This design comes from an exercise in tuning for small area on the open sky130 flow, not from production work. RTL that was checked went through simulation tests only; none was proved equivalent to the original. Not every run is shown, and edits may drop behaviour that the tests do not exercise. For run 2, only the layout was checked, not whether the RTL still works. No driver is modelled on the clock port, so clocking that relies on it looks cheaper here than on a real chip. Power and IR-drop figures of this design are not reliable: the tool's default activity estimate is inflated in some of its runs.

**Run 1: gate families picked out**

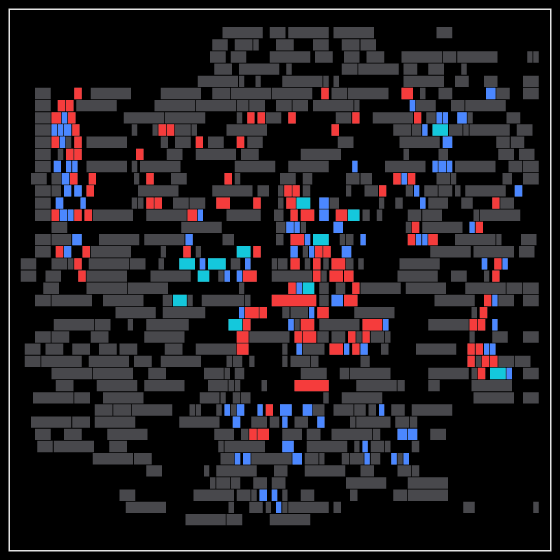
**Run 1: clock network drawn from the DEF**

Bar = 20 um.
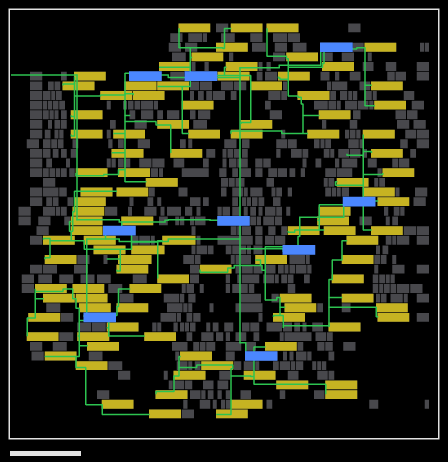
**Run 1: wire density map**

The die is cut into 24 by 24 equal tiles; white is low, dark blue is high, scaled to the fullest tile. Values are wire area over tile area, all layers added.
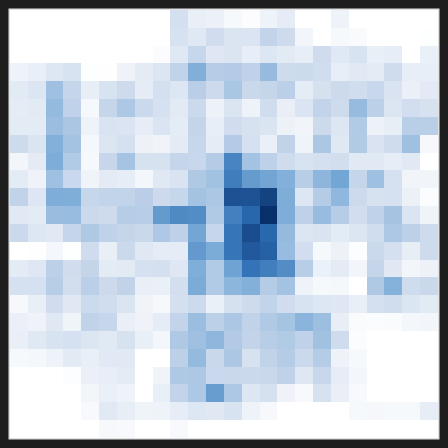
**Run 1: IR drop map**

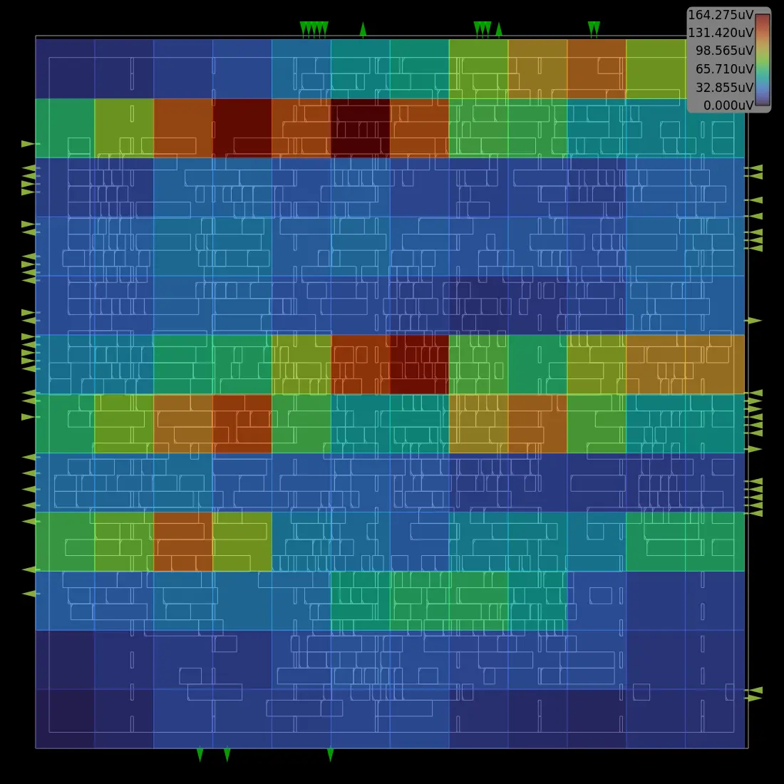
File: flow/constraint.sdc
create_clock -name core_clock -period 5.0 [get_ports {i_local_clk}]
set_input_delay 1.0000 -clock core_clock [delete_from_list [all_inputs] [get_ports {i_local_clk}]]
set_output_delay 1.0000 -clock core_clock [all_outputs]
set_load 0.01 [all_outputs]
File: flow/design.v
module i2c_master #(
 parameter [15:0]  p_DIV = 16'd500
) (
 input                           i_rst_n
,input                           i_local_clk
,input                           i_start
,input         [8:0]             i_req_num
,input         [7:0]             i_device_addr
,input         [7:0]             i_reg_addr
,input         [7:0]             i_wr_data
,output reg                      o_wr_done
,output reg    [7:0]             o_rd_data
,output                          o_rd_valid
,output                          o_busy
,output        [7:0]             o_reg_addr
,output reg    [7:0]             o_ack_erro
,output reg                      o_erro_valid
,output                          o_scl
,input                           i_sda
,output                          o_sda
);
parameter        S_IDLE        = 4'h0     ;
parameter        S_START       = 4'h1     ;
parameter        S_DEV_ADDR    = 4'h2     ;
parameter        S_DEV_ACK     = 4'h3     ;
parameter        S_REG_ADDR    = 4'h4     ;
parameter        S_REG_ACK     = 4'h5     ;
parameter        S_WR_DATA     = 4'h6     ;
parameter        S_WR_DATA_ACK = 4'h7     ;
parameter        S_START2      = 4'h8     ;
parameter        S_DEV_ADDR_RD = 4'h9     ;
parameter        S_DEV_ACK_RD  = 4'ha     ;
parameter        S_RD_DATA     = 4'hb     ;
parameter        S_RD_DATA_ACK = 4'hc     ;
parameter        S_STOP        = 4'hd     ;
reg    [3:0]     r_cs                     ;
reg    [3:0]     r_ns                     ;
reg    [15:0]    r_div_cnt                ;
reg    [2:0]     r_bit_cnt                ;
reg    [8:0]     r_req_cnt                ;
reg    [7:0]     r_device_addr_temp       ;
reg    [7:0]     r_reg_addr_temp          ;
reg    [7:0]     r_device_addr            ;
reg    [7:0]     r_reg_addr_shift         ;
reg              r_scl                    ;
reg              r_sda                    ;
reg              r_scl_dly                ;
wire             w_scl_pos                ;
reg              r_scl_pos_dly            ;
reg    [3:0]     ri_sda                   ;
reg              r_sda_ack                ;
reg    [7:0]     r_rd_data                ;
reg              r_rd_valid               ;
reg    [7:0]     r_wr_data                ;
reg              r_wr_done                ;
wire             w_wr_rd                  ;
assign o_rd_valid  = r_rd_valid           ;
assign w_wr_rd     = r_device_addr_temp[0];
assign o_busy      = (r_cs != S_IDLE)     ;
assign o_reg_addr  = r_reg_addr_temp      ;
assign o_scl       = r_scl                ;
assign o_sda       = r_sda                ;
assign w_scl_pos   = ~r_scl_dly & r_scl   ;
always @(posedge i_local_clk or negedge i_rst_n) begin
	if(~i_rst_n)
		ri_sda <= 'd0;
	else
		ri_sda <= {ri_sda[2:0],i_sda};
end
always @(posedge i_local_clk or negedge i_rst_n) begin
	if(~i_rst_n)
		r_div_cnt <= 'd0;
	else if(r_ns == S_IDLE)
		r_div_cnt <= 'd0;
	else if(r_div_cnt == p_DIV-1)
		r_div_cnt <= 'd0;
	else
		r_div_cnt <= r_div_cnt+1;
end
always @(posedge i_local_clk or negedge i_rst_n) begin
	if(~i_rst_n)
		r_bit_cnt <= 'd0;
	else case(r_cs)
		S_DEV_ADDR,S_REG_ADDR,S_WR_DATA,S_DEV_ADDR_RD,S_RD_DATA:
			if(r_div_cnt == p_DIV-1)
				r_bit_cnt <= r_bit_cnt+1;
			else;
		default:r_bit_cnt <= 'd0;
	endcase
end
always @(posedge i_local_clk or negedge i_rst_n) begin
	if(~i_rst_n)
		r_req_cnt <= 'd0;
	else case(r_cs)
		S_IDLE:
			if(i_start)
				r_req_cnt <= 'd0;
		S_RD_DATA,S_WR_DATA:
			if(r_bit_cnt >= 8-1 && r_div_cnt == p_DIV-1)
				r_req_cnt <= r_req_cnt + 1;
		default:r_req_cnt <= r_req_cnt;
	endcase
end
always @(posedge i_local_clk or negedge i_rst_n) begin
	if(~i_rst_n) begin
		r_device_addr_temp <= 'd0;
		r_reg_addr_temp    <= 'd0;
	end else case(r_cs)
		S_IDLE:
			if(i_start) begin
				r_device_addr_temp <= i_device_addr;
				r_reg_addr_temp    <= i_reg_addr;
			end else ;
		S_WR_DATA_ACK:
			if(r_scl_pos_dly && ~r_sda_ack)
				r_reg_addr_temp    <= r_reg_addr_temp + 1;
			else ;
		S_RD_DATA_ACK:
			if(r_div_cnt == p_DIV[15:1]-1)
				r_reg_addr_temp    <= r_reg_addr_temp + 1;
			else ;
		default: begin
			r_device_addr_temp <= r_device_addr_temp;
			r_reg_addr_temp    <= r_reg_addr_temp;
		end
	endcase
end
always @(posedge i_local_clk or negedge i_rst_n) begin
	if(~i_rst_n)
		r_device_addr <= 'd0;
	else if(r_cs==S_START)
		r_device_addr <= {r_device_addr_temp[7:1],1'b0};
	else if(r_cs==S_START2)
		r_device_addr <= r_device_addr_temp;
	else if((r_cs==S_DEV_ADDR) || (r_cs==S_DEV_ADDR_RD))
		if(r_div_cnt == p_DIV[15:2]-1)
			r_device_addr <= {r_device_addr[6:0],1'b0};
		else ;
	else ;
end
always @(posedge i_local_clk or negedge i_rst_n) begin
	if(~i_rst_n)
		r_reg_addr_shift <= 'd0;
	else if(r_cs==S_START || r_cs==S_WR_DATA_ACK || r_cs==S_RD_DATA_ACK)
		r_reg_addr_shift <= r_reg_addr_temp;
	else if(r_cs==S_REG_ADDR)
		if(r_div_cnt == p_DIV[15:2]-1)
			r_reg_addr_shift <= {r_reg_addr_shift[6:0],1'b0};
		else ;
	else ;
end
always @(posedge i_local_clk or negedge i_rst_n) begin
	if(~i_rst_n)
		r_wr_data <= 'd0;
	else case(r_cs)
		S_REG_ACK,S_WR_DATA_ACK:
			r_wr_data <= i_wr_data;
		S_WR_DATA:
			if(r_div_cnt == p_DIV[15:2]-1)
				r_wr_data <= {r_wr_data[6:0],1'b0};
			else ;
		default:r_wr_data <= 'd0;
	endcase
end
always @(posedge i_local_clk or negedge i_rst_n) begin
	if(~i_rst_n)
		o_wr_done <= 'd0;
	else if(r_cs == S_WR_DATA_ACK && (r_div_cnt == p_DIV[15:1]+p_DIV[15:2]-1) && ~r_sda_ack)
		o_wr_done <= 'd1;
	else
		o_wr_done <= 'd0;
end
always @(posedge i_local_clk or negedge i_rst_n) begin
	if(~i_rst_n)
		r_sda_ack <= 'd1;
	else case(r_cs)
		S_DEV_ACK,S_REG_ACK,S_WR_DATA_ACK,S_DEV_ACK_RD:
			if(w_scl_pos)
				r_sda_ack <= ri_sda[3];
			else ;
		default:r_sda_ack <= 'd1;
	endcase
end
always @(posedge i_local_clk or negedge i_rst_n) begin
	if(~i_rst_n)
		r_rd_data <= 'd0;
	else if(r_ns == S_RD_DATA && r_div_cnt == p_DIV[15:1]-1)
		r_rd_data <= {r_rd_data[6:0],ri_sda[3]};
	else ;
end
always @(posedge i_local_clk or negedge i_rst_n) begin
	if(~i_rst_n)
		o_rd_data <= 'd0;
	else if(r_cs == S_RD_DATA && r_bit_cnt >= 8-1 && r_div_cnt == p_DIV-1)
		o_rd_data <= r_rd_data;
	else ;
end
always @(posedge i_local_clk or negedge i_rst_n) begin
	if(~i_rst_n)
		r_rd_valid <= 'd0;
	else if(r_cs == S_RD_DATA && r_bit_cnt >= 8-1 && r_div_cnt == p_DIV-1)
		r_rd_valid <= 'd1;
	else
		r_rd_valid <= 'd0;
end
always @(posedge i_local_clk or negedge i_rst_n) begin
	if(~i_rst_n) begin
		o_ack_erro   <= 'h0;
		o_erro_valid <= 'd0;
	end else case(r_cs)
		S_DEV_ACK:
			if(r_div_cnt == p_DIV-1 && r_sda_ack) begin
				o_ack_erro   <= 'h1;
				o_erro_valid <= 'd1;
			end else begin
				o_ack_erro   <= 'h0;
				o_erro_valid <= 'd0;
			end
		S_REG_ACK:
			if(r_div_cnt == p_DIV-1 && r_sda_ack) begin
				o_ack_erro   <= 'h2;
				o_erro_valid <= 'd1;
			end else begin
				o_ack_erro   <= 'h0;
				o_erro_valid <= 'd0;
			end
		S_WR_DATA_ACK:
			if(r_div_cnt == p_DIV-1 && r_sda_ack) begin
				o_ack_erro   <= 'h4;
				o_erro_valid <= 'd1;
			end else begin
				o_ack_erro   <= 'h0;
				o_erro_valid <= 'd0;
			end
		S_DEV_ACK_RD:
			if(r_div_cnt == p_DIV-1 && r_sda_ack) begin
				o_ack_erro   <= 'h8;
				o_erro_valid <= 'd1;
			end else begin
				o_ack_erro   <= 'h0;
				o_erro_valid <= 'd0;
			end
		default: begin
			o_ack_erro   <= 'd0;
			o_erro_valid <= 'd0;
		end
	endcase
end
always @(posedge i_local_clk or negedge i_rst_n) begin
	if(~i_rst_n) begin
		r_scl <= 'd1;
		r_sda <= 'd1;
	end else case(r_cs)
		S_IDLE: begin
			r_scl <= 'd1;
			r_sda <= 'd1;
		end
		S_START: begin
			if(r_div_cnt <= p_DIV[15:2]-1)
				r_sda <= 'd1;
			else
				r_sda <= 'd0;
			if(r_div_cnt <= p_DIV[15:1]-1)
				r_scl <= 'd1;
			else
				r_scl <= 'd0;
		end
		S_DEV_ADDR: begin
			if(r_div_cnt <= p_DIV[15:1]-1)
				r_scl <= 0;
			else
				r_scl <= 1;
			if(r_div_cnt == p_DIV[15:2]-1)
				r_sda <= r_device_addr[7];
			else ;
		end
		S_DEV_ACK: begin
			if(r_div_cnt <= p_DIV[15:1]-1)
				r_scl <= 0;
			else
				r_scl <= 1;
			if(r_div_cnt == p_DIV[15:2]-1)
				r_sda <= 1;
			else ;
		end
		S_REG_ADDR: begin
			if(r_div_cnt <= p_DIV[15:1]-1)
				r_scl <= 0;
			else
				r_scl <= 1;
			if(r_div_cnt == p_DIV[15:2]-1)
				r_sda <= r_reg_addr_shift[7];
			else ;
		end
		S_REG_ACK: begin
			if(r_div_cnt <= p_DIV[15:1]-1)
				r_scl <= 0;
			else
				r_scl <= 1;
			if(r_div_cnt == p_DIV[15:2]-1)
				r_sda <= 1;
			else ;
		end
		S_WR_DATA: begin
			if(r_div_cnt <= p_DIV[15:1]-1)
				r_scl <= 0;
			else
				r_scl <= 1;
			if(r_div_cnt == p_DIV[15:2]-1)
				r_sda <= r_wr_data[7];
			else ;
		end
		S_WR_DATA_ACK: begin
			if(r_div_cnt <= p_DIV[15:1]-1)
				r_scl <= 0;
			else
				r_scl <= 1;
			if(r_div_cnt == p_DIV[15:2]-1)
				r_sda <= 1;
			else ;
		end
		S_START2: begin
			if(r_div_cnt <= p_DIV[15:1]-1)
				r_sda <= 'd1;
			else
				r_sda <= 'd0;
			if(r_div_cnt <= p_DIV[15:2]-1 || r_div_cnt > p_DIV[15:1]+p_DIV[15:2]-1)
				r_scl <= 'd0;
			else
				r_scl <= 'd1;
		end
		S_DEV_ADDR_RD: begin
			if(r_div_cnt <= p_DIV[15:1]-1)
				r_scl <= 0;
			else
				r_scl <= 1;
			if(r_div_cnt == p_DIV[15:2]-1)
				r_sda <= r_device_addr[7];
			else ;
		end
		S_DEV_ACK_RD: begin
			if(r_div_cnt <= p_DIV[15:1]-1)
				r_scl <= 0;
			else
				r_scl <= 1;
			if(r_div_cnt == p_DIV[15:2]-1)
				r_sda <= 1;
			else ;
		end
		S_RD_DATA: begin
			if(r_div_cnt <= p_DIV[15:1]-1)
				r_scl <= 0;
			else
				r_scl <= 1;
			if(r_div_cnt == p_DIV[15:2]-1)
				r_sda <= 1;
			else ;
		end
		S_RD_DATA_ACK: begin
			if(r_div_cnt <= p_DIV[15:1]-1)
				r_scl <= 0;
			else
				r_scl <= 1;
			if(r_div_cnt == p_DIV[15:2]-1)
				if(i_req_num == r_req_cnt)
					r_sda <= 1;
				else
					r_sda <= 0;
			else ;
		end
		S_STOP: begin
			if(r_div_cnt == p_DIV[15:2]-1)
				r_sda <= 'd0;
			else if(r_div_cnt == p_DIV[15:1]+p_DIV[15:2]-1)
				r_sda <= 'd1;
			else ;
			if(r_div_cnt <= p_DIV[15:1]-1)
				r_scl <= 'd0;
			else
				r_scl <= 'd1;
		end
		default: begin
			r_scl <= 1;
			r_sda <= 1;
		end
	endcase
end
always @(posedge i_local_clk or negedge i_rst_n) begin
	if(~i_rst_n)
		r_scl_dly <= 'd0;
	else
		r_scl_dly <= r_scl;
end
always @(posedge i_local_clk or negedge i_rst_n) begin
	if(~i_rst_n)
		r_scl_pos_dly <= 'd0;
	else
		r_scl_pos_dly <= w_scl_pos;
end
always @(posedge i_local_clk or negedge i_rst_n) begin
	if(~i_rst_n)
		r_cs <= S_IDLE;
	else
		r_cs <= r_ns;
end
always @(*) begin
	if(~i_rst_n)
		r_ns = S_IDLE;
	else case(r_cs)
		S_IDLE:
			if(i_start)
				r_ns = S_START;
			else
				r_ns = S_IDLE;
		S_START:
			if(r_div_cnt == p_DIV-1)
				r_ns = S_DEV_ADDR;
			else
				r_ns = S_START;
		S_DEV_ADDR:
			if(r_bit_cnt >= 8-1 && r_div_cnt == p_DIV-1)
				r_ns = S_DEV_ACK;
			else
				r_ns = S_DEV_ADDR;
		S_DEV_ACK:
			if(r_div_cnt == p_DIV-1 && r_sda_ack)
				r_ns = S_STOP;
			else if(r_div_cnt == p_DIV-1 && ~r_sda_ack)
				r_ns = S_REG_ADDR;
			else
				r_ns = S_DEV_ACK;
		S_REG_ADDR:
			if(r_bit_cnt >= 8-1 && r_div_cnt == p_DIV-1)
				r_ns = S_REG_ACK;
			else
				r_ns = S_REG_ADDR;
		S_REG_ACK:
			if(r_div_cnt == p_DIV-1 && r_sda_ack)
				r_ns = S_STOP;
			else if(r_div_cnt == p_DIV-1 && ~r_sda_ack)
				if(~w_wr_rd)
					r_ns = S_WR_DATA;
				else
					r_ns = S_START2;
			else
				r_ns = S_REG_ACK;
		S_WR_DATA:
			if(r_bit_cnt >= 8-1 && r_div_cnt == p_DIV-1)
				r_ns = S_WR_DATA_ACK;
			else
				r_ns = S_WR_DATA;
		S_WR_DATA_ACK:
			if(r_div_cnt == p_DIV-1)
				if(r_sda_ack)
					r_ns = S_STOP;
				else if(i_req_num == r_req_cnt)
					r_ns = S_STOP;
				else
					r_ns = S_WR_DATA;
			else
				r_ns = S_WR_DATA_ACK;
		S_START2:
			if(r_div_cnt == p_DIV-1)
				r_ns = S_DEV_ADDR_RD;
			else
				r_ns = S_START2;
		S_DEV_ADDR_RD:
			if(r_bit_cnt >= 8-1 && r_div_cnt == p_DIV-1)
				r_ns = S_DEV_ACK_RD;
			else
				r_ns = S_DEV_ADDR_RD;
		S_DEV_ACK_RD:
			if(r_div_cnt == p_DIV-1 && r_sda_ack)
				r_ns = S_STOP;
			else if(r_div_cnt == p_DIV-1 && ~r_sda_ack)
				r_ns = S_RD_DATA;
			else
				r_ns = S_DEV_ACK_RD;
		S_RD_DATA:
			if(r_bit_cnt >= 8-1 && r_div_cnt == p_DIV-1)
				r_ns = S_RD_DATA_ACK;
			else
				r_ns = S_RD_DATA;
		S_RD_DATA_ACK:
			if(r_div_cnt == p_DIV-1)
				if(i_req_num == r_req_cnt)
					r_ns = S_STOP;
				else
					r_ns = S_RD_DATA;
			else
				r_ns = S_RD_DATA_ACK;
		S_STOP:
			if(r_div_cnt == p_DIV-1)
				r_ns = S_IDLE;
			else
				r_ns = S_STOP;
		default:
			r_ns = S_IDLE;
	endcase
end
endmodule
File: flow/config.mk
export PLATFORM = sky130hd
export DESIGN_NAME = i2c_master
export DESIGN_NICKNAME = i2c_master
export VERILOG_FILES = /design/flow/design.v
export SDC_FILE = /design/flow/constraint.sdc
export NUM_CORES = 4
export LEC_CHECK = 0
export CAP_MARGIN = 20
export CORE_MARGIN = 2
export CORE_UTILIZATION = 40
export PLACE_DENSITY = 0.6
export SLEW_MARGIN = 20
File: flow/run.sh
#!/bin/bash
# synth_recipe.tcl (not shown) runs the flow's synth.tcl, then flattens the netlist and writes it again
# the make line also repeats each setting of config.mk as NAME=value (left out here)
make -C /OpenROAD-flow-scripts/flow DESIGN_CONFIG=/design/flow/config.mk WORK_HOME=/design/flow/orfs CLKGATE_MAP_FILE= SYNTH_SCRIPT=/design/flow/synth_recipe.tcl finish
==> flow_summary.json, run 1 <==
{
  "hold_viol": 0,
  "n_tap_cell": 176,
  "start_kind": "register",
  "m1WireLength_um": 5860,
  "drive_gt1_share_pct": 10.7,
  "ctsResizeCount": 0,
  "async_flop_share_pct": 100,
  "clock_cell_area_share_pct": 4.25,
  "r2r_start": "r_cs[0]$_DFF_PN0_",
  "cts.path.max_buffers": 2,
  "multi_input_area_sq_um": 2690,
  "synth_top_family_by_area": "simple AND/OR/NAND/NOR gates",
  "area_delta_synth_final_pct": 18.9,
  "ys_top_cells_by_count": "dfrtp_1, nor2_1, nand2_1",
  "bufAreaShareNonClock_pct": 10.0,
  "required_ns": 5.24,
  "fin_area_sq_um": 6470,
  "top_layer": "met4",
  "clk_pin_slew_ns": 0.07,
  "num-multi-input-gates": 422,
  "netlist.area_leader.share_pct": 46.4,
  "min_path_type": "register to register",
  "worstSetupStartpoint": "r_cs[0]$_DFF_PN0_",
  "setup_tns_ns": 0,
  "buffers": 66,
  "portBuffers": 62,
  "final_nets": 657,
  "synth_compound_area_share_pct": 13.1,
  "syn_area_sq_um": 5440,
  "synthMuxAreaShare_pct": 8.14,
  "cts_setup_buffers": 0,
  "status": "no timing/DRC/antenna violations",
  "core_area_sq_um": 13200,
  "fin_crit_ns": 3.39,
  "die_h_um": 121,
  "postPlaceCellArea_sq_um": 6190,
  "crit_fanout": 29,
  "synth-main-ff-cell": "dfrtp_1",
  "max_freq_ghz": 0.295
}
Back to the opening pictures, 'gate families picked out':
- cyan: non-inverting ao/oa cells (cells 12)
- red: aoi and oai cells (cells 100; most used a21oi_1)
- blue: nand cells (cells 89; most used nand2_1)

Back to the opening pictures, 'clock network drawn from the DEF':
- blue: clock drivers (count 9)
- green: clock wires (length 1270 um)
- yellow: flip-flops (count 104)
- flops lie: widely spread
Clk Latency, worst-skew pair: 0.35 ns
Clock Skew: 0.00732 ns

Back to the opening pictures, 'wire density map':
- nearly empty tiles: 19%
- mean over tiles: 0.13
- tiles over half the peak: 4.7%
- densest ninth of the die: middle
- fullest tile: 0.72
vias: 4327
WL final: 12100 um
gr usage total: 18.0%

Back to the opening pictures, 'IR drop map':

-- run 1: flip-flops by register name, indices dropped and copies added (netlist names), 3 cells and up --
signal and count:
r_rd_data 8, r_div_cnt 16, ri_sda 4, r_reg_addr_shift 8, r_req_cnt 9, r_device_addr_temp 8, o_ack_erro 4, r_wr_data 8
r_reg_addr_temp 8, r_bit_cnt 3, o_rd_data 8, r_cs 4, r_device_addr 8
-- run 1: worst paths after layout --
path	endpoint	slack (ns)	depth (start not counted)
worst min-delay path	ri_sda[1]$_DFF_PN0_	0.35	0
worst max register to register	r_rd_data[2]$_DFFE_PN0P_	1.61	7
max in group asynchronous	r_reg_addr_temp[0]$_DFFE_PN0P_	3.14	2
worst min register to register	ri_sda[1]$_DFF_PN0_	0.35	0
worst max-delay path	r_rd_data[2]$_DFFE_PN0P_	1.61	7
min in group asynchronous	r_div_cnt[13]$_DFF_PN0_	0.58	1
-- run 1: critical path, delay by kind of cell, from the launching register on --
kind / cells / cell delay [ns]
compound gates: 3 / 0.65
mux: 1 / 0.37
flops: 1 / 0.95
simple gates: 3 / 1.31
-- run 1: layout by cell type (no fill, tap or decap), types with 15 or more instances in the layout --
cell type	synthesis	layout
clkdlybuf4s50_1	0	61
a21oi_1	54	53
o21ai_0	21	20
nand3_1	19	19
mux2_2	26	26
nand2_1	55	55
xor2_1	15	15
xnor2_1	16	16
mux2i_1	15	15
dfrtp_1	101	101
nor3_1	21	21
nor2_1	74	74
-- run 1: per-layer routing --
layer,global-route usage [%],vias up
li1,-,2078
met2,26.4,147
met1,26.2,2084
met5,0,-
met4,5.52,0
met3,4.53,18
-- run 1: through the flow --
stage / util, % / setup WS (ns) / cells / hold WS (ns)
2_1_floorplan: - / 1.79 / 564 / 0.331
3_3_place_gp: 46.8 / 1.51 / 777 / 0.334
3_5_place_dp: 46.8 / 1.39 / 777 / 0.340
4_1_cts: 48.8 / 1.59 / 793 / 0.356
5_1_grt: 48.9 / 1.34 / 793 / 0.365
6_report: 48.9 / 1.61 / 793 / 0.352
==> run 2: a larger rewrite; changed files in full <==
removed: flow/run.sh
==> flow/design.v <==
module i2c_master #(
 parameter [15:0]  p_DIV = 16'd500
) (
 input                           i_rst_n
,input                           i_local_clk
,input                           i_start
,input         [8:0]             i_req_num
,input         [7:0]             i_device_addr
,input         [7:0]             i_reg_addr
,input         [7:0]             i_wr_data
,output                          o_wr_done
,output        [7:0]             o_rd_data
,output                          o_rd_valid
,output                          o_busy
,output        [7:0]             o_reg_addr
,output        [7:0]             o_ack_erro
,output                          o_erro_valid
,output                          o_scl
,input                           i_sda
,output                          o_sda
);
localparam [3:0] S_IDLE   = 4'd0 ;
localparam [3:0] S_START  = 4'd1 ;
localparam [3:0] S_DEV    = 4'd2 ;
localparam [3:0] S_DACK   = 4'd3 ;
localparam [3:0] S_REG    = 4'd4 ;
localparam [3:0] S_RACK   = 4'd5 ;
localparam [3:0] S_DATA   = 4'd6 ;
localparam [3:0] S_DTACK  = 4'd7 ;
localparam [3:0] S_START2 = 4'd8 ;
localparam [3:0] S_DEVR   = 4'd9 ;
localparam [3:0] S_DACKR  = 4'd10;
localparam [3:0] S_STOPD  = 4'd11;   
localparam [3:0] S_STOP1  = 4'd12;   
localparam [3:0] S_STOP2  = 4'd13;   
localparam [3:0] S_STOP8  = 4'd14;   
reg    [3:0]     r_st     ;
reg    [6:0]     r_q      ;
reg    [1:0]     r_p      ;
reg    [2:0]     r_bit    ;
reg    [8:0]     r_cnt    ;
reg    [7:0]     r_rd_data;
reg              r_scl    ;
reg              r_sda    ;
wire   w_rd    = i_device_addr[0];
wire   w_qend  = (r_q == 7'b1010000);   
wire   w_q0    = (r_q == 7'd0);
wire   w_e499  = w_qend & (r_p == 2'd3);
wire   w_d0    = w_q0 & (r_p == 2'd0);
wire   w_last  = (i_req_num == r_cnt);
wire   w_idle  = (r_st == S_IDLE);
wire   w_stop  = (r_st == S_STOPD) | (r_st == S_STOP1) | (r_st == S_STOP2) | (r_st == S_STOP8);
wire   w_shift = (r_st == S_DEV) | (r_st == S_REG) | (r_st == S_DATA) | (r_st == S_DEVR);
assign o_busy       = ~w_idle;
assign o_scl        = r_scl;
assign o_sda        = r_sda;
assign o_rd_data    = r_rd_data;
assign o_reg_addr   = i_reg_addr + r_cnt[7:0];
assign o_rd_valid   = (r_st == S_DTACK) & w_rd & w_d0;
assign o_wr_done    = (r_st == S_DTACK) & ~w_rd & w_q0 & (r_p == 2'd3) & ~i_sda;
assign o_erro_valid = w_d0 & ((r_st == S_STOP1) | (r_st == S_STOP2) | (r_st == S_STOP8) |
                              ((r_st == S_STOPD) & ~w_rd & i_sda));
assign o_ack_erro   = {4'd0, r_st == S_STOP8, r_st == S_STOPD, r_st == S_STOP2, r_st == S_STOP1};
always @(posedge i_local_clk or negedge i_rst_n) begin
	if(~i_rst_n) begin
		r_q <= 'd0;
		r_p <= 'd0;
	end else if(w_idle & ~i_start) begin
		r_q <= 'd0;
		r_p <= 'd0;
	end else if(w_qend) begin
		r_q <= 'd0;
		r_p <= r_p + 1'b1;
	end else
		r_q <= {r_q[5:0], ~(r_q[6] ^ r_q[5])};
end
always @(posedge i_local_clk or negedge i_rst_n) begin
	if(~i_rst_n)
		r_bit <= 'd0;
	else if(w_shift & w_e499)
		r_bit <= r_bit + 1'b1;
end
always @(posedge i_local_clk or negedge i_rst_n) begin
	if(~i_rst_n)
		r_cnt <= 'd0;
	else if(w_idle)
		r_cnt <= 'd0;
	else if((r_st == S_DTACK) & w_d0)
		r_cnt <= r_cnt + 1'b1;
end
always @(posedge i_local_clk) begin
	if(w_e499)
		r_rd_data <= {r_rd_data[6:0], i_sda};
end
reg w_bit;
always @(*) begin
	case(r_st)
		S_DEV, S_DEVR: w_bit = i_device_addr[~r_bit] & ~((r_st == S_DEV) & (r_bit == 3'd7));
		S_REG:         w_bit = i_reg_addr[~r_bit];
		default:       w_bit = i_wr_data[~r_bit] | w_rd;
	endcase
end
always @(posedge i_local_clk or negedge i_rst_n) begin
	if(~i_rst_n)
		r_sda <= 1'b1;
	else case(r_st)
		S_START:  r_sda <= (r_p == 2'd0);
		S_START2: r_sda <= ~r_p[1];
		default: if(w_qend) case(r_p)
			2'd0: case(r_st)
				S_STOPD, S_STOP1, S_STOP2, S_STOP8: r_sda <= 1'b0;
				S_DEV, S_DEVR, S_REG, S_DATA:       r_sda <= w_bit;
				S_DTACK:                            r_sda <= ~w_rd | w_last;
				default:                            r_sda <= 1'b1;
			endcase
			2'd2: if(w_stop) r_sda <= 1'b1;
			default: ;
		endcase
	endcase
end
always @(posedge i_local_clk or negedge i_rst_n) begin
	if(~i_rst_n)
		r_scl <= 1'b1;
	else case(r_st)
		S_IDLE:   r_scl <= 1'b1;
		S_START:  r_scl <= ~r_p[1];
		S_START2: r_scl <= r_p[1] ^ r_p[0];
		default:  r_scl <= r_p[1];
	endcase
end
always @(posedge i_local_clk or negedge i_rst_n) begin
	if(~i_rst_n)
		r_st <= S_IDLE;
	else case(r_st)
		S_IDLE:   if(i_start) r_st <= S_START;
		S_START:  if(w_e499) r_st <= S_DEV;
		S_DEV:    if(w_e499 & (r_bit == 3'd7)) r_st <= S_DACK;
		S_DACK:   if(w_e499) r_st <= i_sda ? S_STOP1 : S_REG;
		S_REG:    if(w_e499 & (r_bit == 3'd7)) r_st <= S_RACK;
		S_RACK:   if(w_e499) r_st <= i_sda ? S_STOP2 : (w_rd ? S_START2 : S_DATA);
		S_DATA:   if(w_e499 & (r_bit == 3'd7)) r_st <= S_DTACK;
		S_DTACK:  if(w_e499) r_st <= (w_last | (~w_rd & i_sda)) ? S_STOPD : S_DATA;
		S_START2: if(w_e499) r_st <= S_DEVR;
		S_DEVR:   if(w_e499 & (r_bit == 3'd7)) r_st <= S_DACKR;
		S_DACKR:  if(w_e499) r_st <= i_sda ? S_STOP8 : S_DATA;
		default:  if(w_e499) r_st <= S_IDLE;
	endcase
end
endmodule
==> flow/flow/run.sh <==
#!/bin/bash
# Standard layout, with the port buffers made from the smallest buffer cell.
set -euo pipefail
export BUFFER_PORTS_ARGS="-buffer_cell sky130_fd_sc_hd__buf_1"
bash standard.sh > standard.log 2>&1
==> flow/standard.sh <==
#!/bin/bash
# synth_recipe.tcl (not shown) runs the flow's synth.tcl, then flattens the netlist and writes it again
# the make line also repeats each setting of config.mk as NAME=value (left out here)
make -C /OpenROAD-flow-scripts/flow DESIGN_CONFIG=/design/flow/config.mk WORK_HOME=/design/flow/orfs CLKGATE_MAP_FILE= SYNTH_SCRIPT=/design/flow/synth_recipe.tcl "${@:-finish}"
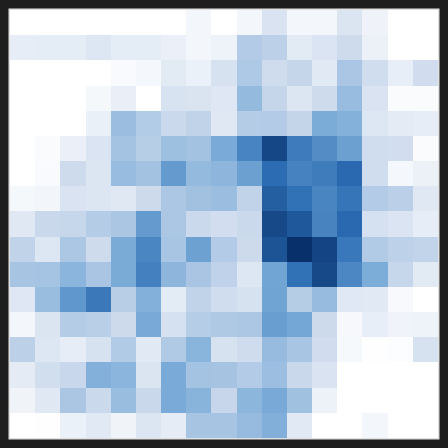
**Above:** run 2 (wire density map).
The die is cut into 17 by 17 equal tiles; white is low, dark blue is high, scaled to the fullest tile. Values are wire area over tile area, all layers added.
- mean over tiles: 0.13
- tiles over half the peak: 13%
- fullest tile: 0.51
- emptiest ninth of the die: top left

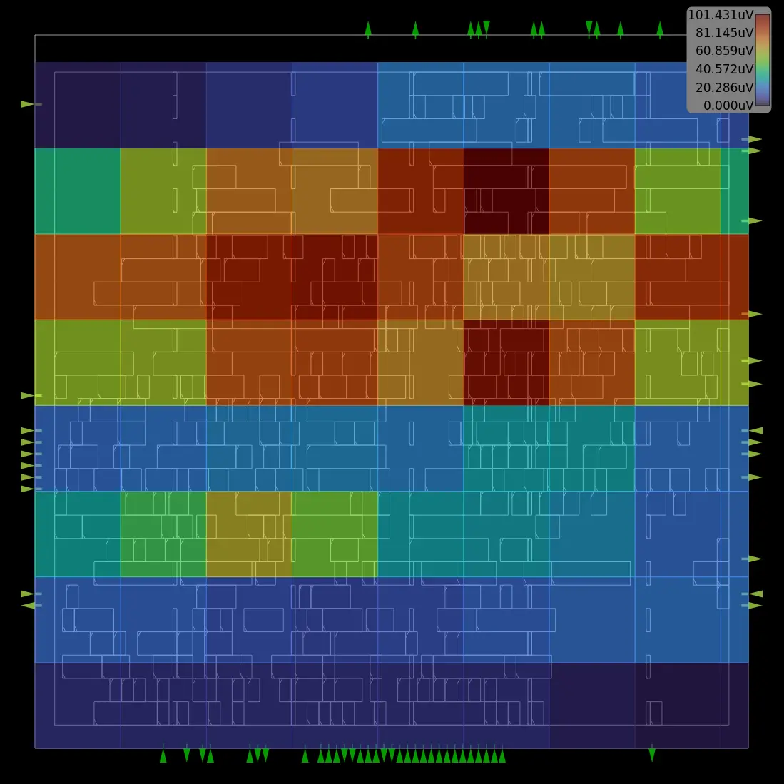
**Above:** run 2 (IR drop map).

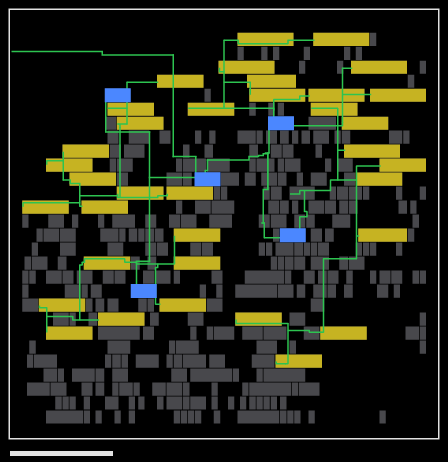
**Above:** run 2 (clock network drawn from the DEF).
Bar = 20 um.
- green: clock wires (length 533 um)
- blue: clock drivers (count 5)
- yellow: flip-flops (count 35)
- routed clock nets: 6

==> flow_summary.json, run 2 <==
{
  "min_path_type": "register to register",
  "syn_area_sq_um": 2510,
  "final_nets": 372,
  "largest_register": "r_cnt",
  "final_cells": 397,
  "area_delta_synth_final_pct": 14.5,
  "r2r_end": "r_st[2]$_DFFE_PN0P_",
  "setup_tns_ns": 0,
  "grt_use_total_pct": 17.4,
  "die_h_um": 83.2,
  "skew_ns": 0.0134,
  "final_cell_mix": "buf_1, nor2_1, dfrtp_1, nand2_1, inv_1",
  "synth-main-ff-cell": "dfrtp_1",
  "path_depth": 11,
  "core_area_sq_um": 5990,
  "crit_path_end": "o_reg_addr[6]",
  "wirelength_um": 5760,
  "r2r_slack_ns": 2.28,
  "drive_gt1_share_pct": 8.39,
  "hold_slack_ns": 0.455,
  "status": "no timing/DRC/antenna violations",
  "start_kind": "input pin",
  "clock_latency_ns": 0.30,
  "ys_top_cells_by_count": "nor2_1, dfrtp_1, nand2_1",
  "required_ns": 4.00,
  "worstSetupStartpoint": "i_reg_addr[0]",
  "max_freq_ghz": 0.270,
  "pre_cts_slack_ns": 1.29,
  "netlist.area_leader.share_pct": 24.9,
  "reg2reg_depth": 6,
  "clk_pin_slew_ns": 0.07,
  "final_common_cell": "buf_1",
  "top_regs": "r_cnt x9, r_rd_data x8, r_q x7",
  "fin_area_sq_um": 2870,
  "portBuffers": 62,
  "cts_setup_buffers": 0,
  "vias": 2077,
  "postPlaceCellArea_sq_um": 2780,
  "async_flop_share_pct": 77.1,
  "cts.path.max_buffers": 2,
  "timing.final.ws_setup_ns": 1.30
}
==> run 2: cell types whose count changed in the layout (fill, tap and decap cells not counted), sizes merged, moves of 6 or more <==
cell	change
o21ai	-12
mux2	-22
edfxtp	+8
nor3	-16
nor2	-43
mux2i	-11
mux4	+6
buf	+59
clkdlybuf4s50	-61
nand2	-39
nand3	-15
dfrtp	-76
a21oi	-44
==> run 2: final cells by class <==
cell class	count	area, sq um	share of cell area (%)
inverters	14	52.6	1.83
clock inverters	1	5.00	0.174
flip-flops and latches	35	918	32.0
repair buffers	64	245	8.54
well taps	75	93.8	3.27
multi-input cells	201	1470	51.2
clock buffers	7	86.3	3.01
==> run 2: cell families after synthesis <==
logic type / after synthesis / synth area share, %
XOR/XNOR: 24 / 8.37
multiplexers: 14 / 8.77
adder cells (fa/ha/maj): 14 / 7.28
flip-flops: 35 / 36.6
AND/OR/NAND/NOR: 102 / 22.1
other: 1 / 0.149
buffers and inverters: 29 / 5.23
AO/OA/AOI/OAI: 43 / 11.5
==> run 2: worst reg2reg max path, cell delays in order (launching register included) <==
cell      delay (ns)
dfrtp_1         0.62
nor4_4          0.65
inv_1           0.17
a222oi_1        0.52
buf_2           0.28
o41ai_1         0.11
a22o_1          0.26
==> run 2: routing by layer <==
layer / share of wire [%] / vias to the layer above / global-route usage [%]
met1: 47 / 966 / 24.5
met4: 1.0 / 0 / 5.51
met5: 0 / - / 0
met2: 48 / 58 / 26.8
li1: - / 1046 / -
met3: 4.8 / 7 / 3.48
==> run 2: worst min path at each step <==
stage	startpoint	cells after the start	to	slack, ns
finish	r_rd_data[2]$_DFFE_PP_	0	r_rd_data[3]$_DFFE_PP_	0.45
CTS	r_rd_data[4]$_DFFE_PP_	0	r_rd_data[5]$_DFFE_PP_	0.45
global placement	r_rd_data[4]$_DFFE_PP_	0	r_rd_data[5]$_DFFE_PP_	0.43
floorplan	r_q[1]$_DFF_PN0_	1	r_q[2]$_DFF_PN0_	0.47
global route	r_rd_data[2]$_DFFE_PP_	0	r_rd_data[3]$_DFFE_PP_	0.47
detailed placement	r_rd_data[4]$_DFFE_PP_	0	r_rd_data[5]$_DFFE_PP_	0.44
**Run 2: gate families picked out**

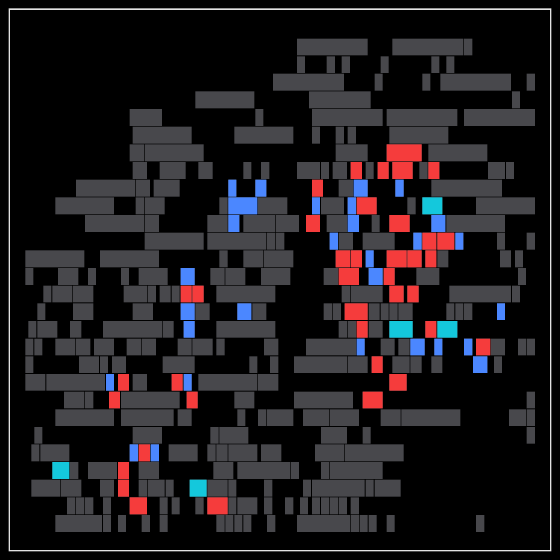

==> run 3, diff against run 2 <==
--- a/flow/design.v
+++ b/flow/design.v
@@ -43,7 +43,7 @@
 reg              r_scl    ;
 reg              r_sda    ;
 wire   w_rd    = i_device_addr[0];
-wire   w_qend  = (r_q == 7'b1010000);   
+wire   w_qend  = (r_q == 7'd124);
 wire   w_q0    = (r_q == 7'd0);
 wire   w_e499  = w_qend & (r_p == 2'd3);
 wire   w_d0    = w_q0 & (r_p == 2'd0);
@@ -72,7 +72,7 @@
 		r_q <= 'd0;
 		r_p <= r_p + 1'b1;
 	end else
-		r_q <= {r_q[5:0], ~(r_q[6] ^ r_q[5])};
+		r_q <= r_q + 1'b1;
 end
 always @(posedge i_local_clk or negedge i_rst_n) begin
 	if(~i_rst_n)
==> flow/run.sh (new file) <==
#!/bin/bash
# synth_recipe.tcl (not shown) runs the flow's synth.tcl, then flattens the netlist and writes it again
# the make line also repeats each setting of config.mk as NAME=value (left out here)
make -C /OpenROAD-flow-scripts/flow DESIGN_CONFIG=/design/flow/config.mk WORK_HOME=/design/flow/orfs CLKGATE_MAP_FILE= SYNTH_SCRIPT=/design/flow/synth_recipe.tcl finish
removed: flow/flow/run.sh
removed: flow/standard.sh
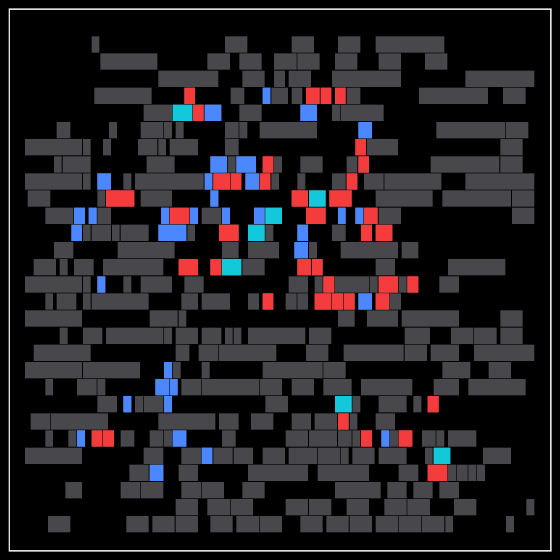
**Above:** run 3 (gate families picked out).
- blue: nand cells (cells 34; most used nand2_1)
- cyan: non-inverting ao/oa cells (cells 7; most used a21o_1)
- red: aoi and oai cells (cells 40; most used a21oi_1)

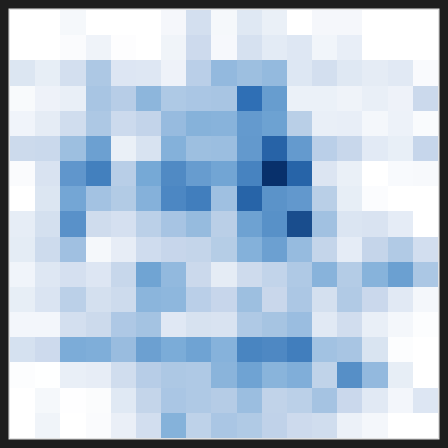
**Above:** run 3 (wire density map).
The die is cut into 17 by 17 equal tiles; white is low, dark blue is high, scaled to the fullest tile. Values are wire area over tile area, all layers added.
- fullest tile: 0.55
- emptiest ninth of the die: top right
- mean over tiles: 0.14
- nearly empty tiles: 12%
- densest ninth of the die: middle

==> flow_summary.json, run 3 <==
{
  "status": "no timing/DRC/antenna violations",
  "r2r_slack_ns": 2.63,
  "synth_top_family_by_area": "simple AND/OR/NAND/NOR gates",
  "synth-main-ff-cell": "dfrtp_1",
  "grt_use_total_pct": 18.7,
  "multi_input_area_sq_um": 1580,
  "synthAdderAreaFrac_pct": 7.78,
  "gr-usage-met2_pct": 30.1,
  "clk_pin_slew_ns": 0.07,
  "hold_slack_ns": 0.451,
  "synth_compound_area_share_pct": 11.5,
  "max_freq_ghz": 0.224,
  "ys_top_cells_by_count": "nor2_1, dfrtp_1, xnor2_1",
  "seqCellArea_sq_um": 918,
  "final_common_cell": "clkdlybuf4s50_1",
  "area_delta_synth_final_pct": 27.8,
  "min_to": "r_rd_data[6]$_DFFE_PP_",
  "postPlaceCellArea_sq_um": 3300,
  "async_flop_share_pct": 77.1,
  "die_h_um": 85.7,
  "largest_register": "r_cnt",
  "setup_tns_ns": 0,
  "fin_area_sq_um": 3410,
  "use_met3_pct": 3.18,
  "required_ns": 4.00,
  "min_path_type": "register to register",
  "start_kind": "input pin",
  "min_path_cells": 0,
  "pre_cts_slack_ns": 0.561,
  "clock_latency_ns": 0.29,
  "reg2reg_depth": 5,
  "grt.busiest_layer": "met2",
  "syn_area_sq_um": 2670
}
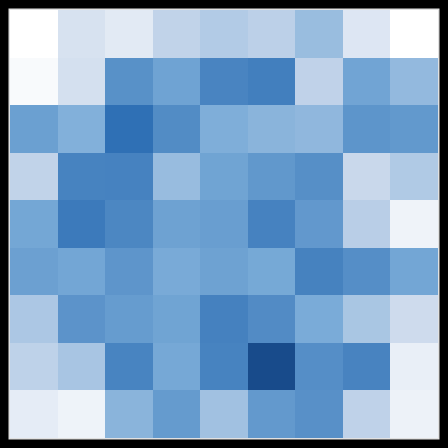
**Above:** run 3 (cell area per tile).
The die is cut into 9 by 9 equal tiles; white is low, dark blue is high, 0 to 100% covered.
- mean over tiles: 45%
- tiles over 75% full: 1.2%
- emptiest ninth of the die: top left
- nearly empty tiles: 2.5%

==> run 3: cell families after synthesis <==
logic type               after synthesis
buffers and inverters                 32
multiplexers                          14
AND/OR/NAND/NOR                      102
flip-flops                            35
adder cells (fa/ha/maj)               16
other                                  1
XOR/XNOR                              31
AO/OA/AOI/OAI                         47
==> run 3: layout make-up <==
cell class / instances / area share, %
clock inverters: 3 / 1.28
well taps: 77 / 2.82
repair buffers: 65 / 18.8
inverters: 16 / 1.76
multi-input cells: 214 / 46.4
flip-flops and latches: 35 / 26.9
clock buffers: 5 / 2.02
==> run 3: stage by stage <==
stage | std cells | util (%)
CTS | 415 | 53.4
detailed placement | 407 | 51.7
global route | 415 | 53.4
global placement | 407 | 51.7
finish | 415 | 53.4
floorplan | 281 | -
==> run 3: worst max-delay path by stage <==
stage,endpoint,start,depth (start not counted)
after global routing,o_reg_addr[6],i_reg_addr[0],11
final,o_reg_addr[6],i_reg_addr[0],11
after floorplan,o_reg_addr[6],i_reg_addr[0],9
after global placement,o_reg_addr[6],i_reg_addr[0],11
after CTS,o_reg_addr[6],i_reg_addr[0],11
after detailed placement,o_reg_addr[6],i_reg_addr[0],11
==> run 3: critical path, delay by kind of cell <==
kind / cells / cell delay, ns
adder cells (fa/ha/maj): 2 / 0.59
buffers and inverters: 3 / 1.11
AO/OA/AOI/OAI: 3 / 0.46
AND/OR/NAND/NOR: 2 / 0.16
XOR/XNOR: 1 / 0.14
==> run 3: per-layer routing <==
metal / vias up / routed length [um]
li1: 1095 / -
met1: 1031 / 3100
met2: 56 / 3050
met3: 7 / 281
met4: 0 / 72
met5: - / 0
**Run 3: clock network drawn from the DEF**

Bar = 20 um.
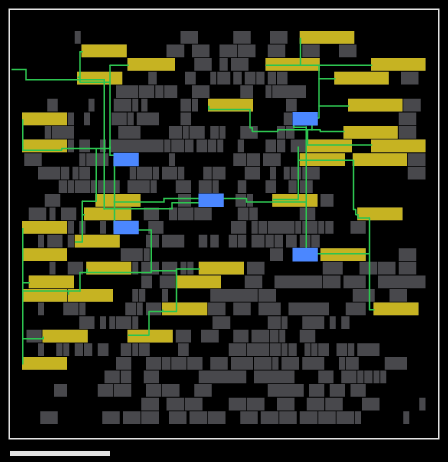

==> run 4: a larger rewrite; changed files in full <==
removed: flow/run.sh
==> flow/design.v <==
module i2c_master #(
 parameter [15:0]  p_DIV = 16'd500
) (
 input                           i_rst_n
,input                           i_local_clk
,input                           i_start
,input         [8:0]             i_req_num
,input         [7:0]             i_device_addr
,input         [7:0]             i_reg_addr
,input         [7:0]             i_wr_data
,output                          o_wr_done
,output        [7:0]             o_rd_data
,output                          o_rd_valid
,output                          o_busy
,output        [7:0]             o_reg_addr
,output        [7:0]             o_ack_erro
,output                          o_erro_valid
,output                          o_scl
,input                           i_sda
,output                          o_sda
);
localparam [1:0] K_SPEC = 2'b00;
localparam [1:0] K_BIT  = 2'b01;
localparam [1:0] K_ACK  = 2'b10;
localparam [1:0] K_STOP = 2'b11;
localparam [1:0] P_DEV  = 2'b00;
localparam [1:0] P_REG  = 2'b01;
localparam [1:0] P_DATA = 2'b10;
localparam [1:0] P_DEVR = 2'b11;
localparam [3:0] S_IDLE   = 4'b0000;
localparam [3:0] S_START  = 4'b0001;
localparam [3:0] S_START2 = 4'b0011;
reg    [3:0]     r_st     ;
reg    [6:0]     r_q      ;
reg    [1:0]     r_p      ;
reg    [2:0]     r_bit    ;
reg    [8:0]     r_cnt    ;
reg    [7:0]     r_rd_data;
reg              r_scl    ;
reg              r_sda    ;
wire   [1:0] w_k = r_st[3:2];
wire   [1:0] w_ph = r_st[1:0];
wire   w_rd    = i_device_addr[0];
wire   w_qend  = (r_q == 7'b1010000);   
wire   w_q0    = (r_q == 7'd0);
wire   w_e499  = w_qend & (r_p == 2'd3);
wire   w_d0    = w_q0 & (r_p == 2'd0);
wire   w_last  = (i_req_num == r_cnt);
wire   w_idle  = (r_st == S_IDLE);
wire   w_dtack = (r_st == {K_ACK, P_DATA});
wire   w_nack  = i_sda & ~((w_ph == P_DATA) & w_rd);
assign o_busy       = ~w_idle;
assign o_scl        = r_scl;
assign o_sda        = r_sda;
assign o_rd_data    = r_rd_data;
assign o_reg_addr   = i_reg_addr + r_cnt[7:0];
assign o_rd_valid   = w_dtack & w_rd & w_d0;
assign o_wr_done    = w_dtack & ~w_rd & w_q0 & (r_p == 2'd3) & ~i_sda;
assign o_erro_valid = w_d0 & (w_k == K_STOP) & ((w_ph != P_DATA) | (~w_rd & i_sda));
assign o_ack_erro   = {4'd0, w_ph == 2'd3, w_ph == 2'd2, w_ph == 2'd1, w_ph == 2'd0};
always @(posedge i_local_clk) begin
	if(w_idle) begin
		r_q <= {6'd0, i_start};
		r_p <= 'd0;
	end else if(w_qend) begin
		r_q <= 'd0;
		r_p <= r_p + 1'b1;
	end else
		r_q <= {r_q[5:0], ~(r_q[6] ^ r_q[5])};
end
always @(posedge i_local_clk or negedge i_rst_n) begin
	if(~i_rst_n)
		r_bit <= 'd0;
	else if((w_k == K_BIT) & w_e499)
		r_bit <= r_bit + 1'b1;
end
always @(posedge i_local_clk) begin
	if(w_idle)
		r_cnt <= 'd0;
	else if(w_dtack & w_d0)
		r_cnt <= r_cnt + 1'b1;
end
always @(posedge i_local_clk) begin
	if(w_e499)
		r_rd_data <= {r_rd_data[6:0], i_sda};
end
reg w_bit;
always @(*) begin
	case(w_ph)
		P_DEV:   w_bit = i_device_addr[~r_bit] & (r_bit != 3'd7);
		P_REG:   w_bit = i_reg_addr[~r_bit];
		P_DATA:  w_bit = i_wr_data[~r_bit] | w_rd;
		default: w_bit = i_device_addr[~r_bit];
	endcase
end
always @(posedge i_local_clk or negedge i_rst_n) begin
	if(~i_rst_n)
		r_sda <= 1'b1;
	else if(r_st == S_START)
		r_sda <= (r_p == 2'd0);
	else if(r_st == S_START2)
		r_sda <= ~r_p[1];
	else if(w_qend) case(r_p)
		2'd0: case(w_k)
			K_BIT:   r_sda <= w_bit;
			K_ACK:   r_sda <= ~((w_ph == P_DATA) & w_rd) | w_last;
			K_STOP:  r_sda <= 1'b0;
			default: r_sda <= 1'b1;
		endcase
		2'd2: if(w_k == K_STOP) r_sda <= 1'b1;
		default: ;
	endcase
end
always @(posedge i_local_clk or negedge i_rst_n) begin
	if(~i_rst_n)
		r_scl <= 1'b1;
	else case(r_st)
		S_IDLE:   r_scl <= 1'b1;
		S_START:  r_scl <= ~r_p[1];
		S_START2: r_scl <= r_p[1] ^ r_p[0];
		default:  r_scl <= r_p[1];
	endcase
end
always @(posedge i_local_clk or negedge i_rst_n) begin
	if(~i_rst_n)
		r_st <= S_IDLE;
	else if(w_idle) begin
		if(i_start) r_st <= S_START;
	end else if(w_e499) case(w_k)
		K_SPEC:  r_st <= (r_st == S_START) ? {K_BIT, P_DEV} : {K_BIT, P_DEVR};
		K_BIT:   if(r_bit == 3'd7) r_st <= {K_ACK, w_ph};
		K_ACK:
			if(w_nack)
				r_st <= {K_STOP, w_ph};
			else case(w_ph)
				P_DEV:   r_st <= {K_BIT, P_REG};
				P_REG:   r_st <= w_rd ? S_START2 : {K_BIT, P_DATA};
				P_DATA:  r_st <= w_last ? {K_STOP, P_DATA} : {K_BIT, P_DATA};
				default: r_st <= {K_BIT, P_DATA};
			endcase
		default: r_st <= S_IDLE;
	endcase
end
endmodule
==> flow/flow/run.sh <==
#!/bin/bash
# Standard layout, with the port buffers made from the smallest buffer cell.
set -euo pipefail
export BUFFER_PORTS_ARGS="-buffer_cell sky130_fd_sc_hd__buf_1"
bash standard.sh > standard.log 2>&1
==> flow/standard.sh <==
#!/bin/bash
# synth_recipe.tcl (not shown) runs the flow's synth.tcl, then flattens the netlist and writes it again
# the make line also repeats each setting of config.mk as NAME=value (left out here)
make -C /OpenROAD-flow-scripts/flow DESIGN_CONFIG=/design/flow/config.mk WORK_HOME=/design/flow/orfs CLKGATE_MAP_FILE= SYNTH_SCRIPT=/design/flow/synth_recipe.tcl "${@:-finish}"
==> flow/config.mk <==
export PLATFORM = sky130hd
export DESIGN_NAME = i2c_master
export DESIGN_NICKNAME = i2c_master
export VERILOG_FILES = /design/flow/design.v
export SDC_FILE = /design/flow/constraint.sdc
export NUM_CORES = 4
export LEC_CHECK = 0
export CAP_MARGIN = 20
export CORE_MARGIN = 2
export CORE_UTILIZATION = 40
export CTS_BUF_LIST = sky130_fd_sc_hd__clkbuf_8 sky130_fd_sc_hd__clkbuf_16
export CTS_CLUSTER_DIAMETER = 200
export CTS_CLUSTER_SIZE = 40
export PLACE_DENSITY = 0.6
export SLEW_MARGIN = 20
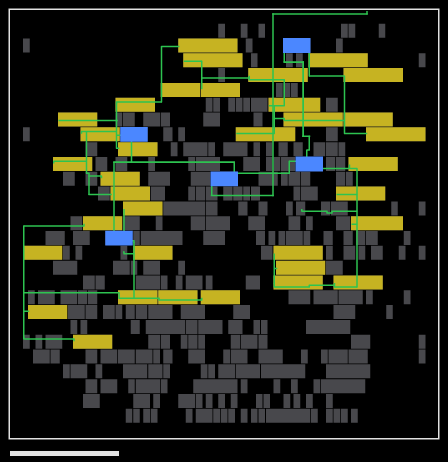
**Above:** run 4 (clock network drawn from the DEF).
Bar = 20 um.
- yellow: flip-flops (count 35)
- blue: clock drivers (count 5)
- green: clock wires (length 483 um)
- routed clock nets: 6

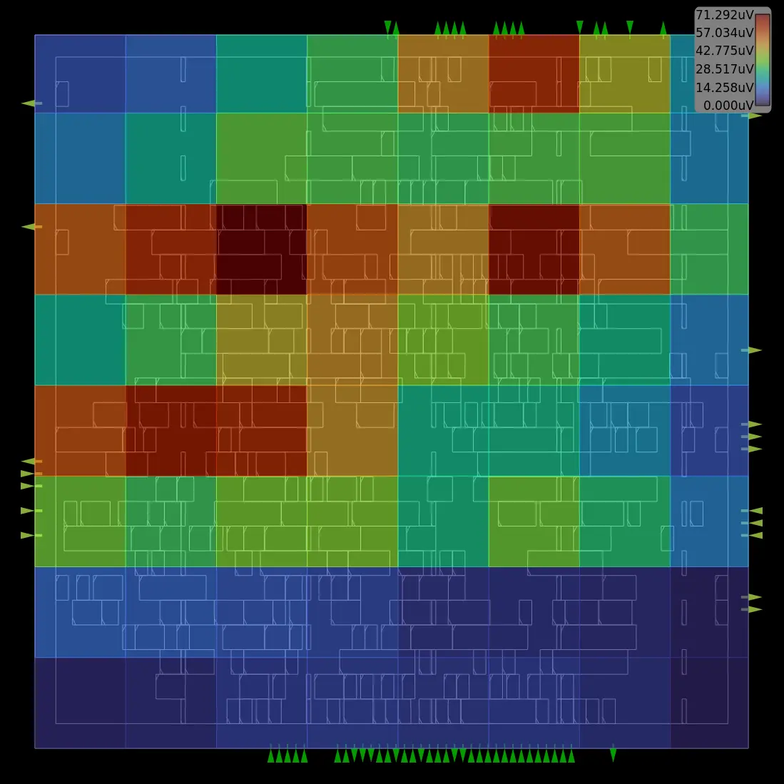
**Above:** run 4 (IR drop map).

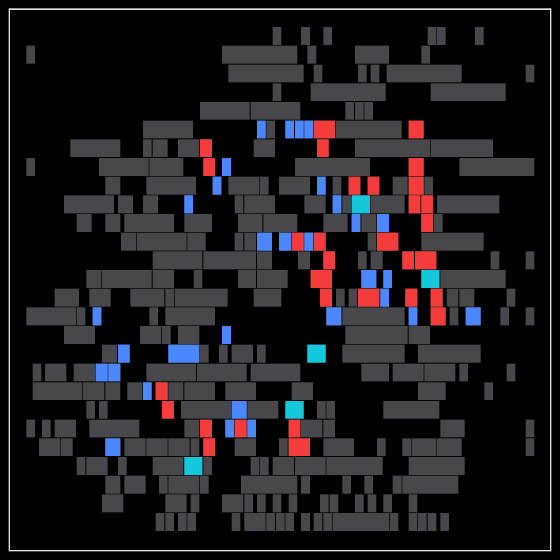
**Above:** run 4 (gate families picked out).
- cyan: non-inverting ao/oa cells (cells 5; most used o21a_1)
- red: aoi and oai cells (cells 31; most used o21ai_0)
- blue: nand cells (cells 31; most used nand2_1)

==> flow_summary.json, run 4 <==
{
  "status": "no timing/DRC/antenna violations",
  "synth-main-ff-cell": "dfxtp_1",
  "criticalPathCategory": "input pin to primary output",
  "crit_chain": "buf_1 -> ha_1 -> a21o_1 -> a21oi_1 -> o21ai_0 -> o41ai_1 -> xnor2_1 -> buf_1",
  "largest_register": "r_cnt",
  "crit_path_max_incr_delay_ns": 0.38,
  "start_kind": "input pin",
  "final_common_cell": "buf_1",
  "path_buf_inv": 2,
  "clock_latency_ns": 0.28,
  "clk_pin_slew_ns": 0.07,
  "synth_compound_area_share_pct": 9.89,
  "final_cells": 364,
  "async_flop_share_pct": 25.7,
  "ys_top_cells_by_count": "nand2_1, dfxtp_1, nor2_1",
  "cpLargestDelayFamily": "compound AO/OA/AOI/OAI gates",
  "grt_use_total_pct": 17.7,
  "setup_tns_ns": 0,
  "endpoint_kind": "primary output",
  "syn_area_sq_um": 2230,
  "required_ns": 4.00,
  "dp_cells": 356,
  "synth_top_family_by_area": "simple AND/OR/NAND/NOR gates",
  "max_freq_ghz": 0.274,
  "die_h_um": 78.6,
  "hold_slack_ns": 0.452,
  "worstSetupStartpoint": "i_reg_addr[1]",
  "synthAdderAreaFrac_pct": 8.21,
  "fin_crit_sh_pct": 73.1
}
run 4: cell types whose count changed after synthesis, moves of 3 or more:
cell | previous run | this run
mux4_2 | 2 | 6
dfxtp_1 | 0 | 18
mux4_1 | 4 | 0
a21oi_1 | 13 | 7
o21ai_0 | 10 | 14
nand3b_1 | 3 | 0
buf_6 | 4 | 0
dfrtp_1 | 25 | 7
nor2_1 | 37 | 17
xnor2_1 | 19 | 12
nand2_1 | 16 | 19
run 4: area by class of cell:
class	count	area [sq um]
Clock buffer	5	68.8
Clock inverter	3	12.5
Fill cell	540	2840
Inverter	14	52.6
Multi-Input combinational cell	172	1310
Sequential cell	35	828
Tap cell	72	90.1
Timing Repair Buffer	63	240
run 4: cell families after synthesis:
logic type      count (synthesis)
other cells                     1
mux                            14
fa+ha+maj                      14
compound gates                 36
buf+inv                        25
flops                          35
simple gates                   78
xor+xnor                       26
run 4: worst paths after layout:
check,slack [ns],to,cells past startpoint
min in group asynchronous,0.64,r_st[1]$_DFFE_PN0P_,1
worst min-delay path,0.45,r_rd_data[6]$_DFFE_PP_,0
max in group asynchronous,4.01,r_sda$_DFFE_PN1P_,1
worst max-delay path,1.34,o_reg_addr[7],8
worst max register to register,2.68,r_bit[2]$_DFFE_PN0P_,6
worst min register to register,0.45,r_rd_data[6]$_DFFE_PP_,0
run 4: per-layer routing:
layer | global-route usage, % | share of wire [%]
met1 | 22.2 | 44
met2 | 29.5 | 50
met3 | 4.14 | 4.7
met4 | 6.84 | 1.2
met5 | 0 | 0
run 4: metrics by stage:
stage | area (sq um) | utilization [%]
6_report | 2600 | 47.8
5_1_grt | 2600 | 47.8
4_1_cts | 2600 | 47.8
3_5_place_dp | 2520 | 46.3
3_3_place_gp | 2520 | 46.3
2_1_floorplan | 2240 | -
**Run 4: wire density map**

The die is cut into 16 by 16 equal tiles; white is low, dark blue is high, scaled to the fullest tile. Values are wire area over tile area, all layers added.
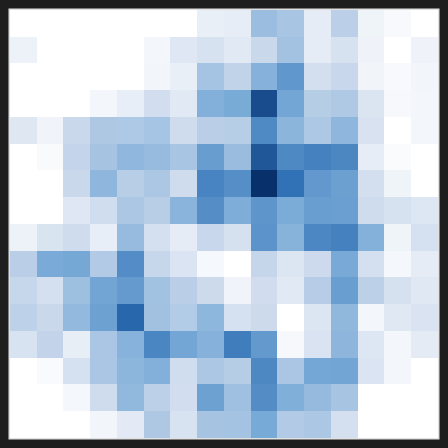

==> run 5, diff against run 4 <==
--- a/flow/config.mk
+++ b/flow/config.mk
@@ -8,8 +8,5 @@
 export CAP_MARGIN = 20
 export CORE_MARGIN = 2
 export CORE_UTILIZATION = 40
-export CTS_BUF_LIST = sky130_fd_sc_hd__clkbuf_8 sky130_fd_sc_hd__clkbuf_16
-export CTS_CLUSTER_DIAMETER = 200
-export CTS_CLUSTER_SIZE = 40
 export PLACE_DENSITY = 0.6
 export SLEW_MARGIN = 20
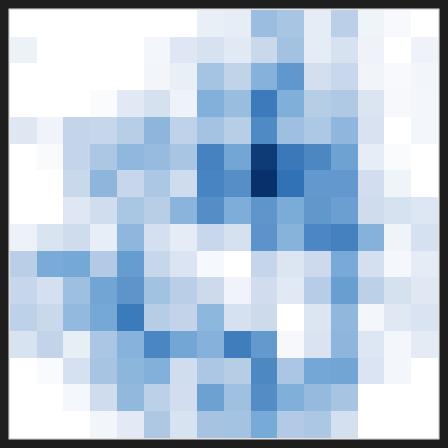
**Above:** run 5 (wire density map).
The die is cut into 16 by 16 equal tiles; white is low, dark blue is high, scaled to the fullest tile. Values are wire area over tile area, all layers added.
- tiles over half the peak: 15%
- emptiest ninth of the die: top left
- nearly empty tiles: 17%
- mean over tiles: 0.13
- fullest tile: 0.51

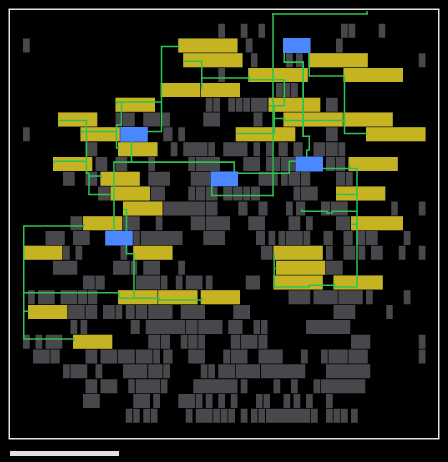
**Above:** run 5 (clock network drawn from the DEF).
Bar = 20 um.
- green: clock wires (length 482 um)
- blue: clock drivers (count 5)
- yellow: flip-flops (count 35)
- routed clock nets: 6
Clock Skew: 0.00462 ns
Clk Latency, worst-skew pair: 0.28 ns

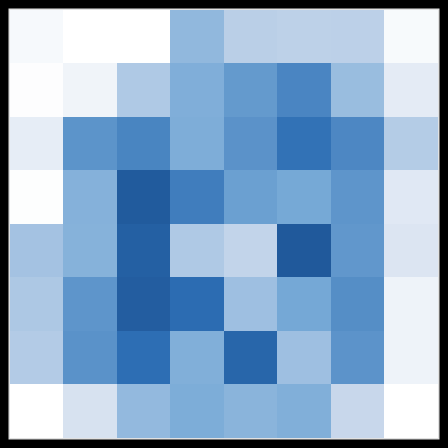
**Above:** run 5 (cell area per tile).
The die is cut into 8 by 8 equal tiles; white is low, dark blue is high, 0 to 100% covered.
- mean over tiles: 41%
- nearly empty tiles: 9.4%
- emptiest ninth of the die: top left
Core Util, Final: 47.8%
initial core utilization: 40.9%
core area: 5440 sq um

==> flow_summary.json, run 5 <==
{
  "status": "no timing/DRC/antenna violations",
  "netlist.area_leader.share_pct": 16.2,
  "rsz0062_at_grt": "false",
  "h-tree-depth": 2,
  "syn_area_sq_um": 2230,
  "row_count": 27,
  "numCtsBuffers": 5,
  "hold_slack_ns": 0.452,
  "ys_top_cells_by_area": "dfxtp_1, edfxtp_1, dfrtp_1",
  "finalMaxSlewViolations": 0,
  "final_cell_mix": "buf_1, nand2_1, dfxtp_1, nor2_1",
  "drt-initial-drc-count": 101,
  "max_freq_ghz": 0.274,
  "r2r_slack_ns": 2.68,
  "reg2reg_depth": 6,
  "largest_register": "r_cnt",
  "seq_area_frac_synth_pct": 37.2,
  "wirelength_um": 5170,
  "dp_cells": 356,
  "gp_congestion": 0.830,
  "grt_use_total_pct": 17.7,
  "setup_violations": 0,
  "final_cells": 364,
  "yosys_register_bits": 35,
  "criticalPathCategory": "input pin to primary output",
  "synth_edf_count": 8,
  "setup_tns_ns": 0,
  "synth-main-ff-cell": "dfxtp_1",
  "fin_crit_sh_pct": 73.1,
  "die_h_um": 78.6,
  "ys_top_cells_by_count": "nand2_1, dfxtp_1, nor2_1",
  "yosysMostFrequentCell": "nand2_1",
  "final_common_cell": "buf_1",
  "crit_path_max_incr_delay_ns": 0.38,
  "syn_inst": 229,
  "r2r_end": "r_bit[2]$_DFFE_PN0P_",
  "postPlaceCellArea_sq_um": 2520,
  "crit_chain": "buf_1 -> ha_1 -> a21o_1 -> a21oi_1 -> o21ai_0 -> o41ai_1 -> xnor2_1 -> buf_1",
  "start_kind": "input pin",
  "required_ns": 4.00,
  "pin_count": 67,
  "clk_pin_slew_ns": 0.07,
  "final_nets": 342,
  "min_path_cells": 0,
  "async_flop_share_pct": 25.7,
  "worstSetupStartpoint": "i_reg_addr[1]",
  "die_w_um": 78.6,
  "crit_fanout": 3,
  "hp-start": "r_rd_data[5]$_DFFE_PP_",
  "fin_area_sq_um": 2600,
  "grt_pass1_wl_um": 8550,
  "endpoint_kind": "primary output",
  "min_to": "r_rd_data[6]$_DFFE_PP_",
  "min_path_type": "register to register",
  "yosysTopAreaCell": "dfxtp_1"
}
run 5: critical path, delay by kind of cell:
family                   cells  cell delay, ns
XOR/XNOR                     1            0.16
buffers and inverters        2            0.27
AO/OA/AOI/OAI                4            0.92
adder cells (fa/ha/maj)      1            0.30
run 5: how the worst max path moves through the flow:
stage | end | depth (start not counted)
final | o_reg_addr[7] | 8
after global routing | o_reg_addr[7] | 8
after CTS | o_reg_addr[7] | 8
after detailed placement | o_reg_addr[7] | 8
after global placement | o_reg_addr[7] | 8
after floorplan | o_reg_addr[7] | 6
run 5: cell type report:
class | instances | area, sq um
fill | 540 | 2840
multi-input combinational | 172 | 1310
sequential | 35 | 828
timing repair buffer | 63 | 240
tap | 72 | 90.1
clock buffer | 7 | 76.3
inverter | 14 | 52.6
clock inverter | 1 | 5.00
run 5: routing by layer:
layer  routed length [um]  global-route usage, %  share of wire, %
met1                 2310                   22.2                45
met2                 2570                   29.5                50
met3                  224                   4.14               4.3
met4                   63                   6.84               1.2
met5                    0                      0                 0
run 5: cell families (layout without fill, tap and decap cells):
group / after synthesis / in the layout / synth area share [%]
AO/OA/AOI/OAI: 36 / 36 / 9.89
XOR/XNOR: 26 / 26 / 10.2
adder cells (fa/ha/maj): 14 / 14 / 8.21
buffers and inverters: 25 / 85 / 4.95
flip-flops: 35 / 35 / 37.2
multiplexers: 14 / 14 / 9.78
other: 1 / 4 / 0.168
AND/OR/NAND/NOR: 78 / 78 / 19.6
**Run 5: IR drop map**

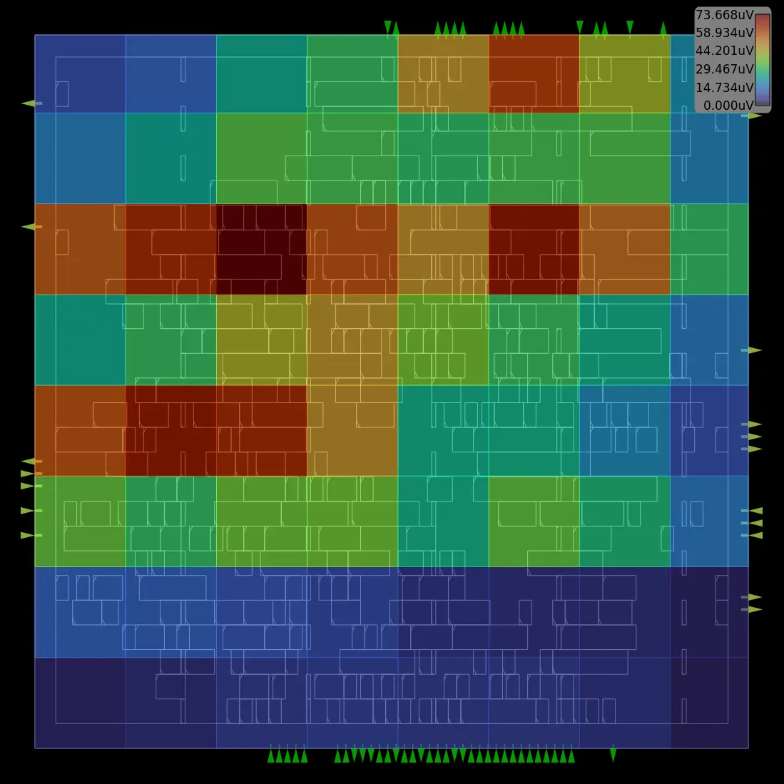

==> run 6, diff against run 5 <==
==> flow/flow/run.sh (replaced) <==
#!/bin/bash
# Standard layout, with the port buffers made from the smallest buffer cell
# and non-critical gates downsized after global routing.
set -euo pipefail
export BUFFER_PORTS_ARGS="-buffer_cell sky130_fd_sc_hd__buf_1"
export RECOVER_POWER=100
bash standard.sh > standard.log 2>&1
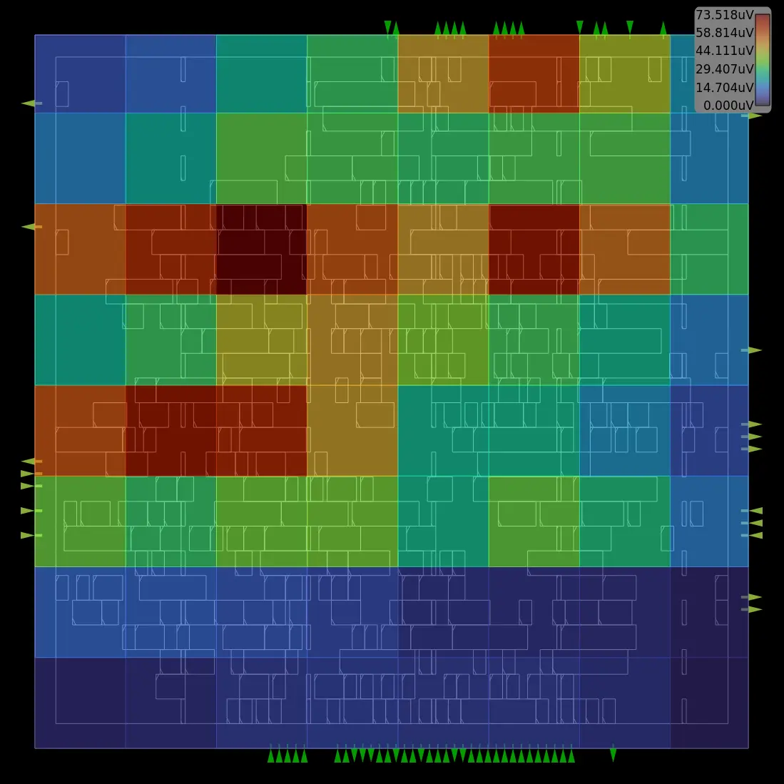
**Above:** run 6 (IR drop map).

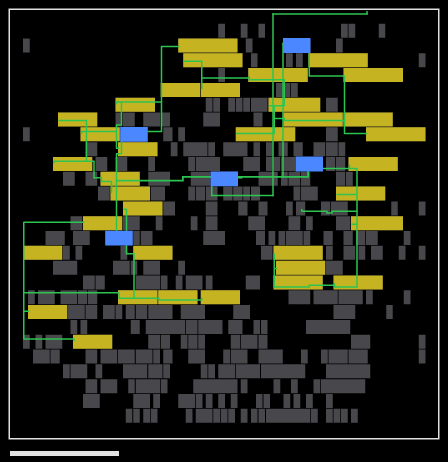
**Above:** run 6 (clock network drawn from the DEF).
Bar = 20 um.
- blue: clock drivers (count 5)
- green: clock wires (length 482 um)
- yellow: flip-flops (count 35)
- routed clock nets: 6
Clk Latency, worst-skew pair: 0.29 ns
Clock Skew: 0.00457 ns

==> flow_summary.json, run 6 <==
{
  "crit_path_end": "o_reg_addr[7]",
  "h-tree-depth": 2,
  "crit_fanout": 3,
  "fin_crit_sh_pct": 73.1,
  "worstSetupStartpoint": "i_reg_addr[1]",
  "r2r_slack_ns": 2.21,
  "finalMaxSlewViolations": 0,
  "pin_count": 67,
  "final_nets": 342,
  "synth_edf_count": 8,
  "m1WireLength_um": 2330,
  "setup_tns_ns": 0,
  "top_layer": "met4",
  "required_ns": 4.00,
  "yosys_register_bits": 35,
  "syn_area_sq_um": 2230,
  "synth-main-ff-cell": "dfxtp_1",
  "seq_area_frac_synth_pct": 37.2,
  "start_kind": "input pin",
  "ys_top_cells_by_count": "nand2_1, dfxtp_1, nor2_1",
  "fillers": 545,
  "yosysTopAreaCell": "dfxtp_1",
  "rsz0062_at_grt": "false",
  "met2WireLength_um": 2610,
  "grt_use_total_pct": 17.7,
  "core_area_sq_um": 5440,
  "routed-wl-met3_um": 207,
  "netlist.area_leader.share_pct": 16.2,
  "die_w_um": 78.6,
  "reg2reg_depth": 5,
  "gp_congestion": 0.830,
  "criticalPathCategory": "input pin to primary output",
  "row_count": 27,
  "die_h_um": 78.6,
  "status": "no timing/DRC/antenna violations",
  "r2r_end": "r_cnt[7]$_SDFFE_PP0P_",
  "final_common_cell": "buf_1",
  "setup_violations": 0,
  "numCtsBuffers": 5,
  "drt-initial-drc-count": 97,
  "yosysMostFrequentCell": "nand2_1",
  "syn_inst": 229,
  "clk_pin_slew_ns": 0.07,
  "min_path_type": "register to register",
  "grt_pass1_wl_um": 8550,
  "final_cell_mix": "buf_1, nand2_1, dfxtp_1, nor2_1",
  "start_util_pct": 40.9
}
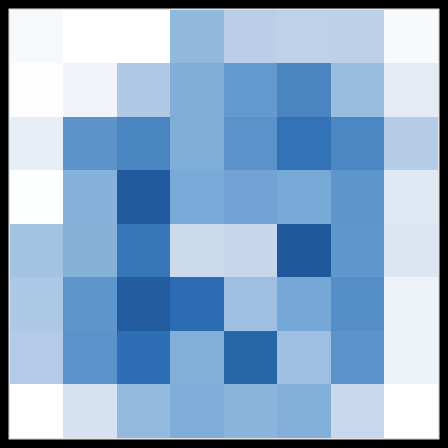
**Above:** run 6 (cell area per tile).
The die is cut into 8 by 8 equal tiles; white is low, dark blue is high, 0 to 100% covered.
- nearly empty tiles: 9.4%
- emptiest ninth of the die: top left
- tiles over 75% full: 7.8%
- fullest tile: 84%
Core Util, Final: 47.0%

## run 6: worst min path at each step
stage | end | slack (ns) | cells past startpoint
after floorplan | r_q[2]$_SDFF_PP0_ | 0.43 | 1
after global routing | r_rd_data[6]$_DFFE_PP_ | 0.47 | 0
after CTS | r_rd_data[6]$_DFFE_PP_ | 0.46 | 0
final | r_rd_data[6]$_DFFE_PP_ | 0.45 | 0
after detailed placement | r_rd_data[6]$_DFFE_PP_ | 0.44 | 0
after global placement | r_rd_data[4]$_DFFE_PP_ | 0.43 | 0
## run 6: final cells by class
cell class / count / area, sq um / share of cell area, %
clock inverter: 1 / 5.00 / 0.196
multi-input combinational: 172 / 1270 / 49.6
clock buffer: 7 / 76.3 / 2.98
tap: 72 / 90.1 / 3.52
inverter: 14 / 52.6 / 2.05
timing repair buffer: 63 / 236 / 9.25
sequential: 35 / 828 / 32.4
## run 6: per-stage QoR
stage / instance area, sq um / instances / setup slack, ns
finish: 2560 / 364 / 1.34
CTS: 2600 / 364 / 1.34
detailed placement: 2520 / 356 / 1.35
floorplan: 2240 / 232 / 1.74
global route: 2560 / 364 / 1.22
global placement: 2520 / 356 / 1.42
## run 6: cell families (layout without fill, tap and decap cells)
group,after synthesis,after routing,share of synthesized area (%)
mux,14,14,9.78
fa+ha+maj,14,14,8.21
compound gates,36,36,9.89
simple gates,78,78,19.6
other cells,1,4,0.168
xor+xnor,26,26,10.2
flops,35,35,37.2
buf+inv,25,85,4.95
## run 6: metal layers
layer,global-route usage [%],vias to the layer above
li1,-,926
met1,22.2,876
met2,29.5,37
met3,4.14,4
met4,6.84,0
met5,0,-
## run 6: critical path: stages
cell	delay (ns)
buf_1	0.11
ha_1	0.30
a21o_1	0.18
a21oi_1	0.20
o21ai_0	0.16
o41ai_1	0.38
xnor2_1	0.16
buf_1	0.16
**Run 6: gate families picked out**

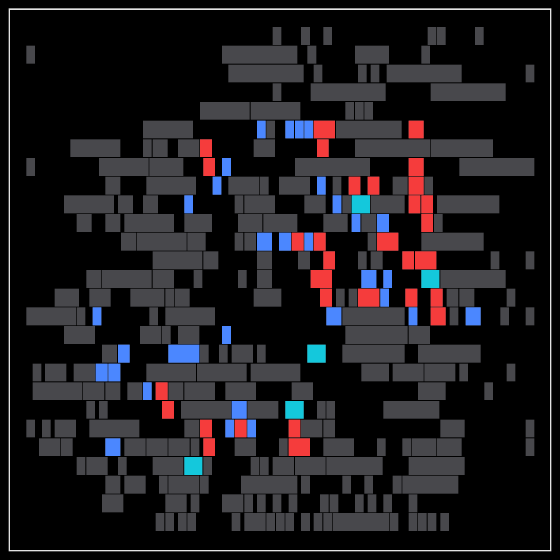

==> run 7, diff against run 6 <==
==> flow/flow/run.sh (replaced) <==
#!/bin/bash
# Standard layout, with the port buffers made from the smallest buffer cell
# and a clock tree of fewer, larger buffers.
set -euo pipefail
export BUFFER_PORTS_ARGS="-buffer_cell sky130_fd_sc_hd__buf_1"
export CTS_ARGS="-sink_clustering_enable -repair_clock_nets -sink_clustering_size 50 -sink_clustering_max_diameter 400 -buf_list sky130_fd_sc_hd__clkbuf_16"
bash standard.sh > standard.log 2>&1
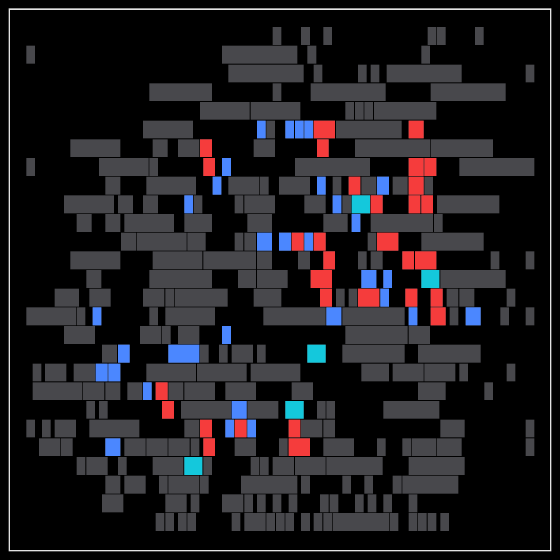
**Above:** run 7 (gate families picked out).
- cyan: non-inverting ao/oa cells (cells 5; most used o21a_1)
- blue: nand cells (cells 31; most used nand2_1)
- red: aoi and oai cells (cells 31; most used o21ai_0)
multi-input gate share of total cell area: 49.2%
most common cell after layout, fill and taps aside: buf_1
final std cells w/o fill: 364

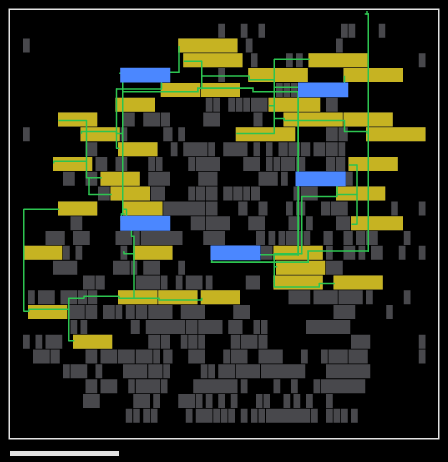
**Above:** run 7 (clock network drawn from the DEF).
Bar = 20 um.
- green: clock wires (length 490 um)
- yellow: flip-flops (count 35)
- blue: clock drivers (count 5)
- routed clock nets: 6
Clk Latency, worst-skew pair: 0.28 ns

==> flow_summary.json, run 7 <==
{
  "status": "no timing/DRC/antenna violations",
  "worstSetupStartpoint": "i_reg_addr[1]",
  "dp_cells": 356,
  "synth-main-ff-cell": "dfxtp_1",
  "required_ns": 4.00,
  "crit_path_end": "o_reg_addr[7]",
  "cpMostUsedCell": "buf_1",
  "synth_top_family_by_area": "simple AND/OR/NAND/NOR gates",
  "netlist.area_leader.share_pct": 16.2,
  "pin_count": 67,
  "final_nets": 342,
  "clk_pin_slew_ns": 0.05,
  "fin_crit_sh_pct": 73.2,
  "synthMuxAreaShare_pct": 9.78,
  "die_h_um": 78.6,
  "rsz0062_at_grt": "false",
  "cts.sink_count": 35,
  "ys_top_cells_by_count": "nand2_1, dfxtp_1, nor2_1",
  "syn_area_sq_um": 2230,
  "yosysTopAreaCell": "dfxtp_1",
  "r2r_slack_ns": 2.67,
  "cts_tree": "built",
  "seq_area_frac_synth_pct": 37.2,
  "synth_compound_area_share_pct": 9.89,
  "path_buf_inv": 2,
  "crit_slowest_cell": "o41ai_1",
  "gp_congestion": 0.830,
  "synth-simple-area-share_pct": 19.6,
  "grt_pass1_wl_um": 8700,
  "numCtsBuffers": 5,
  "row_count": 27,
  "grt_use_total_pct": 18.3,
  "cpLargestDelayFamily": "compound AO/OA/AOI/OAI gates",
  "async_flop_share_pct": 25.7,
  "start_util_pct": 40.9,
  "path_depth": 8,
  "min_path_type": "register to register",
  "start_kind": "input pin",
  "die_w_um": 78.6,
  "synthXorXnorAreaFrac_pct": 10.2,
  "skew_ns": 0.00475,
  "final_cell_mix": "buf_1, nand2_1, dfxtp_1, nor2_1, inv_1",
  "core_area_sq_um": 5440,
  "setup_violations": 0,
  "drt-initial-drc-count": 73,
  "setup_tns_ns": 0,
  "crit_fanout": 3,
  "reg2reg_depth": 5,
  "yosysMostFrequentCell": "nand2_1",
  "syn_inst": 229,
  "synth_edf_count": 8,
  "fillers": 541,
  "criticalPathCategory": "input pin to primary output",
  "postPlaceCellArea_sq_um": 2520,
  "r2r_end": "r_cnt[7]$_SDFFE_PP0P_",
  "yosys_register_bits": 35,
  "h-tree-depth": 2
}
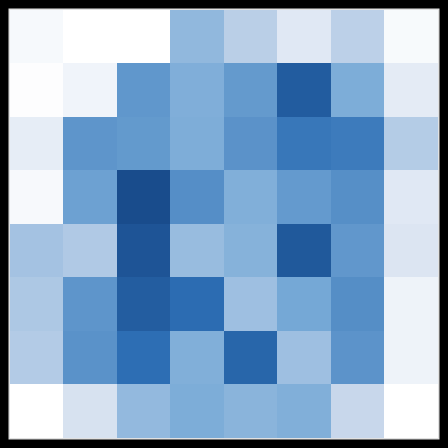
**Above:** run 7 (cell area per tile).
The die is cut into 8 by 8 equal tiles; white is low, dark blue is high, 0 to 100% covered.
- emptiest ninth of the die: top left
- nearly empty tiles: 7.8%
- tiles over 75% full: 11%
- fullest tile: 89%
Core Util, Final: 48.8%

[run 7: changes by cell type in the layout (fill, tap and decap cells not counted), moves of 2 or more]
cell | previous run | this run
clkbuf_8 | 5 | 0
clkbuf_1 | 5 | 0
clkbuf_16 | 0 | 5
buf_1 | 60 | 62
nor4_4 | 0 | 2
nor4_1 | 4 | 1
and2_0 | 3 | 0
and2_1 | 0 | 3
inv_1 | 14 | 16
[run 7: worst min path at each step]
stage,start,endpoint,cells past startpoint
4_1_cts,r_rd_data[5]$_DFFE_PP_,r_rd_data[6]$_DFFE_PP_,0
3_3_place_gp,r_rd_data[3]$_DFFE_PP_,r_rd_data[4]$_DFFE_PP_,0
6_report,r_rd_data[5]$_DFFE_PP_,r_rd_data[6]$_DFFE_PP_,0
2_1_floorplan,r_q[1]$_SDFF_PP0_,r_q[2]$_SDFF_PP0_,1
3_5_place_dp,r_rd_data[5]$_DFFE_PP_,r_rd_data[6]$_DFFE_PP_,0
5_1_grt,r_rd_data[5]$_DFFE_PP_,r_rd_data[6]$_DFFE_PP_,0
[run 7: layout make-up]
cell class / instances / area, sq um / area share (%)
Sequential cell: 35 / 828 / 31.2
Inverter: 14 / 52.6 / 1.98
Tap cell: 72 / 90.1 / 3.39
Timing Repair Buffer: 63 / 240 / 9.05
Clock buffer: 5 / 125 / 4.71
Multi-Input combinational cell: 172 / 1310 / 49.2
Clock inverter: 3 / 12.5 / 0.471
[run 7: layer usage]
layer	routed length, um	up-vias	track usage [%]
met5	0	-	0
met2	2580	45	30.2
li1	-	930	-
met3	229	8	4.48
met4	99	0	8.95
met1	2320	868	22.2
[run 7: through the flow]
| step | hold WS, ns | worst slack, ns |
|---|---|---|
| final | 0.449 | 1.34 |
| after global routing | 0.467 | 1.22 |
| after CTS | 0.454 | 1.34 |
| after detailed placement | 0.441 | 1.35 |
| after global placement | 0.426 | 1.42 |
| after floorplan | 0.431 | 1.74 |
[run 7: logic make-up after synthesis]
family,Yosys count
adder cells (fa/ha/maj),14
AND/OR/NAND/NOR,78
flip-flops,35
other,1
buffers and inverters,25
multiplexers,14
XOR/XNOR,26
AO/OA/AOI/OAI,36
**Run 7: wire density map**

The die is cut into 16 by 16 equal tiles; white is low, dark blue is high, scaled to the fullest tile. Values are wire area over tile area, all layers added.
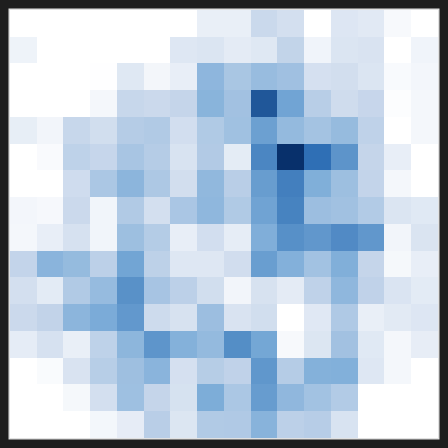

==> run 8, diff against run 7 <==
==> flow/run.sh (new file) <==
#!/bin/bash
# synth_recipe.tcl (not shown) runs the flow's synth.tcl, then flattens the netlist and writes it again
# the make line also repeats each setting of config.mk as NAME=value (left out here)
make -C /OpenROAD-flow-scripts/flow DESIGN_CONFIG=/design/flow/config.mk WORK_HOME=/design/flow/orfs CLKGATE_MAP_FILE= SYNTH_SCRIPT=/design/flow/synth_recipe.tcl finish
removed: flow/flow/run.sh
removed: flow/standard.sh
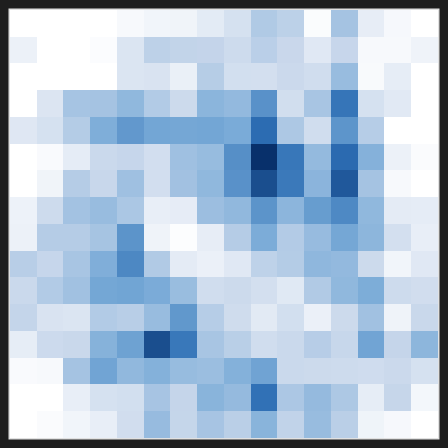
**Above:** run 8 (wire density map).
The die is cut into 16 by 16 equal tiles; white is low, dark blue is high, scaled to the fullest tile. Values are wire area over tile area, all layers added.
- nearly empty tiles: 9.8%
- tiles over half the peak: 13%
- emptiest ninth of the die: top left
- mean over tiles: 0.14
- fullest tile: 0.49
gr usage total: 18.9%
WL final: 5440 um
Avg WL per Cell: 14.9 um
vias: 1808

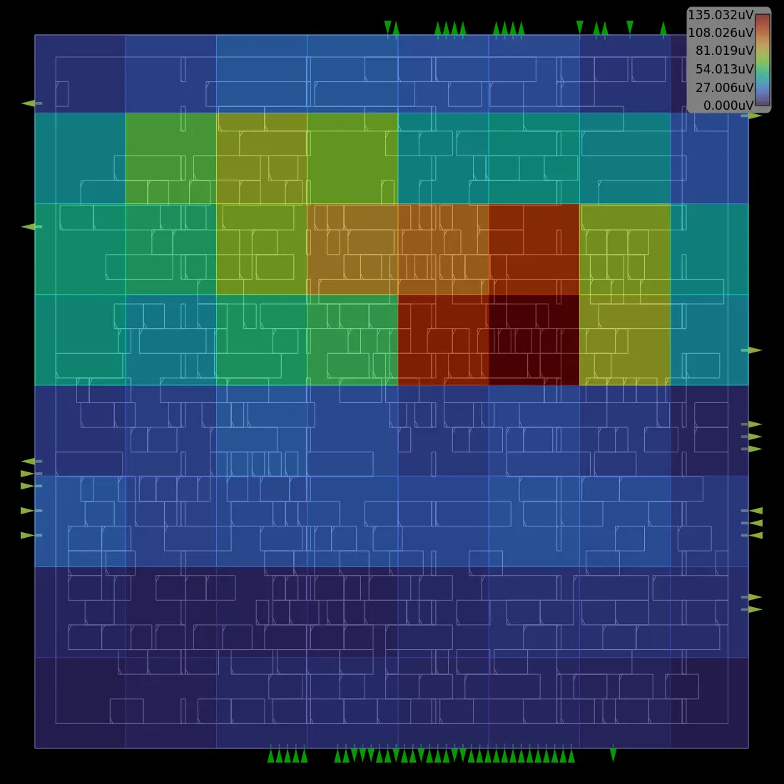
**Above:** run 8 (IR drop map).

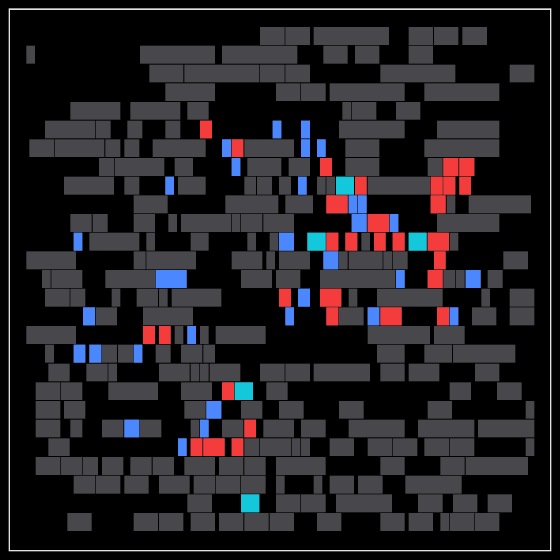
**Above:** run 8 (gate families picked out).
- blue: nand cells (cells 31; most used nand2_1)
- cyan: non-inverting ao/oa cells (cells 5; most used o21a_1)
- red: aoi and oai cells (cells 31; most used o21ai_0)

==> flow_summary.json, run 8 <==
{
  "met2WireLength_um": 2580,
  "crit_slowest_cell": "clkdlybuf4s50_1",
  "crit_fanout": 2,
  "clk_pin_slew_ns": 0.07,
  "cpMostUsedCell": "clkdlybuf4s50_1",
  "yosys_register_bits": 35,
  "top_layer": "met4",
  "status": "no timing/DRC/antenna violations",
  "worstSetupStartpoint": "i_reg_addr[0]",
  "syn_area_sq_um": 2230,
  "setup_tns_ns": 0,
  "final_cell_mix": "clkdlybuf4s50_1, nand2_1, dfxtp_1, nor2_1",
  "multi_input_area_sq_um": 1310,
  "start_util_pct": 40.9,
  "synth_compound_area_share_pct": 9.89,
  "criticalPathCategory": "input pin to primary output",
  "synthXorXnorAreaFrac_pct": 10.2,
  "h-tree-depth": 2,
  "skew_ns": 0.00472,
  "gp_congestion": 0.814,
  "numCtsBuffers": 5,
  "fillers": 499,
  "die_w_um": 78.6,
  "ys_top_cells_by_count": "nand2_1, dfxtp_1, nor2_1",
  "netlist.area_leader.share_pct": 16.2,
  "setup_violations": 0,
  "final_nets": 342,
  "synth_edf_count": 8
}
## run 8: cell counts after synthesis
Identical to the previous run, type by type.
## run 8: cell families after synthesis
| kind of cell | after synthesis |
|---|---|
| other cells | 1 |
| mux | 14 |
| fa+ha+maj | 14 |
| simple gates | 78 |
| compound gates | 36 |
| xor+xnor | 26 |
| buf+inv | 25 |
| flops | 35 |
## run 8: worst min-delay path by stage
stage                                 from                     end  slack [ns]  cells past startpoint
floorplan                r_q[1]$_SDFF_PP0_       r_q[2]$_SDFF_PP0_        0.43                      1
global placement    r_rd_data[2]$_DFFE_PP_  r_rd_data[3]$_DFFE_PP_        0.43                      0
detailed placement  r_rd_data[2]$_DFFE_PP_  r_rd_data[3]$_DFFE_PP_        0.44                      0
CTS                 r_rd_data[2]$_DFFE_PP_  r_rd_data[3]$_DFFE_PP_        0.46                      0
global route        r_rd_data[2]$_DFFE_PP_  r_rd_data[3]$_DFFE_PP_        0.46                      0
finish              r_rd_data[2]$_DFFE_PP_  r_rd_data[3]$_DFFE_PP_        0.45                      0
## run 8: final cells by class
class / count / area share, %
clock buffer: 6 / 2.73
clock inverter: 2 / 1.16
inverter: 14 / 1.74
multi-input combinational: 172 / 43.2
sequential: 35 / 27.4
tap: 72 / 2.98
timing repair buffer: 63 / 20.8
## run 8: worst max-delay path: cells and delay by family
family	cells	cell delay, ns
adder cells (fa/ha/maj)	2	0.58
AO/OA/AOI/OAI	3	0.28
AND/OR/NAND/NOR	2	0.23
buffers and inverters	3	1.13
XOR/XNOR	1	0.14
## run 8: metal layers
layer / GRT usage [%] / vias up
met4: 3.68 / 0
met1: 27.2 / 845
met2: 29.6 / 31
li1: - / 928
met5: 0 / -
met3: 3.56 / 4
## run 8: stage by stage
stage / hold WS (ns) / cell area [sq um] / util [%]
6_report: 0.452 / 3020 / 55.6
5_1_grt: 0.461 / 3020 / 55.6
4_1_cts: 0.456 / 3020 / 55.6
3_5_place_dp: 0.437 / 2900 / 53.4
3_3_place_gp: 0.429 / 2900 / 53.4
2_1_floorplan: 0.431 / 2240 / -
**Run 8: clock network drawn from the DEF**

Bar = 20 um.
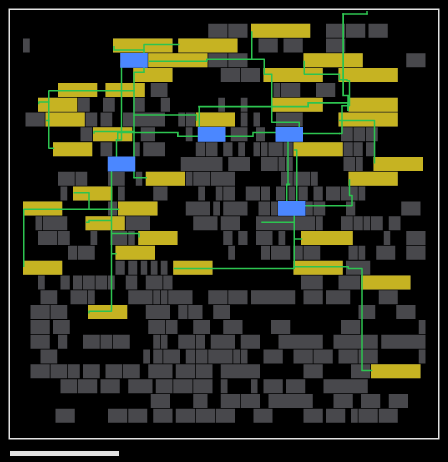

==> run 9, diff against run 8 <==
==> flow/flow/run.sh (new file) <==
#!/bin/bash
# Standard layout with three changes to how it is made:
#  - synthesis maps the logic with an area-oriented ABC script
#    (flow/abc_area.script) in place of ORFS's speed script; everything else
#    in the standard flow's synthesis script (synth_recipe.tcl) is kept as it is;
#  - the port buffers are made from the smallest buffer cell;
#  - non-critical gates are downsized after global routing.
set -euo pipefail
here=$(pwd)
{
  echo "proc abc {args} {"
  echo "  set i [lsearch \$args -script]"
  echo "  lset args [expr {\$i + 1}] $here/flow/abc_area.script"
  echo "  yosys abc {*}\$args"
  echo "}"
  cat synth_recipe.tcl
} > synth_area.tcl
export BUFFER_PORTS_ARGS="-buffer_cell sky130_fd_sc_hd__buf_1"
export RECOVER_POWER=100
bash standard.sh SYNTH_SCRIPT=$here/synth_area.tcl finish > standard.log 2>&1
==> flow/flow/abc_area.script (new file) <==
&get -n
&st
&dch -f
&nf -R 1000 -p
&put
topo
dnsize -c
==> flow/standard.sh (new file) <==
#!/bin/bash
# synth_recipe.tcl (not shown) runs the flow's synth.tcl, then flattens the netlist and writes it again
# the make line also repeats each setting of config.mk as NAME=value (left out here)
make -C /OpenROAD-flow-scripts/flow DESIGN_CONFIG=/design/flow/config.mk WORK_HOME=/design/flow/orfs CLKGATE_MAP_FILE= SYNTH_SCRIPT=/design/flow/synth_recipe.tcl "${@:-finish}"
removed: flow/run.sh
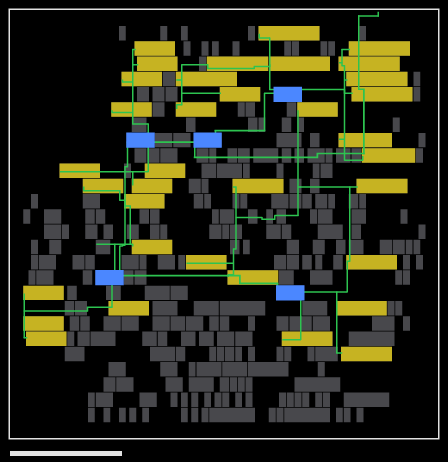
**Above:** run 9 (clock network drawn from the DEF).
Bar = 20 um.
- yellow: flip-flops (count 35)
- green: clock wires (length 477 um)
- blue: clock drivers (count 5)
- routed clock nets: 6

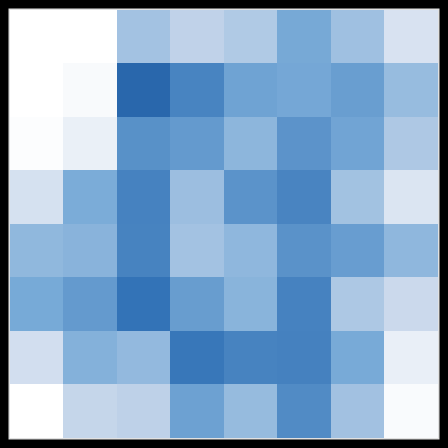
**Above:** run 9 (cell area per tile).
The die is cut into 8 by 8 equal tiles; white is low, dark blue is high, 0 to 100% covered.
- mean over tiles: 41%
- densest ninth of the die: bottom middle
- emptiest ninth of the die: top left

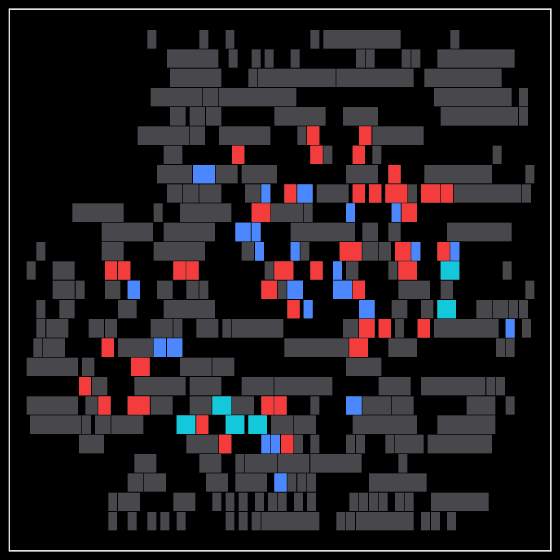
**Above:** run 9 (gate families picked out).
- cyan: non-inverting ao/oa cells (cells 6; most used a21o_1)
- blue: nand cells (cells 24; most used nand2_1)
- red: aoi and oai cells (cells 41)

==> flow_summary.json, run 9 <==
{
  "gp_congestion": 0.826,
  "grt_pass1_vias": 1745,
  "crit_fanout": 4,
  "clk_pin_slew_ns": 0.08,
  "grt_use_total_pct": 17.5,
  "synth_edf_count": 8,
  "h-tree-depth": 2,
  "routed-wl-met3_um": 171,
  "netlist.area_leader.share_pct": 17.3,
  "final_nets": 330,
  "setup_violations": 0,
  "status": "no timing/DRC/antenna violations",
  "crit_slowest_cell": "ha_1",
  "yosys_register_bits": 35,
  "crit_chain": "buf_1 -> ha_1 -> a21oi_1 -> nand2_1 -> a21o_1 -> a21o_1 -> a21o_1 -> a21oi_1 -> xnor2_1 -> buf_1",
  "setup_tns_ns": 0,
  "fin_util_pct": 48.9,
  "met2WireLength_um": 2310,
  "wirelength_um": 4780,
  "drive_gt1_share_pct": 5.71,
  "cpLargestDelayFamily": "compound AO/OA/AOI/OAI gates",
  "syn_area_sq_um": 2090,
  "path_buf_inv": 2,
  "ys_top_cells_by_count": "dfxtp_1, a21oi_1, o21ai_0, xor2_1",
  "cpMostUsedCell": "a21o_1",
  "postPlaceCellArea_sq_um": 2390,
  "vias": 1794,
  "r2r_start": "r_st[1]$_DFFE_PN0P_",
  "numCtsBuffers": 5,
  "ys_warn_count": 1,
  "fin_area_sq_um": 2480,
  "finalMaxSlewViolations": 0,
  "final_cell_mix": "buf_1, dfxtp_1, a21oi_1, xor2_1, o21ai_0",
  "hp-start": "r_rd_data[3]$_DFFE_PP_",
  "worstSetupStartpoint": "i_reg_addr[2]",
  "criticalPathCategory": "input pin to primary output",
  "die_w_um": 76.2,
  "pin_count": 67,
  "start_util_pct": 41.1,
  "skew_ns": 0.0143,
  "hold_slack_ns": 0.449,
  "ctsResizeCount": 0
}
-- run 9: cell types whose count changed in the layout (fill, tap and decap cells not counted), moves of 6 or more --
cell | before | now
nand2_1 | 19 | 13
a21oi_1 | 7 | 14
inv_1 | 14 | 0
buf_1 | 0 | 60
xnor2_1 | 12 | 6
clkdlybuf4s50_1 | 62 | 0
clkinv_1 | 0 | 10
-- run 9: cell families (layout without fill, tap and decap cells) --
kind of cell / count (synthesis) / count (layout) / share of synthesized area, %
AO/OA/AOI/OAI: 47 / 47 / 13.5
XOR/XNOR: 20 / 20 / 8.40
adder cells (fa/ha/maj): 14 / 14 / 8.76
buffers and inverters: 14 / 81 / 3.24
flip-flops: 35 / 35 / 39.7
multiplexers: 11 / 11 / 9.12
other: 1 / 4 / 0.180
AND/OR/NAND/NOR: 68 / 68 / 17.1
-- run 9: final cells by class --
cell class | count | area [sq um]
clock buffers | 5 | 68.8
clock inverters | 3 | 20.0
fillers | 525 | 2590
inverters | 10 | 37.5
multi-input cells | 164 | 1200
flip-flops and latches | 35 | 828
well taps | 70 | 87.6
repair buffers | 63 | 236
-- run 9: worst paths after layout --
path	slack, ns	endpoint	cells after the start
setup / recovery	1.26	o_reg_addr[7]	10
hold / removal	0.45	r_rd_data[4]$_DFFE_PP_	0
setup reg to reg	2.24	r_cnt[8]$_SDFFE_PP0P_	9
hold reg to reg	0.45	r_rd_data[4]$_DFFE_PP_	0
max in group asynchronous	3.99	r_scl$_DFF_PN1_	1
min in group asynchronous	0.64	r_st[3]$_DFFE_PN0P_	1
-- run 9: layer usage --
| layer | up-vias | global-route usage (%) |
|---|---|---|
| met4 | 0 | 4.91 |
| met5 | - | 0 |
| met3 | 4 | 4.50 |
| li1 | 900 | - |
| met2 | 31 | 28.5 |
| met1 | 859 | 23.1 |
**Run 9: IR drop map**

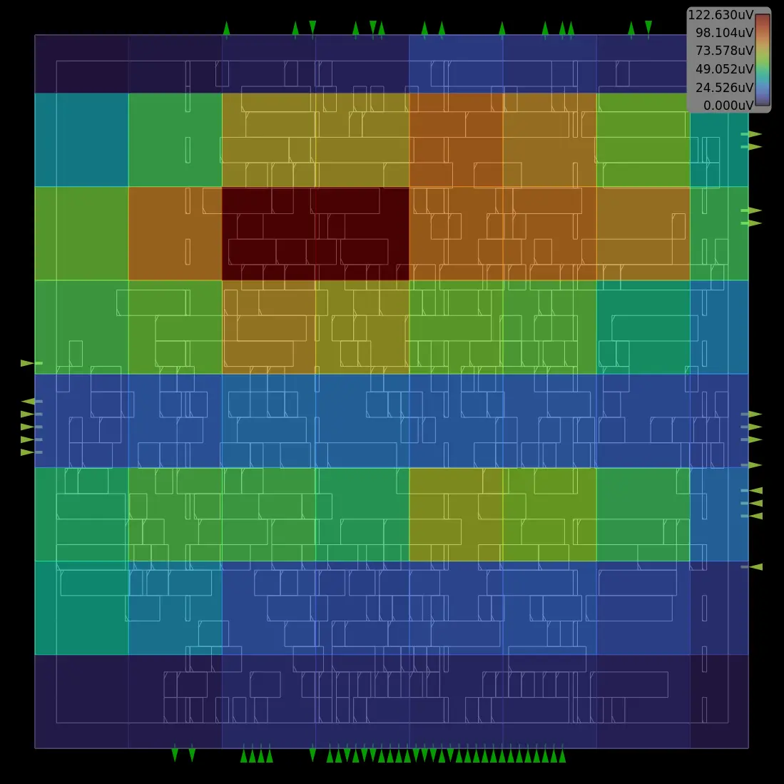

==> run 10, diff against run 9 <==
--- a/flow/design.v
+++ b/flow/design.v
@@ -68,10 +68,10 @@
 	end else
 		r_q <= {r_q[5:0], ~(r_q[6] ^ r_q[5])};
 end
-always @(posedge i_local_clk or negedge i_rst_n) begin
-	if(~i_rst_n)
+always @(posedge i_local_clk) begin
+	if(w_k != K_BIT)
 		r_bit <= 'd0;
-	else if((w_k == K_BIT) & w_e499)
+	else if(w_e499)
 		r_bit <= r_bit + 1'b1;
 end
 always @(posedge i_local_clk) begin
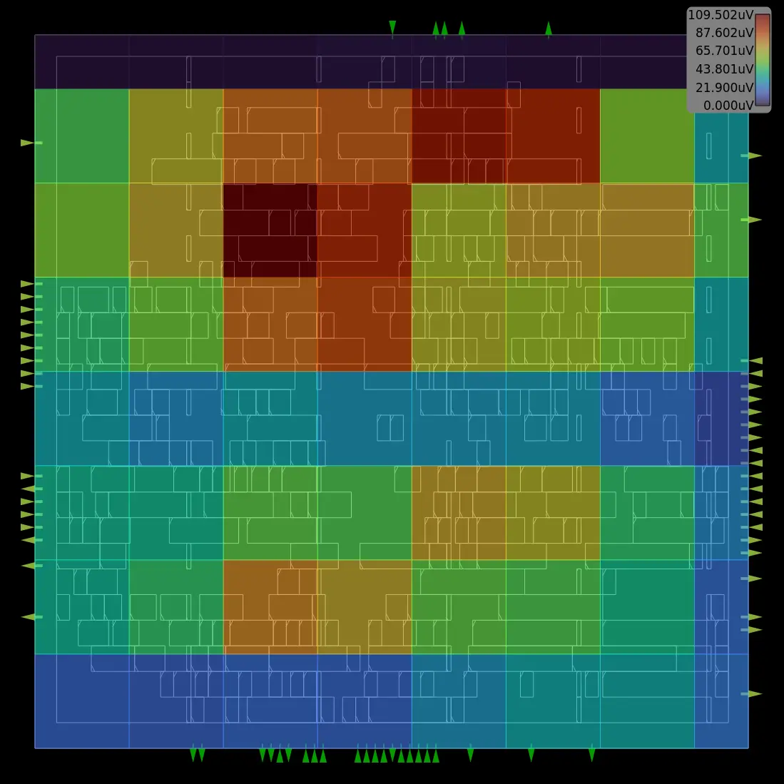
**Above:** run 10 (IR drop map).

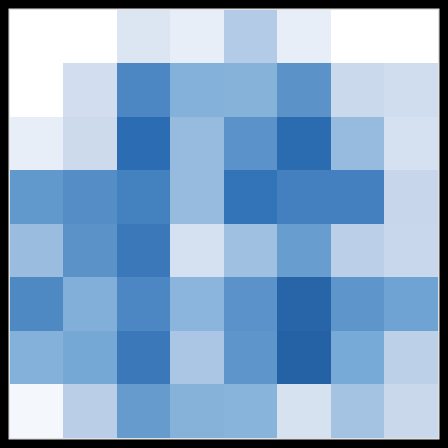
**Above:** run 10 (cell area per tile).
The die is cut into 8 by 8 equal tiles; white is low, dark blue is high, 0 to 100% covered.
- emptiest ninth of the die: top left
- nearly empty tiles: 7.8%
- tiles over 75% full: 6.2%
initial core utilization: 40.8%
core area: 5040 sq um

==> flow_summary.json, run 10 <==
{
  "status": "no timing/DRC/antenna violations",
  "fin_area_sq_um": 2450,
  "ys_warn_count": 1,
  "clk_pin_slew_ns": 0.07,
  "setup_violations": 0,
  "final_cell_mix": "buf_1, dfxtp_1, nor2_1, nand2_1, a21oi_1",
  "final_nets": 335,
  "skew_ns": 0.00359,
  "postPlaceCellArea_sq_um": 2370,
  "syn_area_sq_um": 2060,
  "gp_congestion": 0.852,
  "numCtsBuffers": 5,
  "h-tree-depth": 2,
  "pin_count": 67,
  "criticalPathCategory": "input pin to primary output",
  "hold_slack_ns": 0.456,
  "crit_fanout": 4,
  "finalMaxSlewViolations": 0,
  "grt_pass1_vias": 1610,
  "die_w_um": 75.7,
  "ys_top_cells_by_count": "dfxtp_1, nor2_1, nand2_1",
  "drive_gt1_share_pct": 5.26,
  "synth_edf_count": 8
}
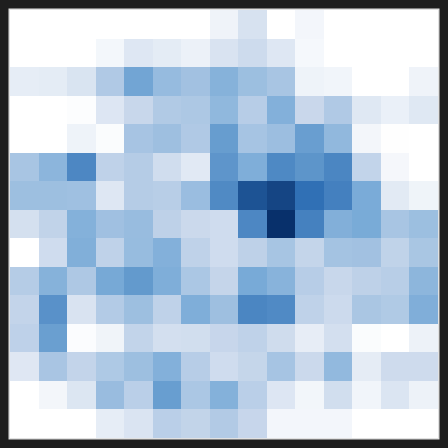
**Above:** run 10 (wire density map).
The die is cut into 15 by 15 equal tiles; white is low, dark blue is high, scaled to the fullest tile. Values are wire area over tile area, all layers added.
- fullest tile: 0.49
- tiles over half the peak: 11%
- densest ninth of the die: middle
gr usage total: 17.5%
vias: 1780
WL final: 4500 um
Avg WL per Cell: 12.7 um

run 10: layer usage:
layer | GRT usage, % | part of all wire [%]
met1 | 22.6 | 48
met3 | 5.03 | 6.5
met2 | 27.1 | 44
met5 | 0 | 0
met4 | 8.19 | 1.9
run 10: cell families (layout without fill, tap and decap cells):
kind of cell / after synthesis / in the layout / share of synthesized area (%)
muxes: 8 / 8 / 7.60
DFF: 35 / 35 / 39.5
AOI/OAI and AO/OA: 47 / 47 / 13.6
adders and majority gates: 14 / 14 / 8.88
other: 1 / 4 / 0.182
and+or+nand+nor: 75 / 75 / 18.2
xor gates and xnor gates: 20 / 20 / 8.52
buffers and inverters: 15 / 82 / 3.47
run 10: worst max-delay path, cell delays in order:
cell and delay [ns]:
buf_1 0.09, ha_1 0.34, a21oi_1 0.15, nand2_1 0.09
a21o_1 0.18, a21o_1 0.19, a21o_1 0.17, a21oi_1 0.16
xnor2_1 0.14, buf_1 0.17
run 10: area by class of cell:
type	count	area [sq um]
Multi-Input combinational cell	168	1180
Clock buffer	7	86.3
Fill cell	487	2590
Inverter	11	41.3
Sequential cell	35	813
Clock inverter	1	5.00
Timing Repair Buffer	63	236
Tap cell	70	87.6
run 10: path summary, 6_finish.rpt:
kind / from / to / slack [ns] / cells past startpoint
max: i_reg_addr[2] / o_reg_addr[7] / 1.32 / 10
min: r_rd_data[2]$_DFFE_PP_ / r_rd_data[3]$_DFFE_PP_ / 0.46 / 0
max reg2reg: r_st[2]$_DFFE_PN0P_ / r_st[0]$_DFFE_PN0P_ / 2.34 / 6
min reg2reg: r_rd_data[2]$_DFFE_PP_ / r_rd_data[3]$_DFFE_PP_ / 0.46 / 0
max in group asynchronous: i_rst_n / r_sda$_DFFE_PN1P_ / 4.14 / 1
min in group asynchronous: i_rst_n / r_st[3]$_DFFE_PN0P_ / 0.57 / 1
**Run 10: gate families picked out**

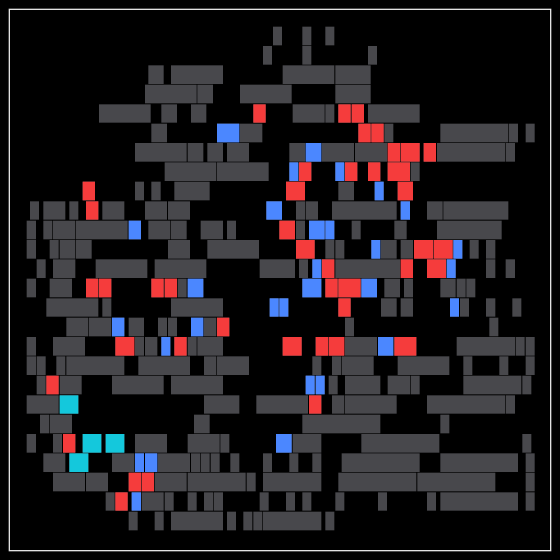

==> run 11, diff against run 10 <==
--- a/flow/design.v
+++ b/flow/design.v
@@ -27,9 +27,9 @@
 localparam [1:0] P_REG  = 2'b01;
 localparam [1:0] P_DATA = 2'b10;
 localparam [1:0] P_DEVR = 2'b11;
-localparam [3:0] S_IDLE   = 4'b0000;
-localparam [3:0] S_START  = 4'b0001;
-localparam [3:0] S_START2 = 4'b0011;
+localparam [3:0] S_IDLE   = {K_SPEC, 2'b00};
+localparam [3:0] S_START  = {K_SPEC, 2'b01};
+localparam [3:0] S_START2 = {K_SPEC, 2'b11};
 reg    [3:0]     r_st     ;
 reg    [6:0]     r_q      ;
 reg    [1:0]     r_p      ;
@@ -57,7 +57,7 @@
 assign o_rd_valid   = w_dtack & w_rd & w_d0;
 assign o_wr_done    = w_dtack & ~w_rd & w_q0 & (r_p == 2'd3) & ~i_sda;
 assign o_erro_valid = w_d0 & (w_k == K_STOP) & ((w_ph != P_DATA) | (~w_rd & i_sda));
-assign o_ack_erro   = {4'd0, w_ph == 2'd3, w_ph == 2'd2, w_ph == 2'd1, w_ph == 2'd0};
+assign o_ack_erro   = {4'd0, w_ph == P_DEVR, w_ph == P_DATA, w_ph == P_REG, w_ph == P_DEV};
 always @(posedge i_local_clk) begin
 	if(w_idle) begin
 		r_q <= {6'd0, i_start};
--- a/flow/flow/run.sh
+++ b/flow/flow/run.sh
@@ -1,10 +1,13 @@
 #!/bin/bash
-# Standard layout with three changes to how it is made:
+# Standard layout with four changes to how it is made:
 #  - synthesis maps the logic with an area-oriented ABC script
 #    (flow/abc_area.script) in place of ORFS's speed script; everything else
 #    in the standard flow's synthesis script (synth_recipe.tcl) is kept as it is;
 #  - the port buffers are made from the smallest buffer cell;
+#  - the clock tree is built by flow/clktree.tcl (a balanced two-level tree
+#    of four buffers) just before ORFS's CTS step;
 #  - non-critical gates are downsized after global routing.
+# Each tool's output is in standard.log (and ORFS's own logs under orfs/).
 set -euo pipefail
 here=$(pwd)
 {
@@ -16,5 +19,6 @@
   cat synth_recipe.tcl
 } > synth_area.tcl
 export BUFFER_PORTS_ARGS="-buffer_cell sky130_fd_sc_hd__buf_1"
+export PRE_CTS_TCL=$here/flow/clktree.tcl
 export RECOVER_POWER=100
 bash standard.sh SYNTH_SCRIPT=$here/synth_area.tcl finish > standard.log 2>&1
==> flow/flow/clktree.tcl (new file) <==
# Run before CTS (PRE_CTS_TCL): a hand-made two-level clock tree. The
# flip-flops are split into three groups of about equal size by position
# (sorted along x); each group is driven by one clkbuf_8 placed at the
# group's centre, and the three leaf buffers by one clkbuf_2 root buffer on
# the clock port. The tree is balanced (every flip-flop is two buffers from
# the port); CTS then finds no unbuffered clock net left to build.
proc build_clock_tree { ngroups leaf_cell root_cell } {
  set block [ord::get_db_block]
  set sinks {}
  foreach iterm [[$block findNet i_local_clk] getITerms] {
    set inst [$iterm getInst]
    lassign [$inst getLocation] x y
    lappend sinks [list $x $y [$inst getName]/[[$iterm getMTerm] getName]]
  }
  set sinks [lsort -real -index 0 $sinks]
  set n [llength $sinks]
  set sumx 0
  set sumy 0
  for {set g 0} {$g < $ngroups} {incr g} {
    set lo [expr {$g * $n / $ngroups}]
    set hi [expr {($g + 1) * $n / $ngroups - 1}]
    set pins {}
    set sx 0
    set sy 0
    foreach s [lrange $sinks $lo $hi] {
      lappend pins [get_pins [lindex $s 2]]
      set sx [expr {$sx + [lindex $s 0]}]
      set sy [expr {$sy + [lindex $s 1]}]
    }
    set k [llength $pins]
    set cx [expr {$sx / $k / 1000.0}]
    set cy [expr {$sy / $k / 1000.0}]
    set sumx [expr {$sumx + $cx}]
    set sumy [expr {$sumy + $cy}]
    insert_buffer -buffer_cell $leaf_cell -net i_local_clk -load_pins $pins \
      -location [list $cx $cy] -buffer_name clkleaf_$g -net_name clkleaf_net_$g
  }
  insert_buffer -buffer_cell $root_cell -net i_local_clk \
    -location [list [expr {$sumx / $ngroups}] [expr {$sumy / $ngroups}]] \
    -buffer_name clkroot -net_name clkroot_net
}
build_clock_tree 3 sky130_fd_sc_hd__clkbuf_8 sky130_fd_sc_hd__clkbuf_2
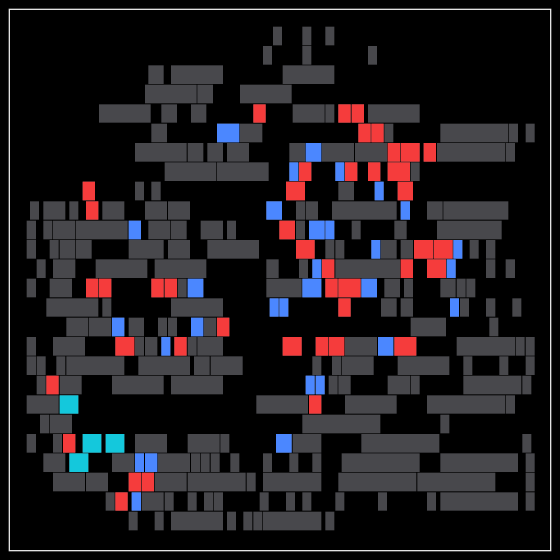
**Above:** run 11 (gate families picked out).
- cyan: non-inverting ao/oa cells (cells 4; most used a21o_1; where bottom left)
- blue: nand cells (cells 30; most used nand2_1)
- red: aoi and oai cells (cells 43; most used a21oi_1)

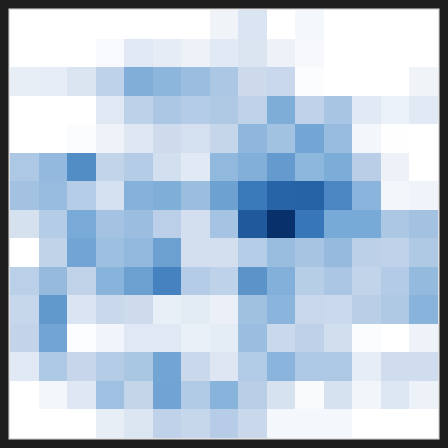
**Above:** run 11 (wire density map).
The die is cut into 15 by 15 equal tiles; white is low, dark blue is high, scaled to the fullest tile. Values are wire area over tile area, all layers added.
- mean over tiles: 0.13
- tiles over half the peak: 9.3%
- nearly empty tiles: 19%
- fullest tile: 0.52
- densest ninth of the die: middle

==> flow_summary.json, run 11 <==
{
  "status": "no timing/DRC/antenna violations",
  "crit_fanout": 4,
  "gp_congestion": 0.852,
  "fin_area_sq_um": 2410,
  "grt.busiest_layer": "met2",
  "vias": 1789,
  "cpLargestDelayFamily": "compound AO/OA/AOI/OAI gates",
  "path_buf_inv": 2,
  "ys_warn_count": 1,
  "grt_pass1_vias": 1610,
  "r2r_start": "r_st[2]$_DFFE_PN0P_",
  "clk_pin_slew_ns": 0.07,
  "grt_use_total_pct": 16.0,
  "postPlaceCellArea_sq_um": 2370,
  "criticalPathCategory": "input pin to primary output",
  "hold_slack_ns": 0.459,
  "setup_violations": 0,
  "wirelength_um": 4480,
  "finalMaxSlewViolations": 0,
  "drive_gt1_share_pct": 4.27,
  "skew_ns": 0.00800,
  "crit_path_end": "o_reg_addr[7]",
  "cpMostUsedCell": "a21o_1",
  "core_area_sq_um": 5040,
  "hp-start": "r_rd_data[2]$_DFFE_PP_"
}
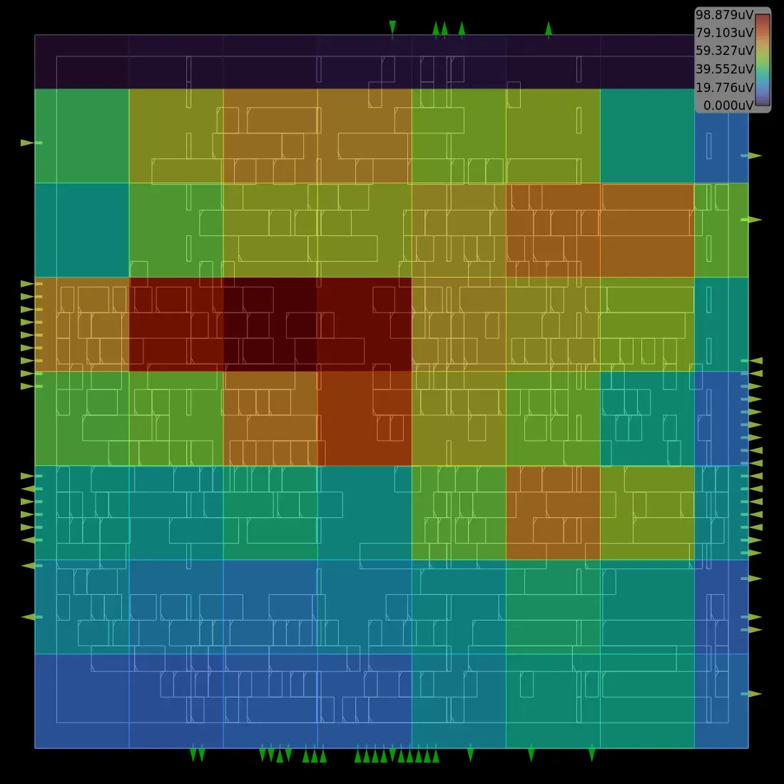
**Above:** run 11 (IR drop map).

## run 11: changes by cell type in the layout (fill, tap and decap cells not counted)
cell and delta:
clkbuf_1 -1, clkbuf_2 +1, clkbuf_8 -3, clkinv_2 -1
## run 11: how the worst min path moves through the flow
stage / cells past startpoint / slack [ns] / to
after floorplan: 1 / 0.44 / r_cnt[8]$_SDFFE_PP0P_
after global placement: 0 / 0.43 / r_rd_data[3]$_DFFE_PP_
after detailed placement: 0 / 0.44 / r_rd_data[3]$_DFFE_PP_
after CTS: 0 / 0.44 / r_rd_data[3]$_DFFE_PP_
after global routing: 0 / 0.47 / r_rd_data[3]$_DFFE_PP_
final: 0 / 0.46 / r_rd_data[3]$_DFFE_PP_
## run 11: final cells by class, clock buffers not listed
class | instances | area (sq um)
Inverter | 11 | 41.3
Fill cell | 489 | 2630
Multi-Input combinational cell | 168 | 1180
Sequential cell | 35 | 813
Tap cell | 70 | 87.6
Timing Repair Buffer | 63 | 236
## run 11: logic make-up after synthesis
family                   count (synthesis)  share of synthesized area (%)
AND/OR/NAND/NOR                         75                           18.2
AO/OA/AOI/OAI                           47                           13.6
flip-flops                              35                           39.5
XOR/XNOR                                20                           8.52
buffers and inverters                   15                           3.47
adder cells (fa/ha/maj)                 14                           8.88
multiplexers                             8                           7.60
other                                    1                          0.182
## run 11: per-layer routing
layer	vias up	wire length, um
met2	64	2000
li1	906	-
met1	812	2130
met5	-	0
met4	0	63
met3	7	290

## Gallery

Cell area per tile.
The die is cut into 8 by 8 equal tiles; white is low, dark blue is high, 0 to 100% covered.
(a)
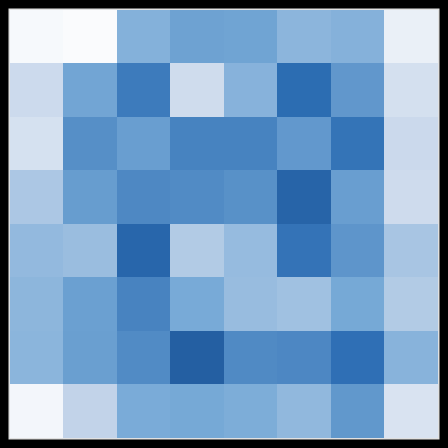
(b)
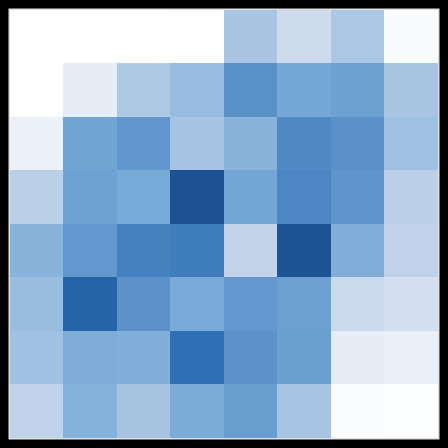
(c)
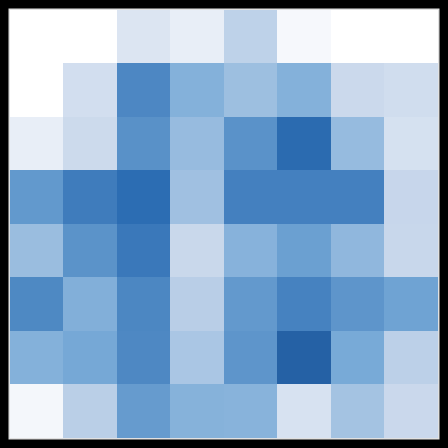
- run 8 = (a)
- run 11 = (c)
- run 2 = (b)
The one with the highest utilization is (a).

[static timing again, ports no longer ideal]
No port has a modelled driver above. Below, the same layouts with a new extraction and two added sets of constraints.
Step 1: set_driving_cell puts a clkbuf_16 on i_local_clk and a buf_2 on each other input, an assumption about the parent block.
Step 2, shift: input delay + t, output delay - t, t = (earliest + latest rising clock arrival at the registers) / 2. This alone moves slack from input paths to output paths.
Three values: ideal, step 1, step 2; two values: the first two.
| run | shift t [ns] | setup WS [ns] | cell pins on the clock port's net |
|---|---|---|---|
| run 1 | 0.391 | 1.606 / 1.606 / 1.395 | 1 |
| run 2 | 0.318 | 1.299 / 1.277 / 1.277 | 1 |
| run 3 | 0.317 | 0.541 / 0.517 / 0.517 | 1 |
| run 4 | 0.310 | 1.345 / 1.325 / 1.325 | 1 |
| run 5 | 0.310 | 1.345 / 1.325 / 1.325 | 1 |
| run 6 | 0.312 | 1.344 / 1.324 / 1.324 | 1 |
| run 7 | 0.311 | 1.342 / 1.323 / 1.323 | 1 |
| run 8 | 0.308 | 0.635 / 0.613 / 0.613 | 1 |
| run 9 | 0.315 | 1.261 / 1.241 / 1.241 | 1 |
| run 10 | 0.307 | 1.319 / 1.296 / 1.296 | 1 |
| run 11 | 0.346 | 1.319 / 1.296 / 1.296 | 1 |
After both steps setup and hold are still met in every run listed. For run 1, which loses most, drivers alone change the setup slack by 0.000 ns; drivers and shift together by -0.211 ns.
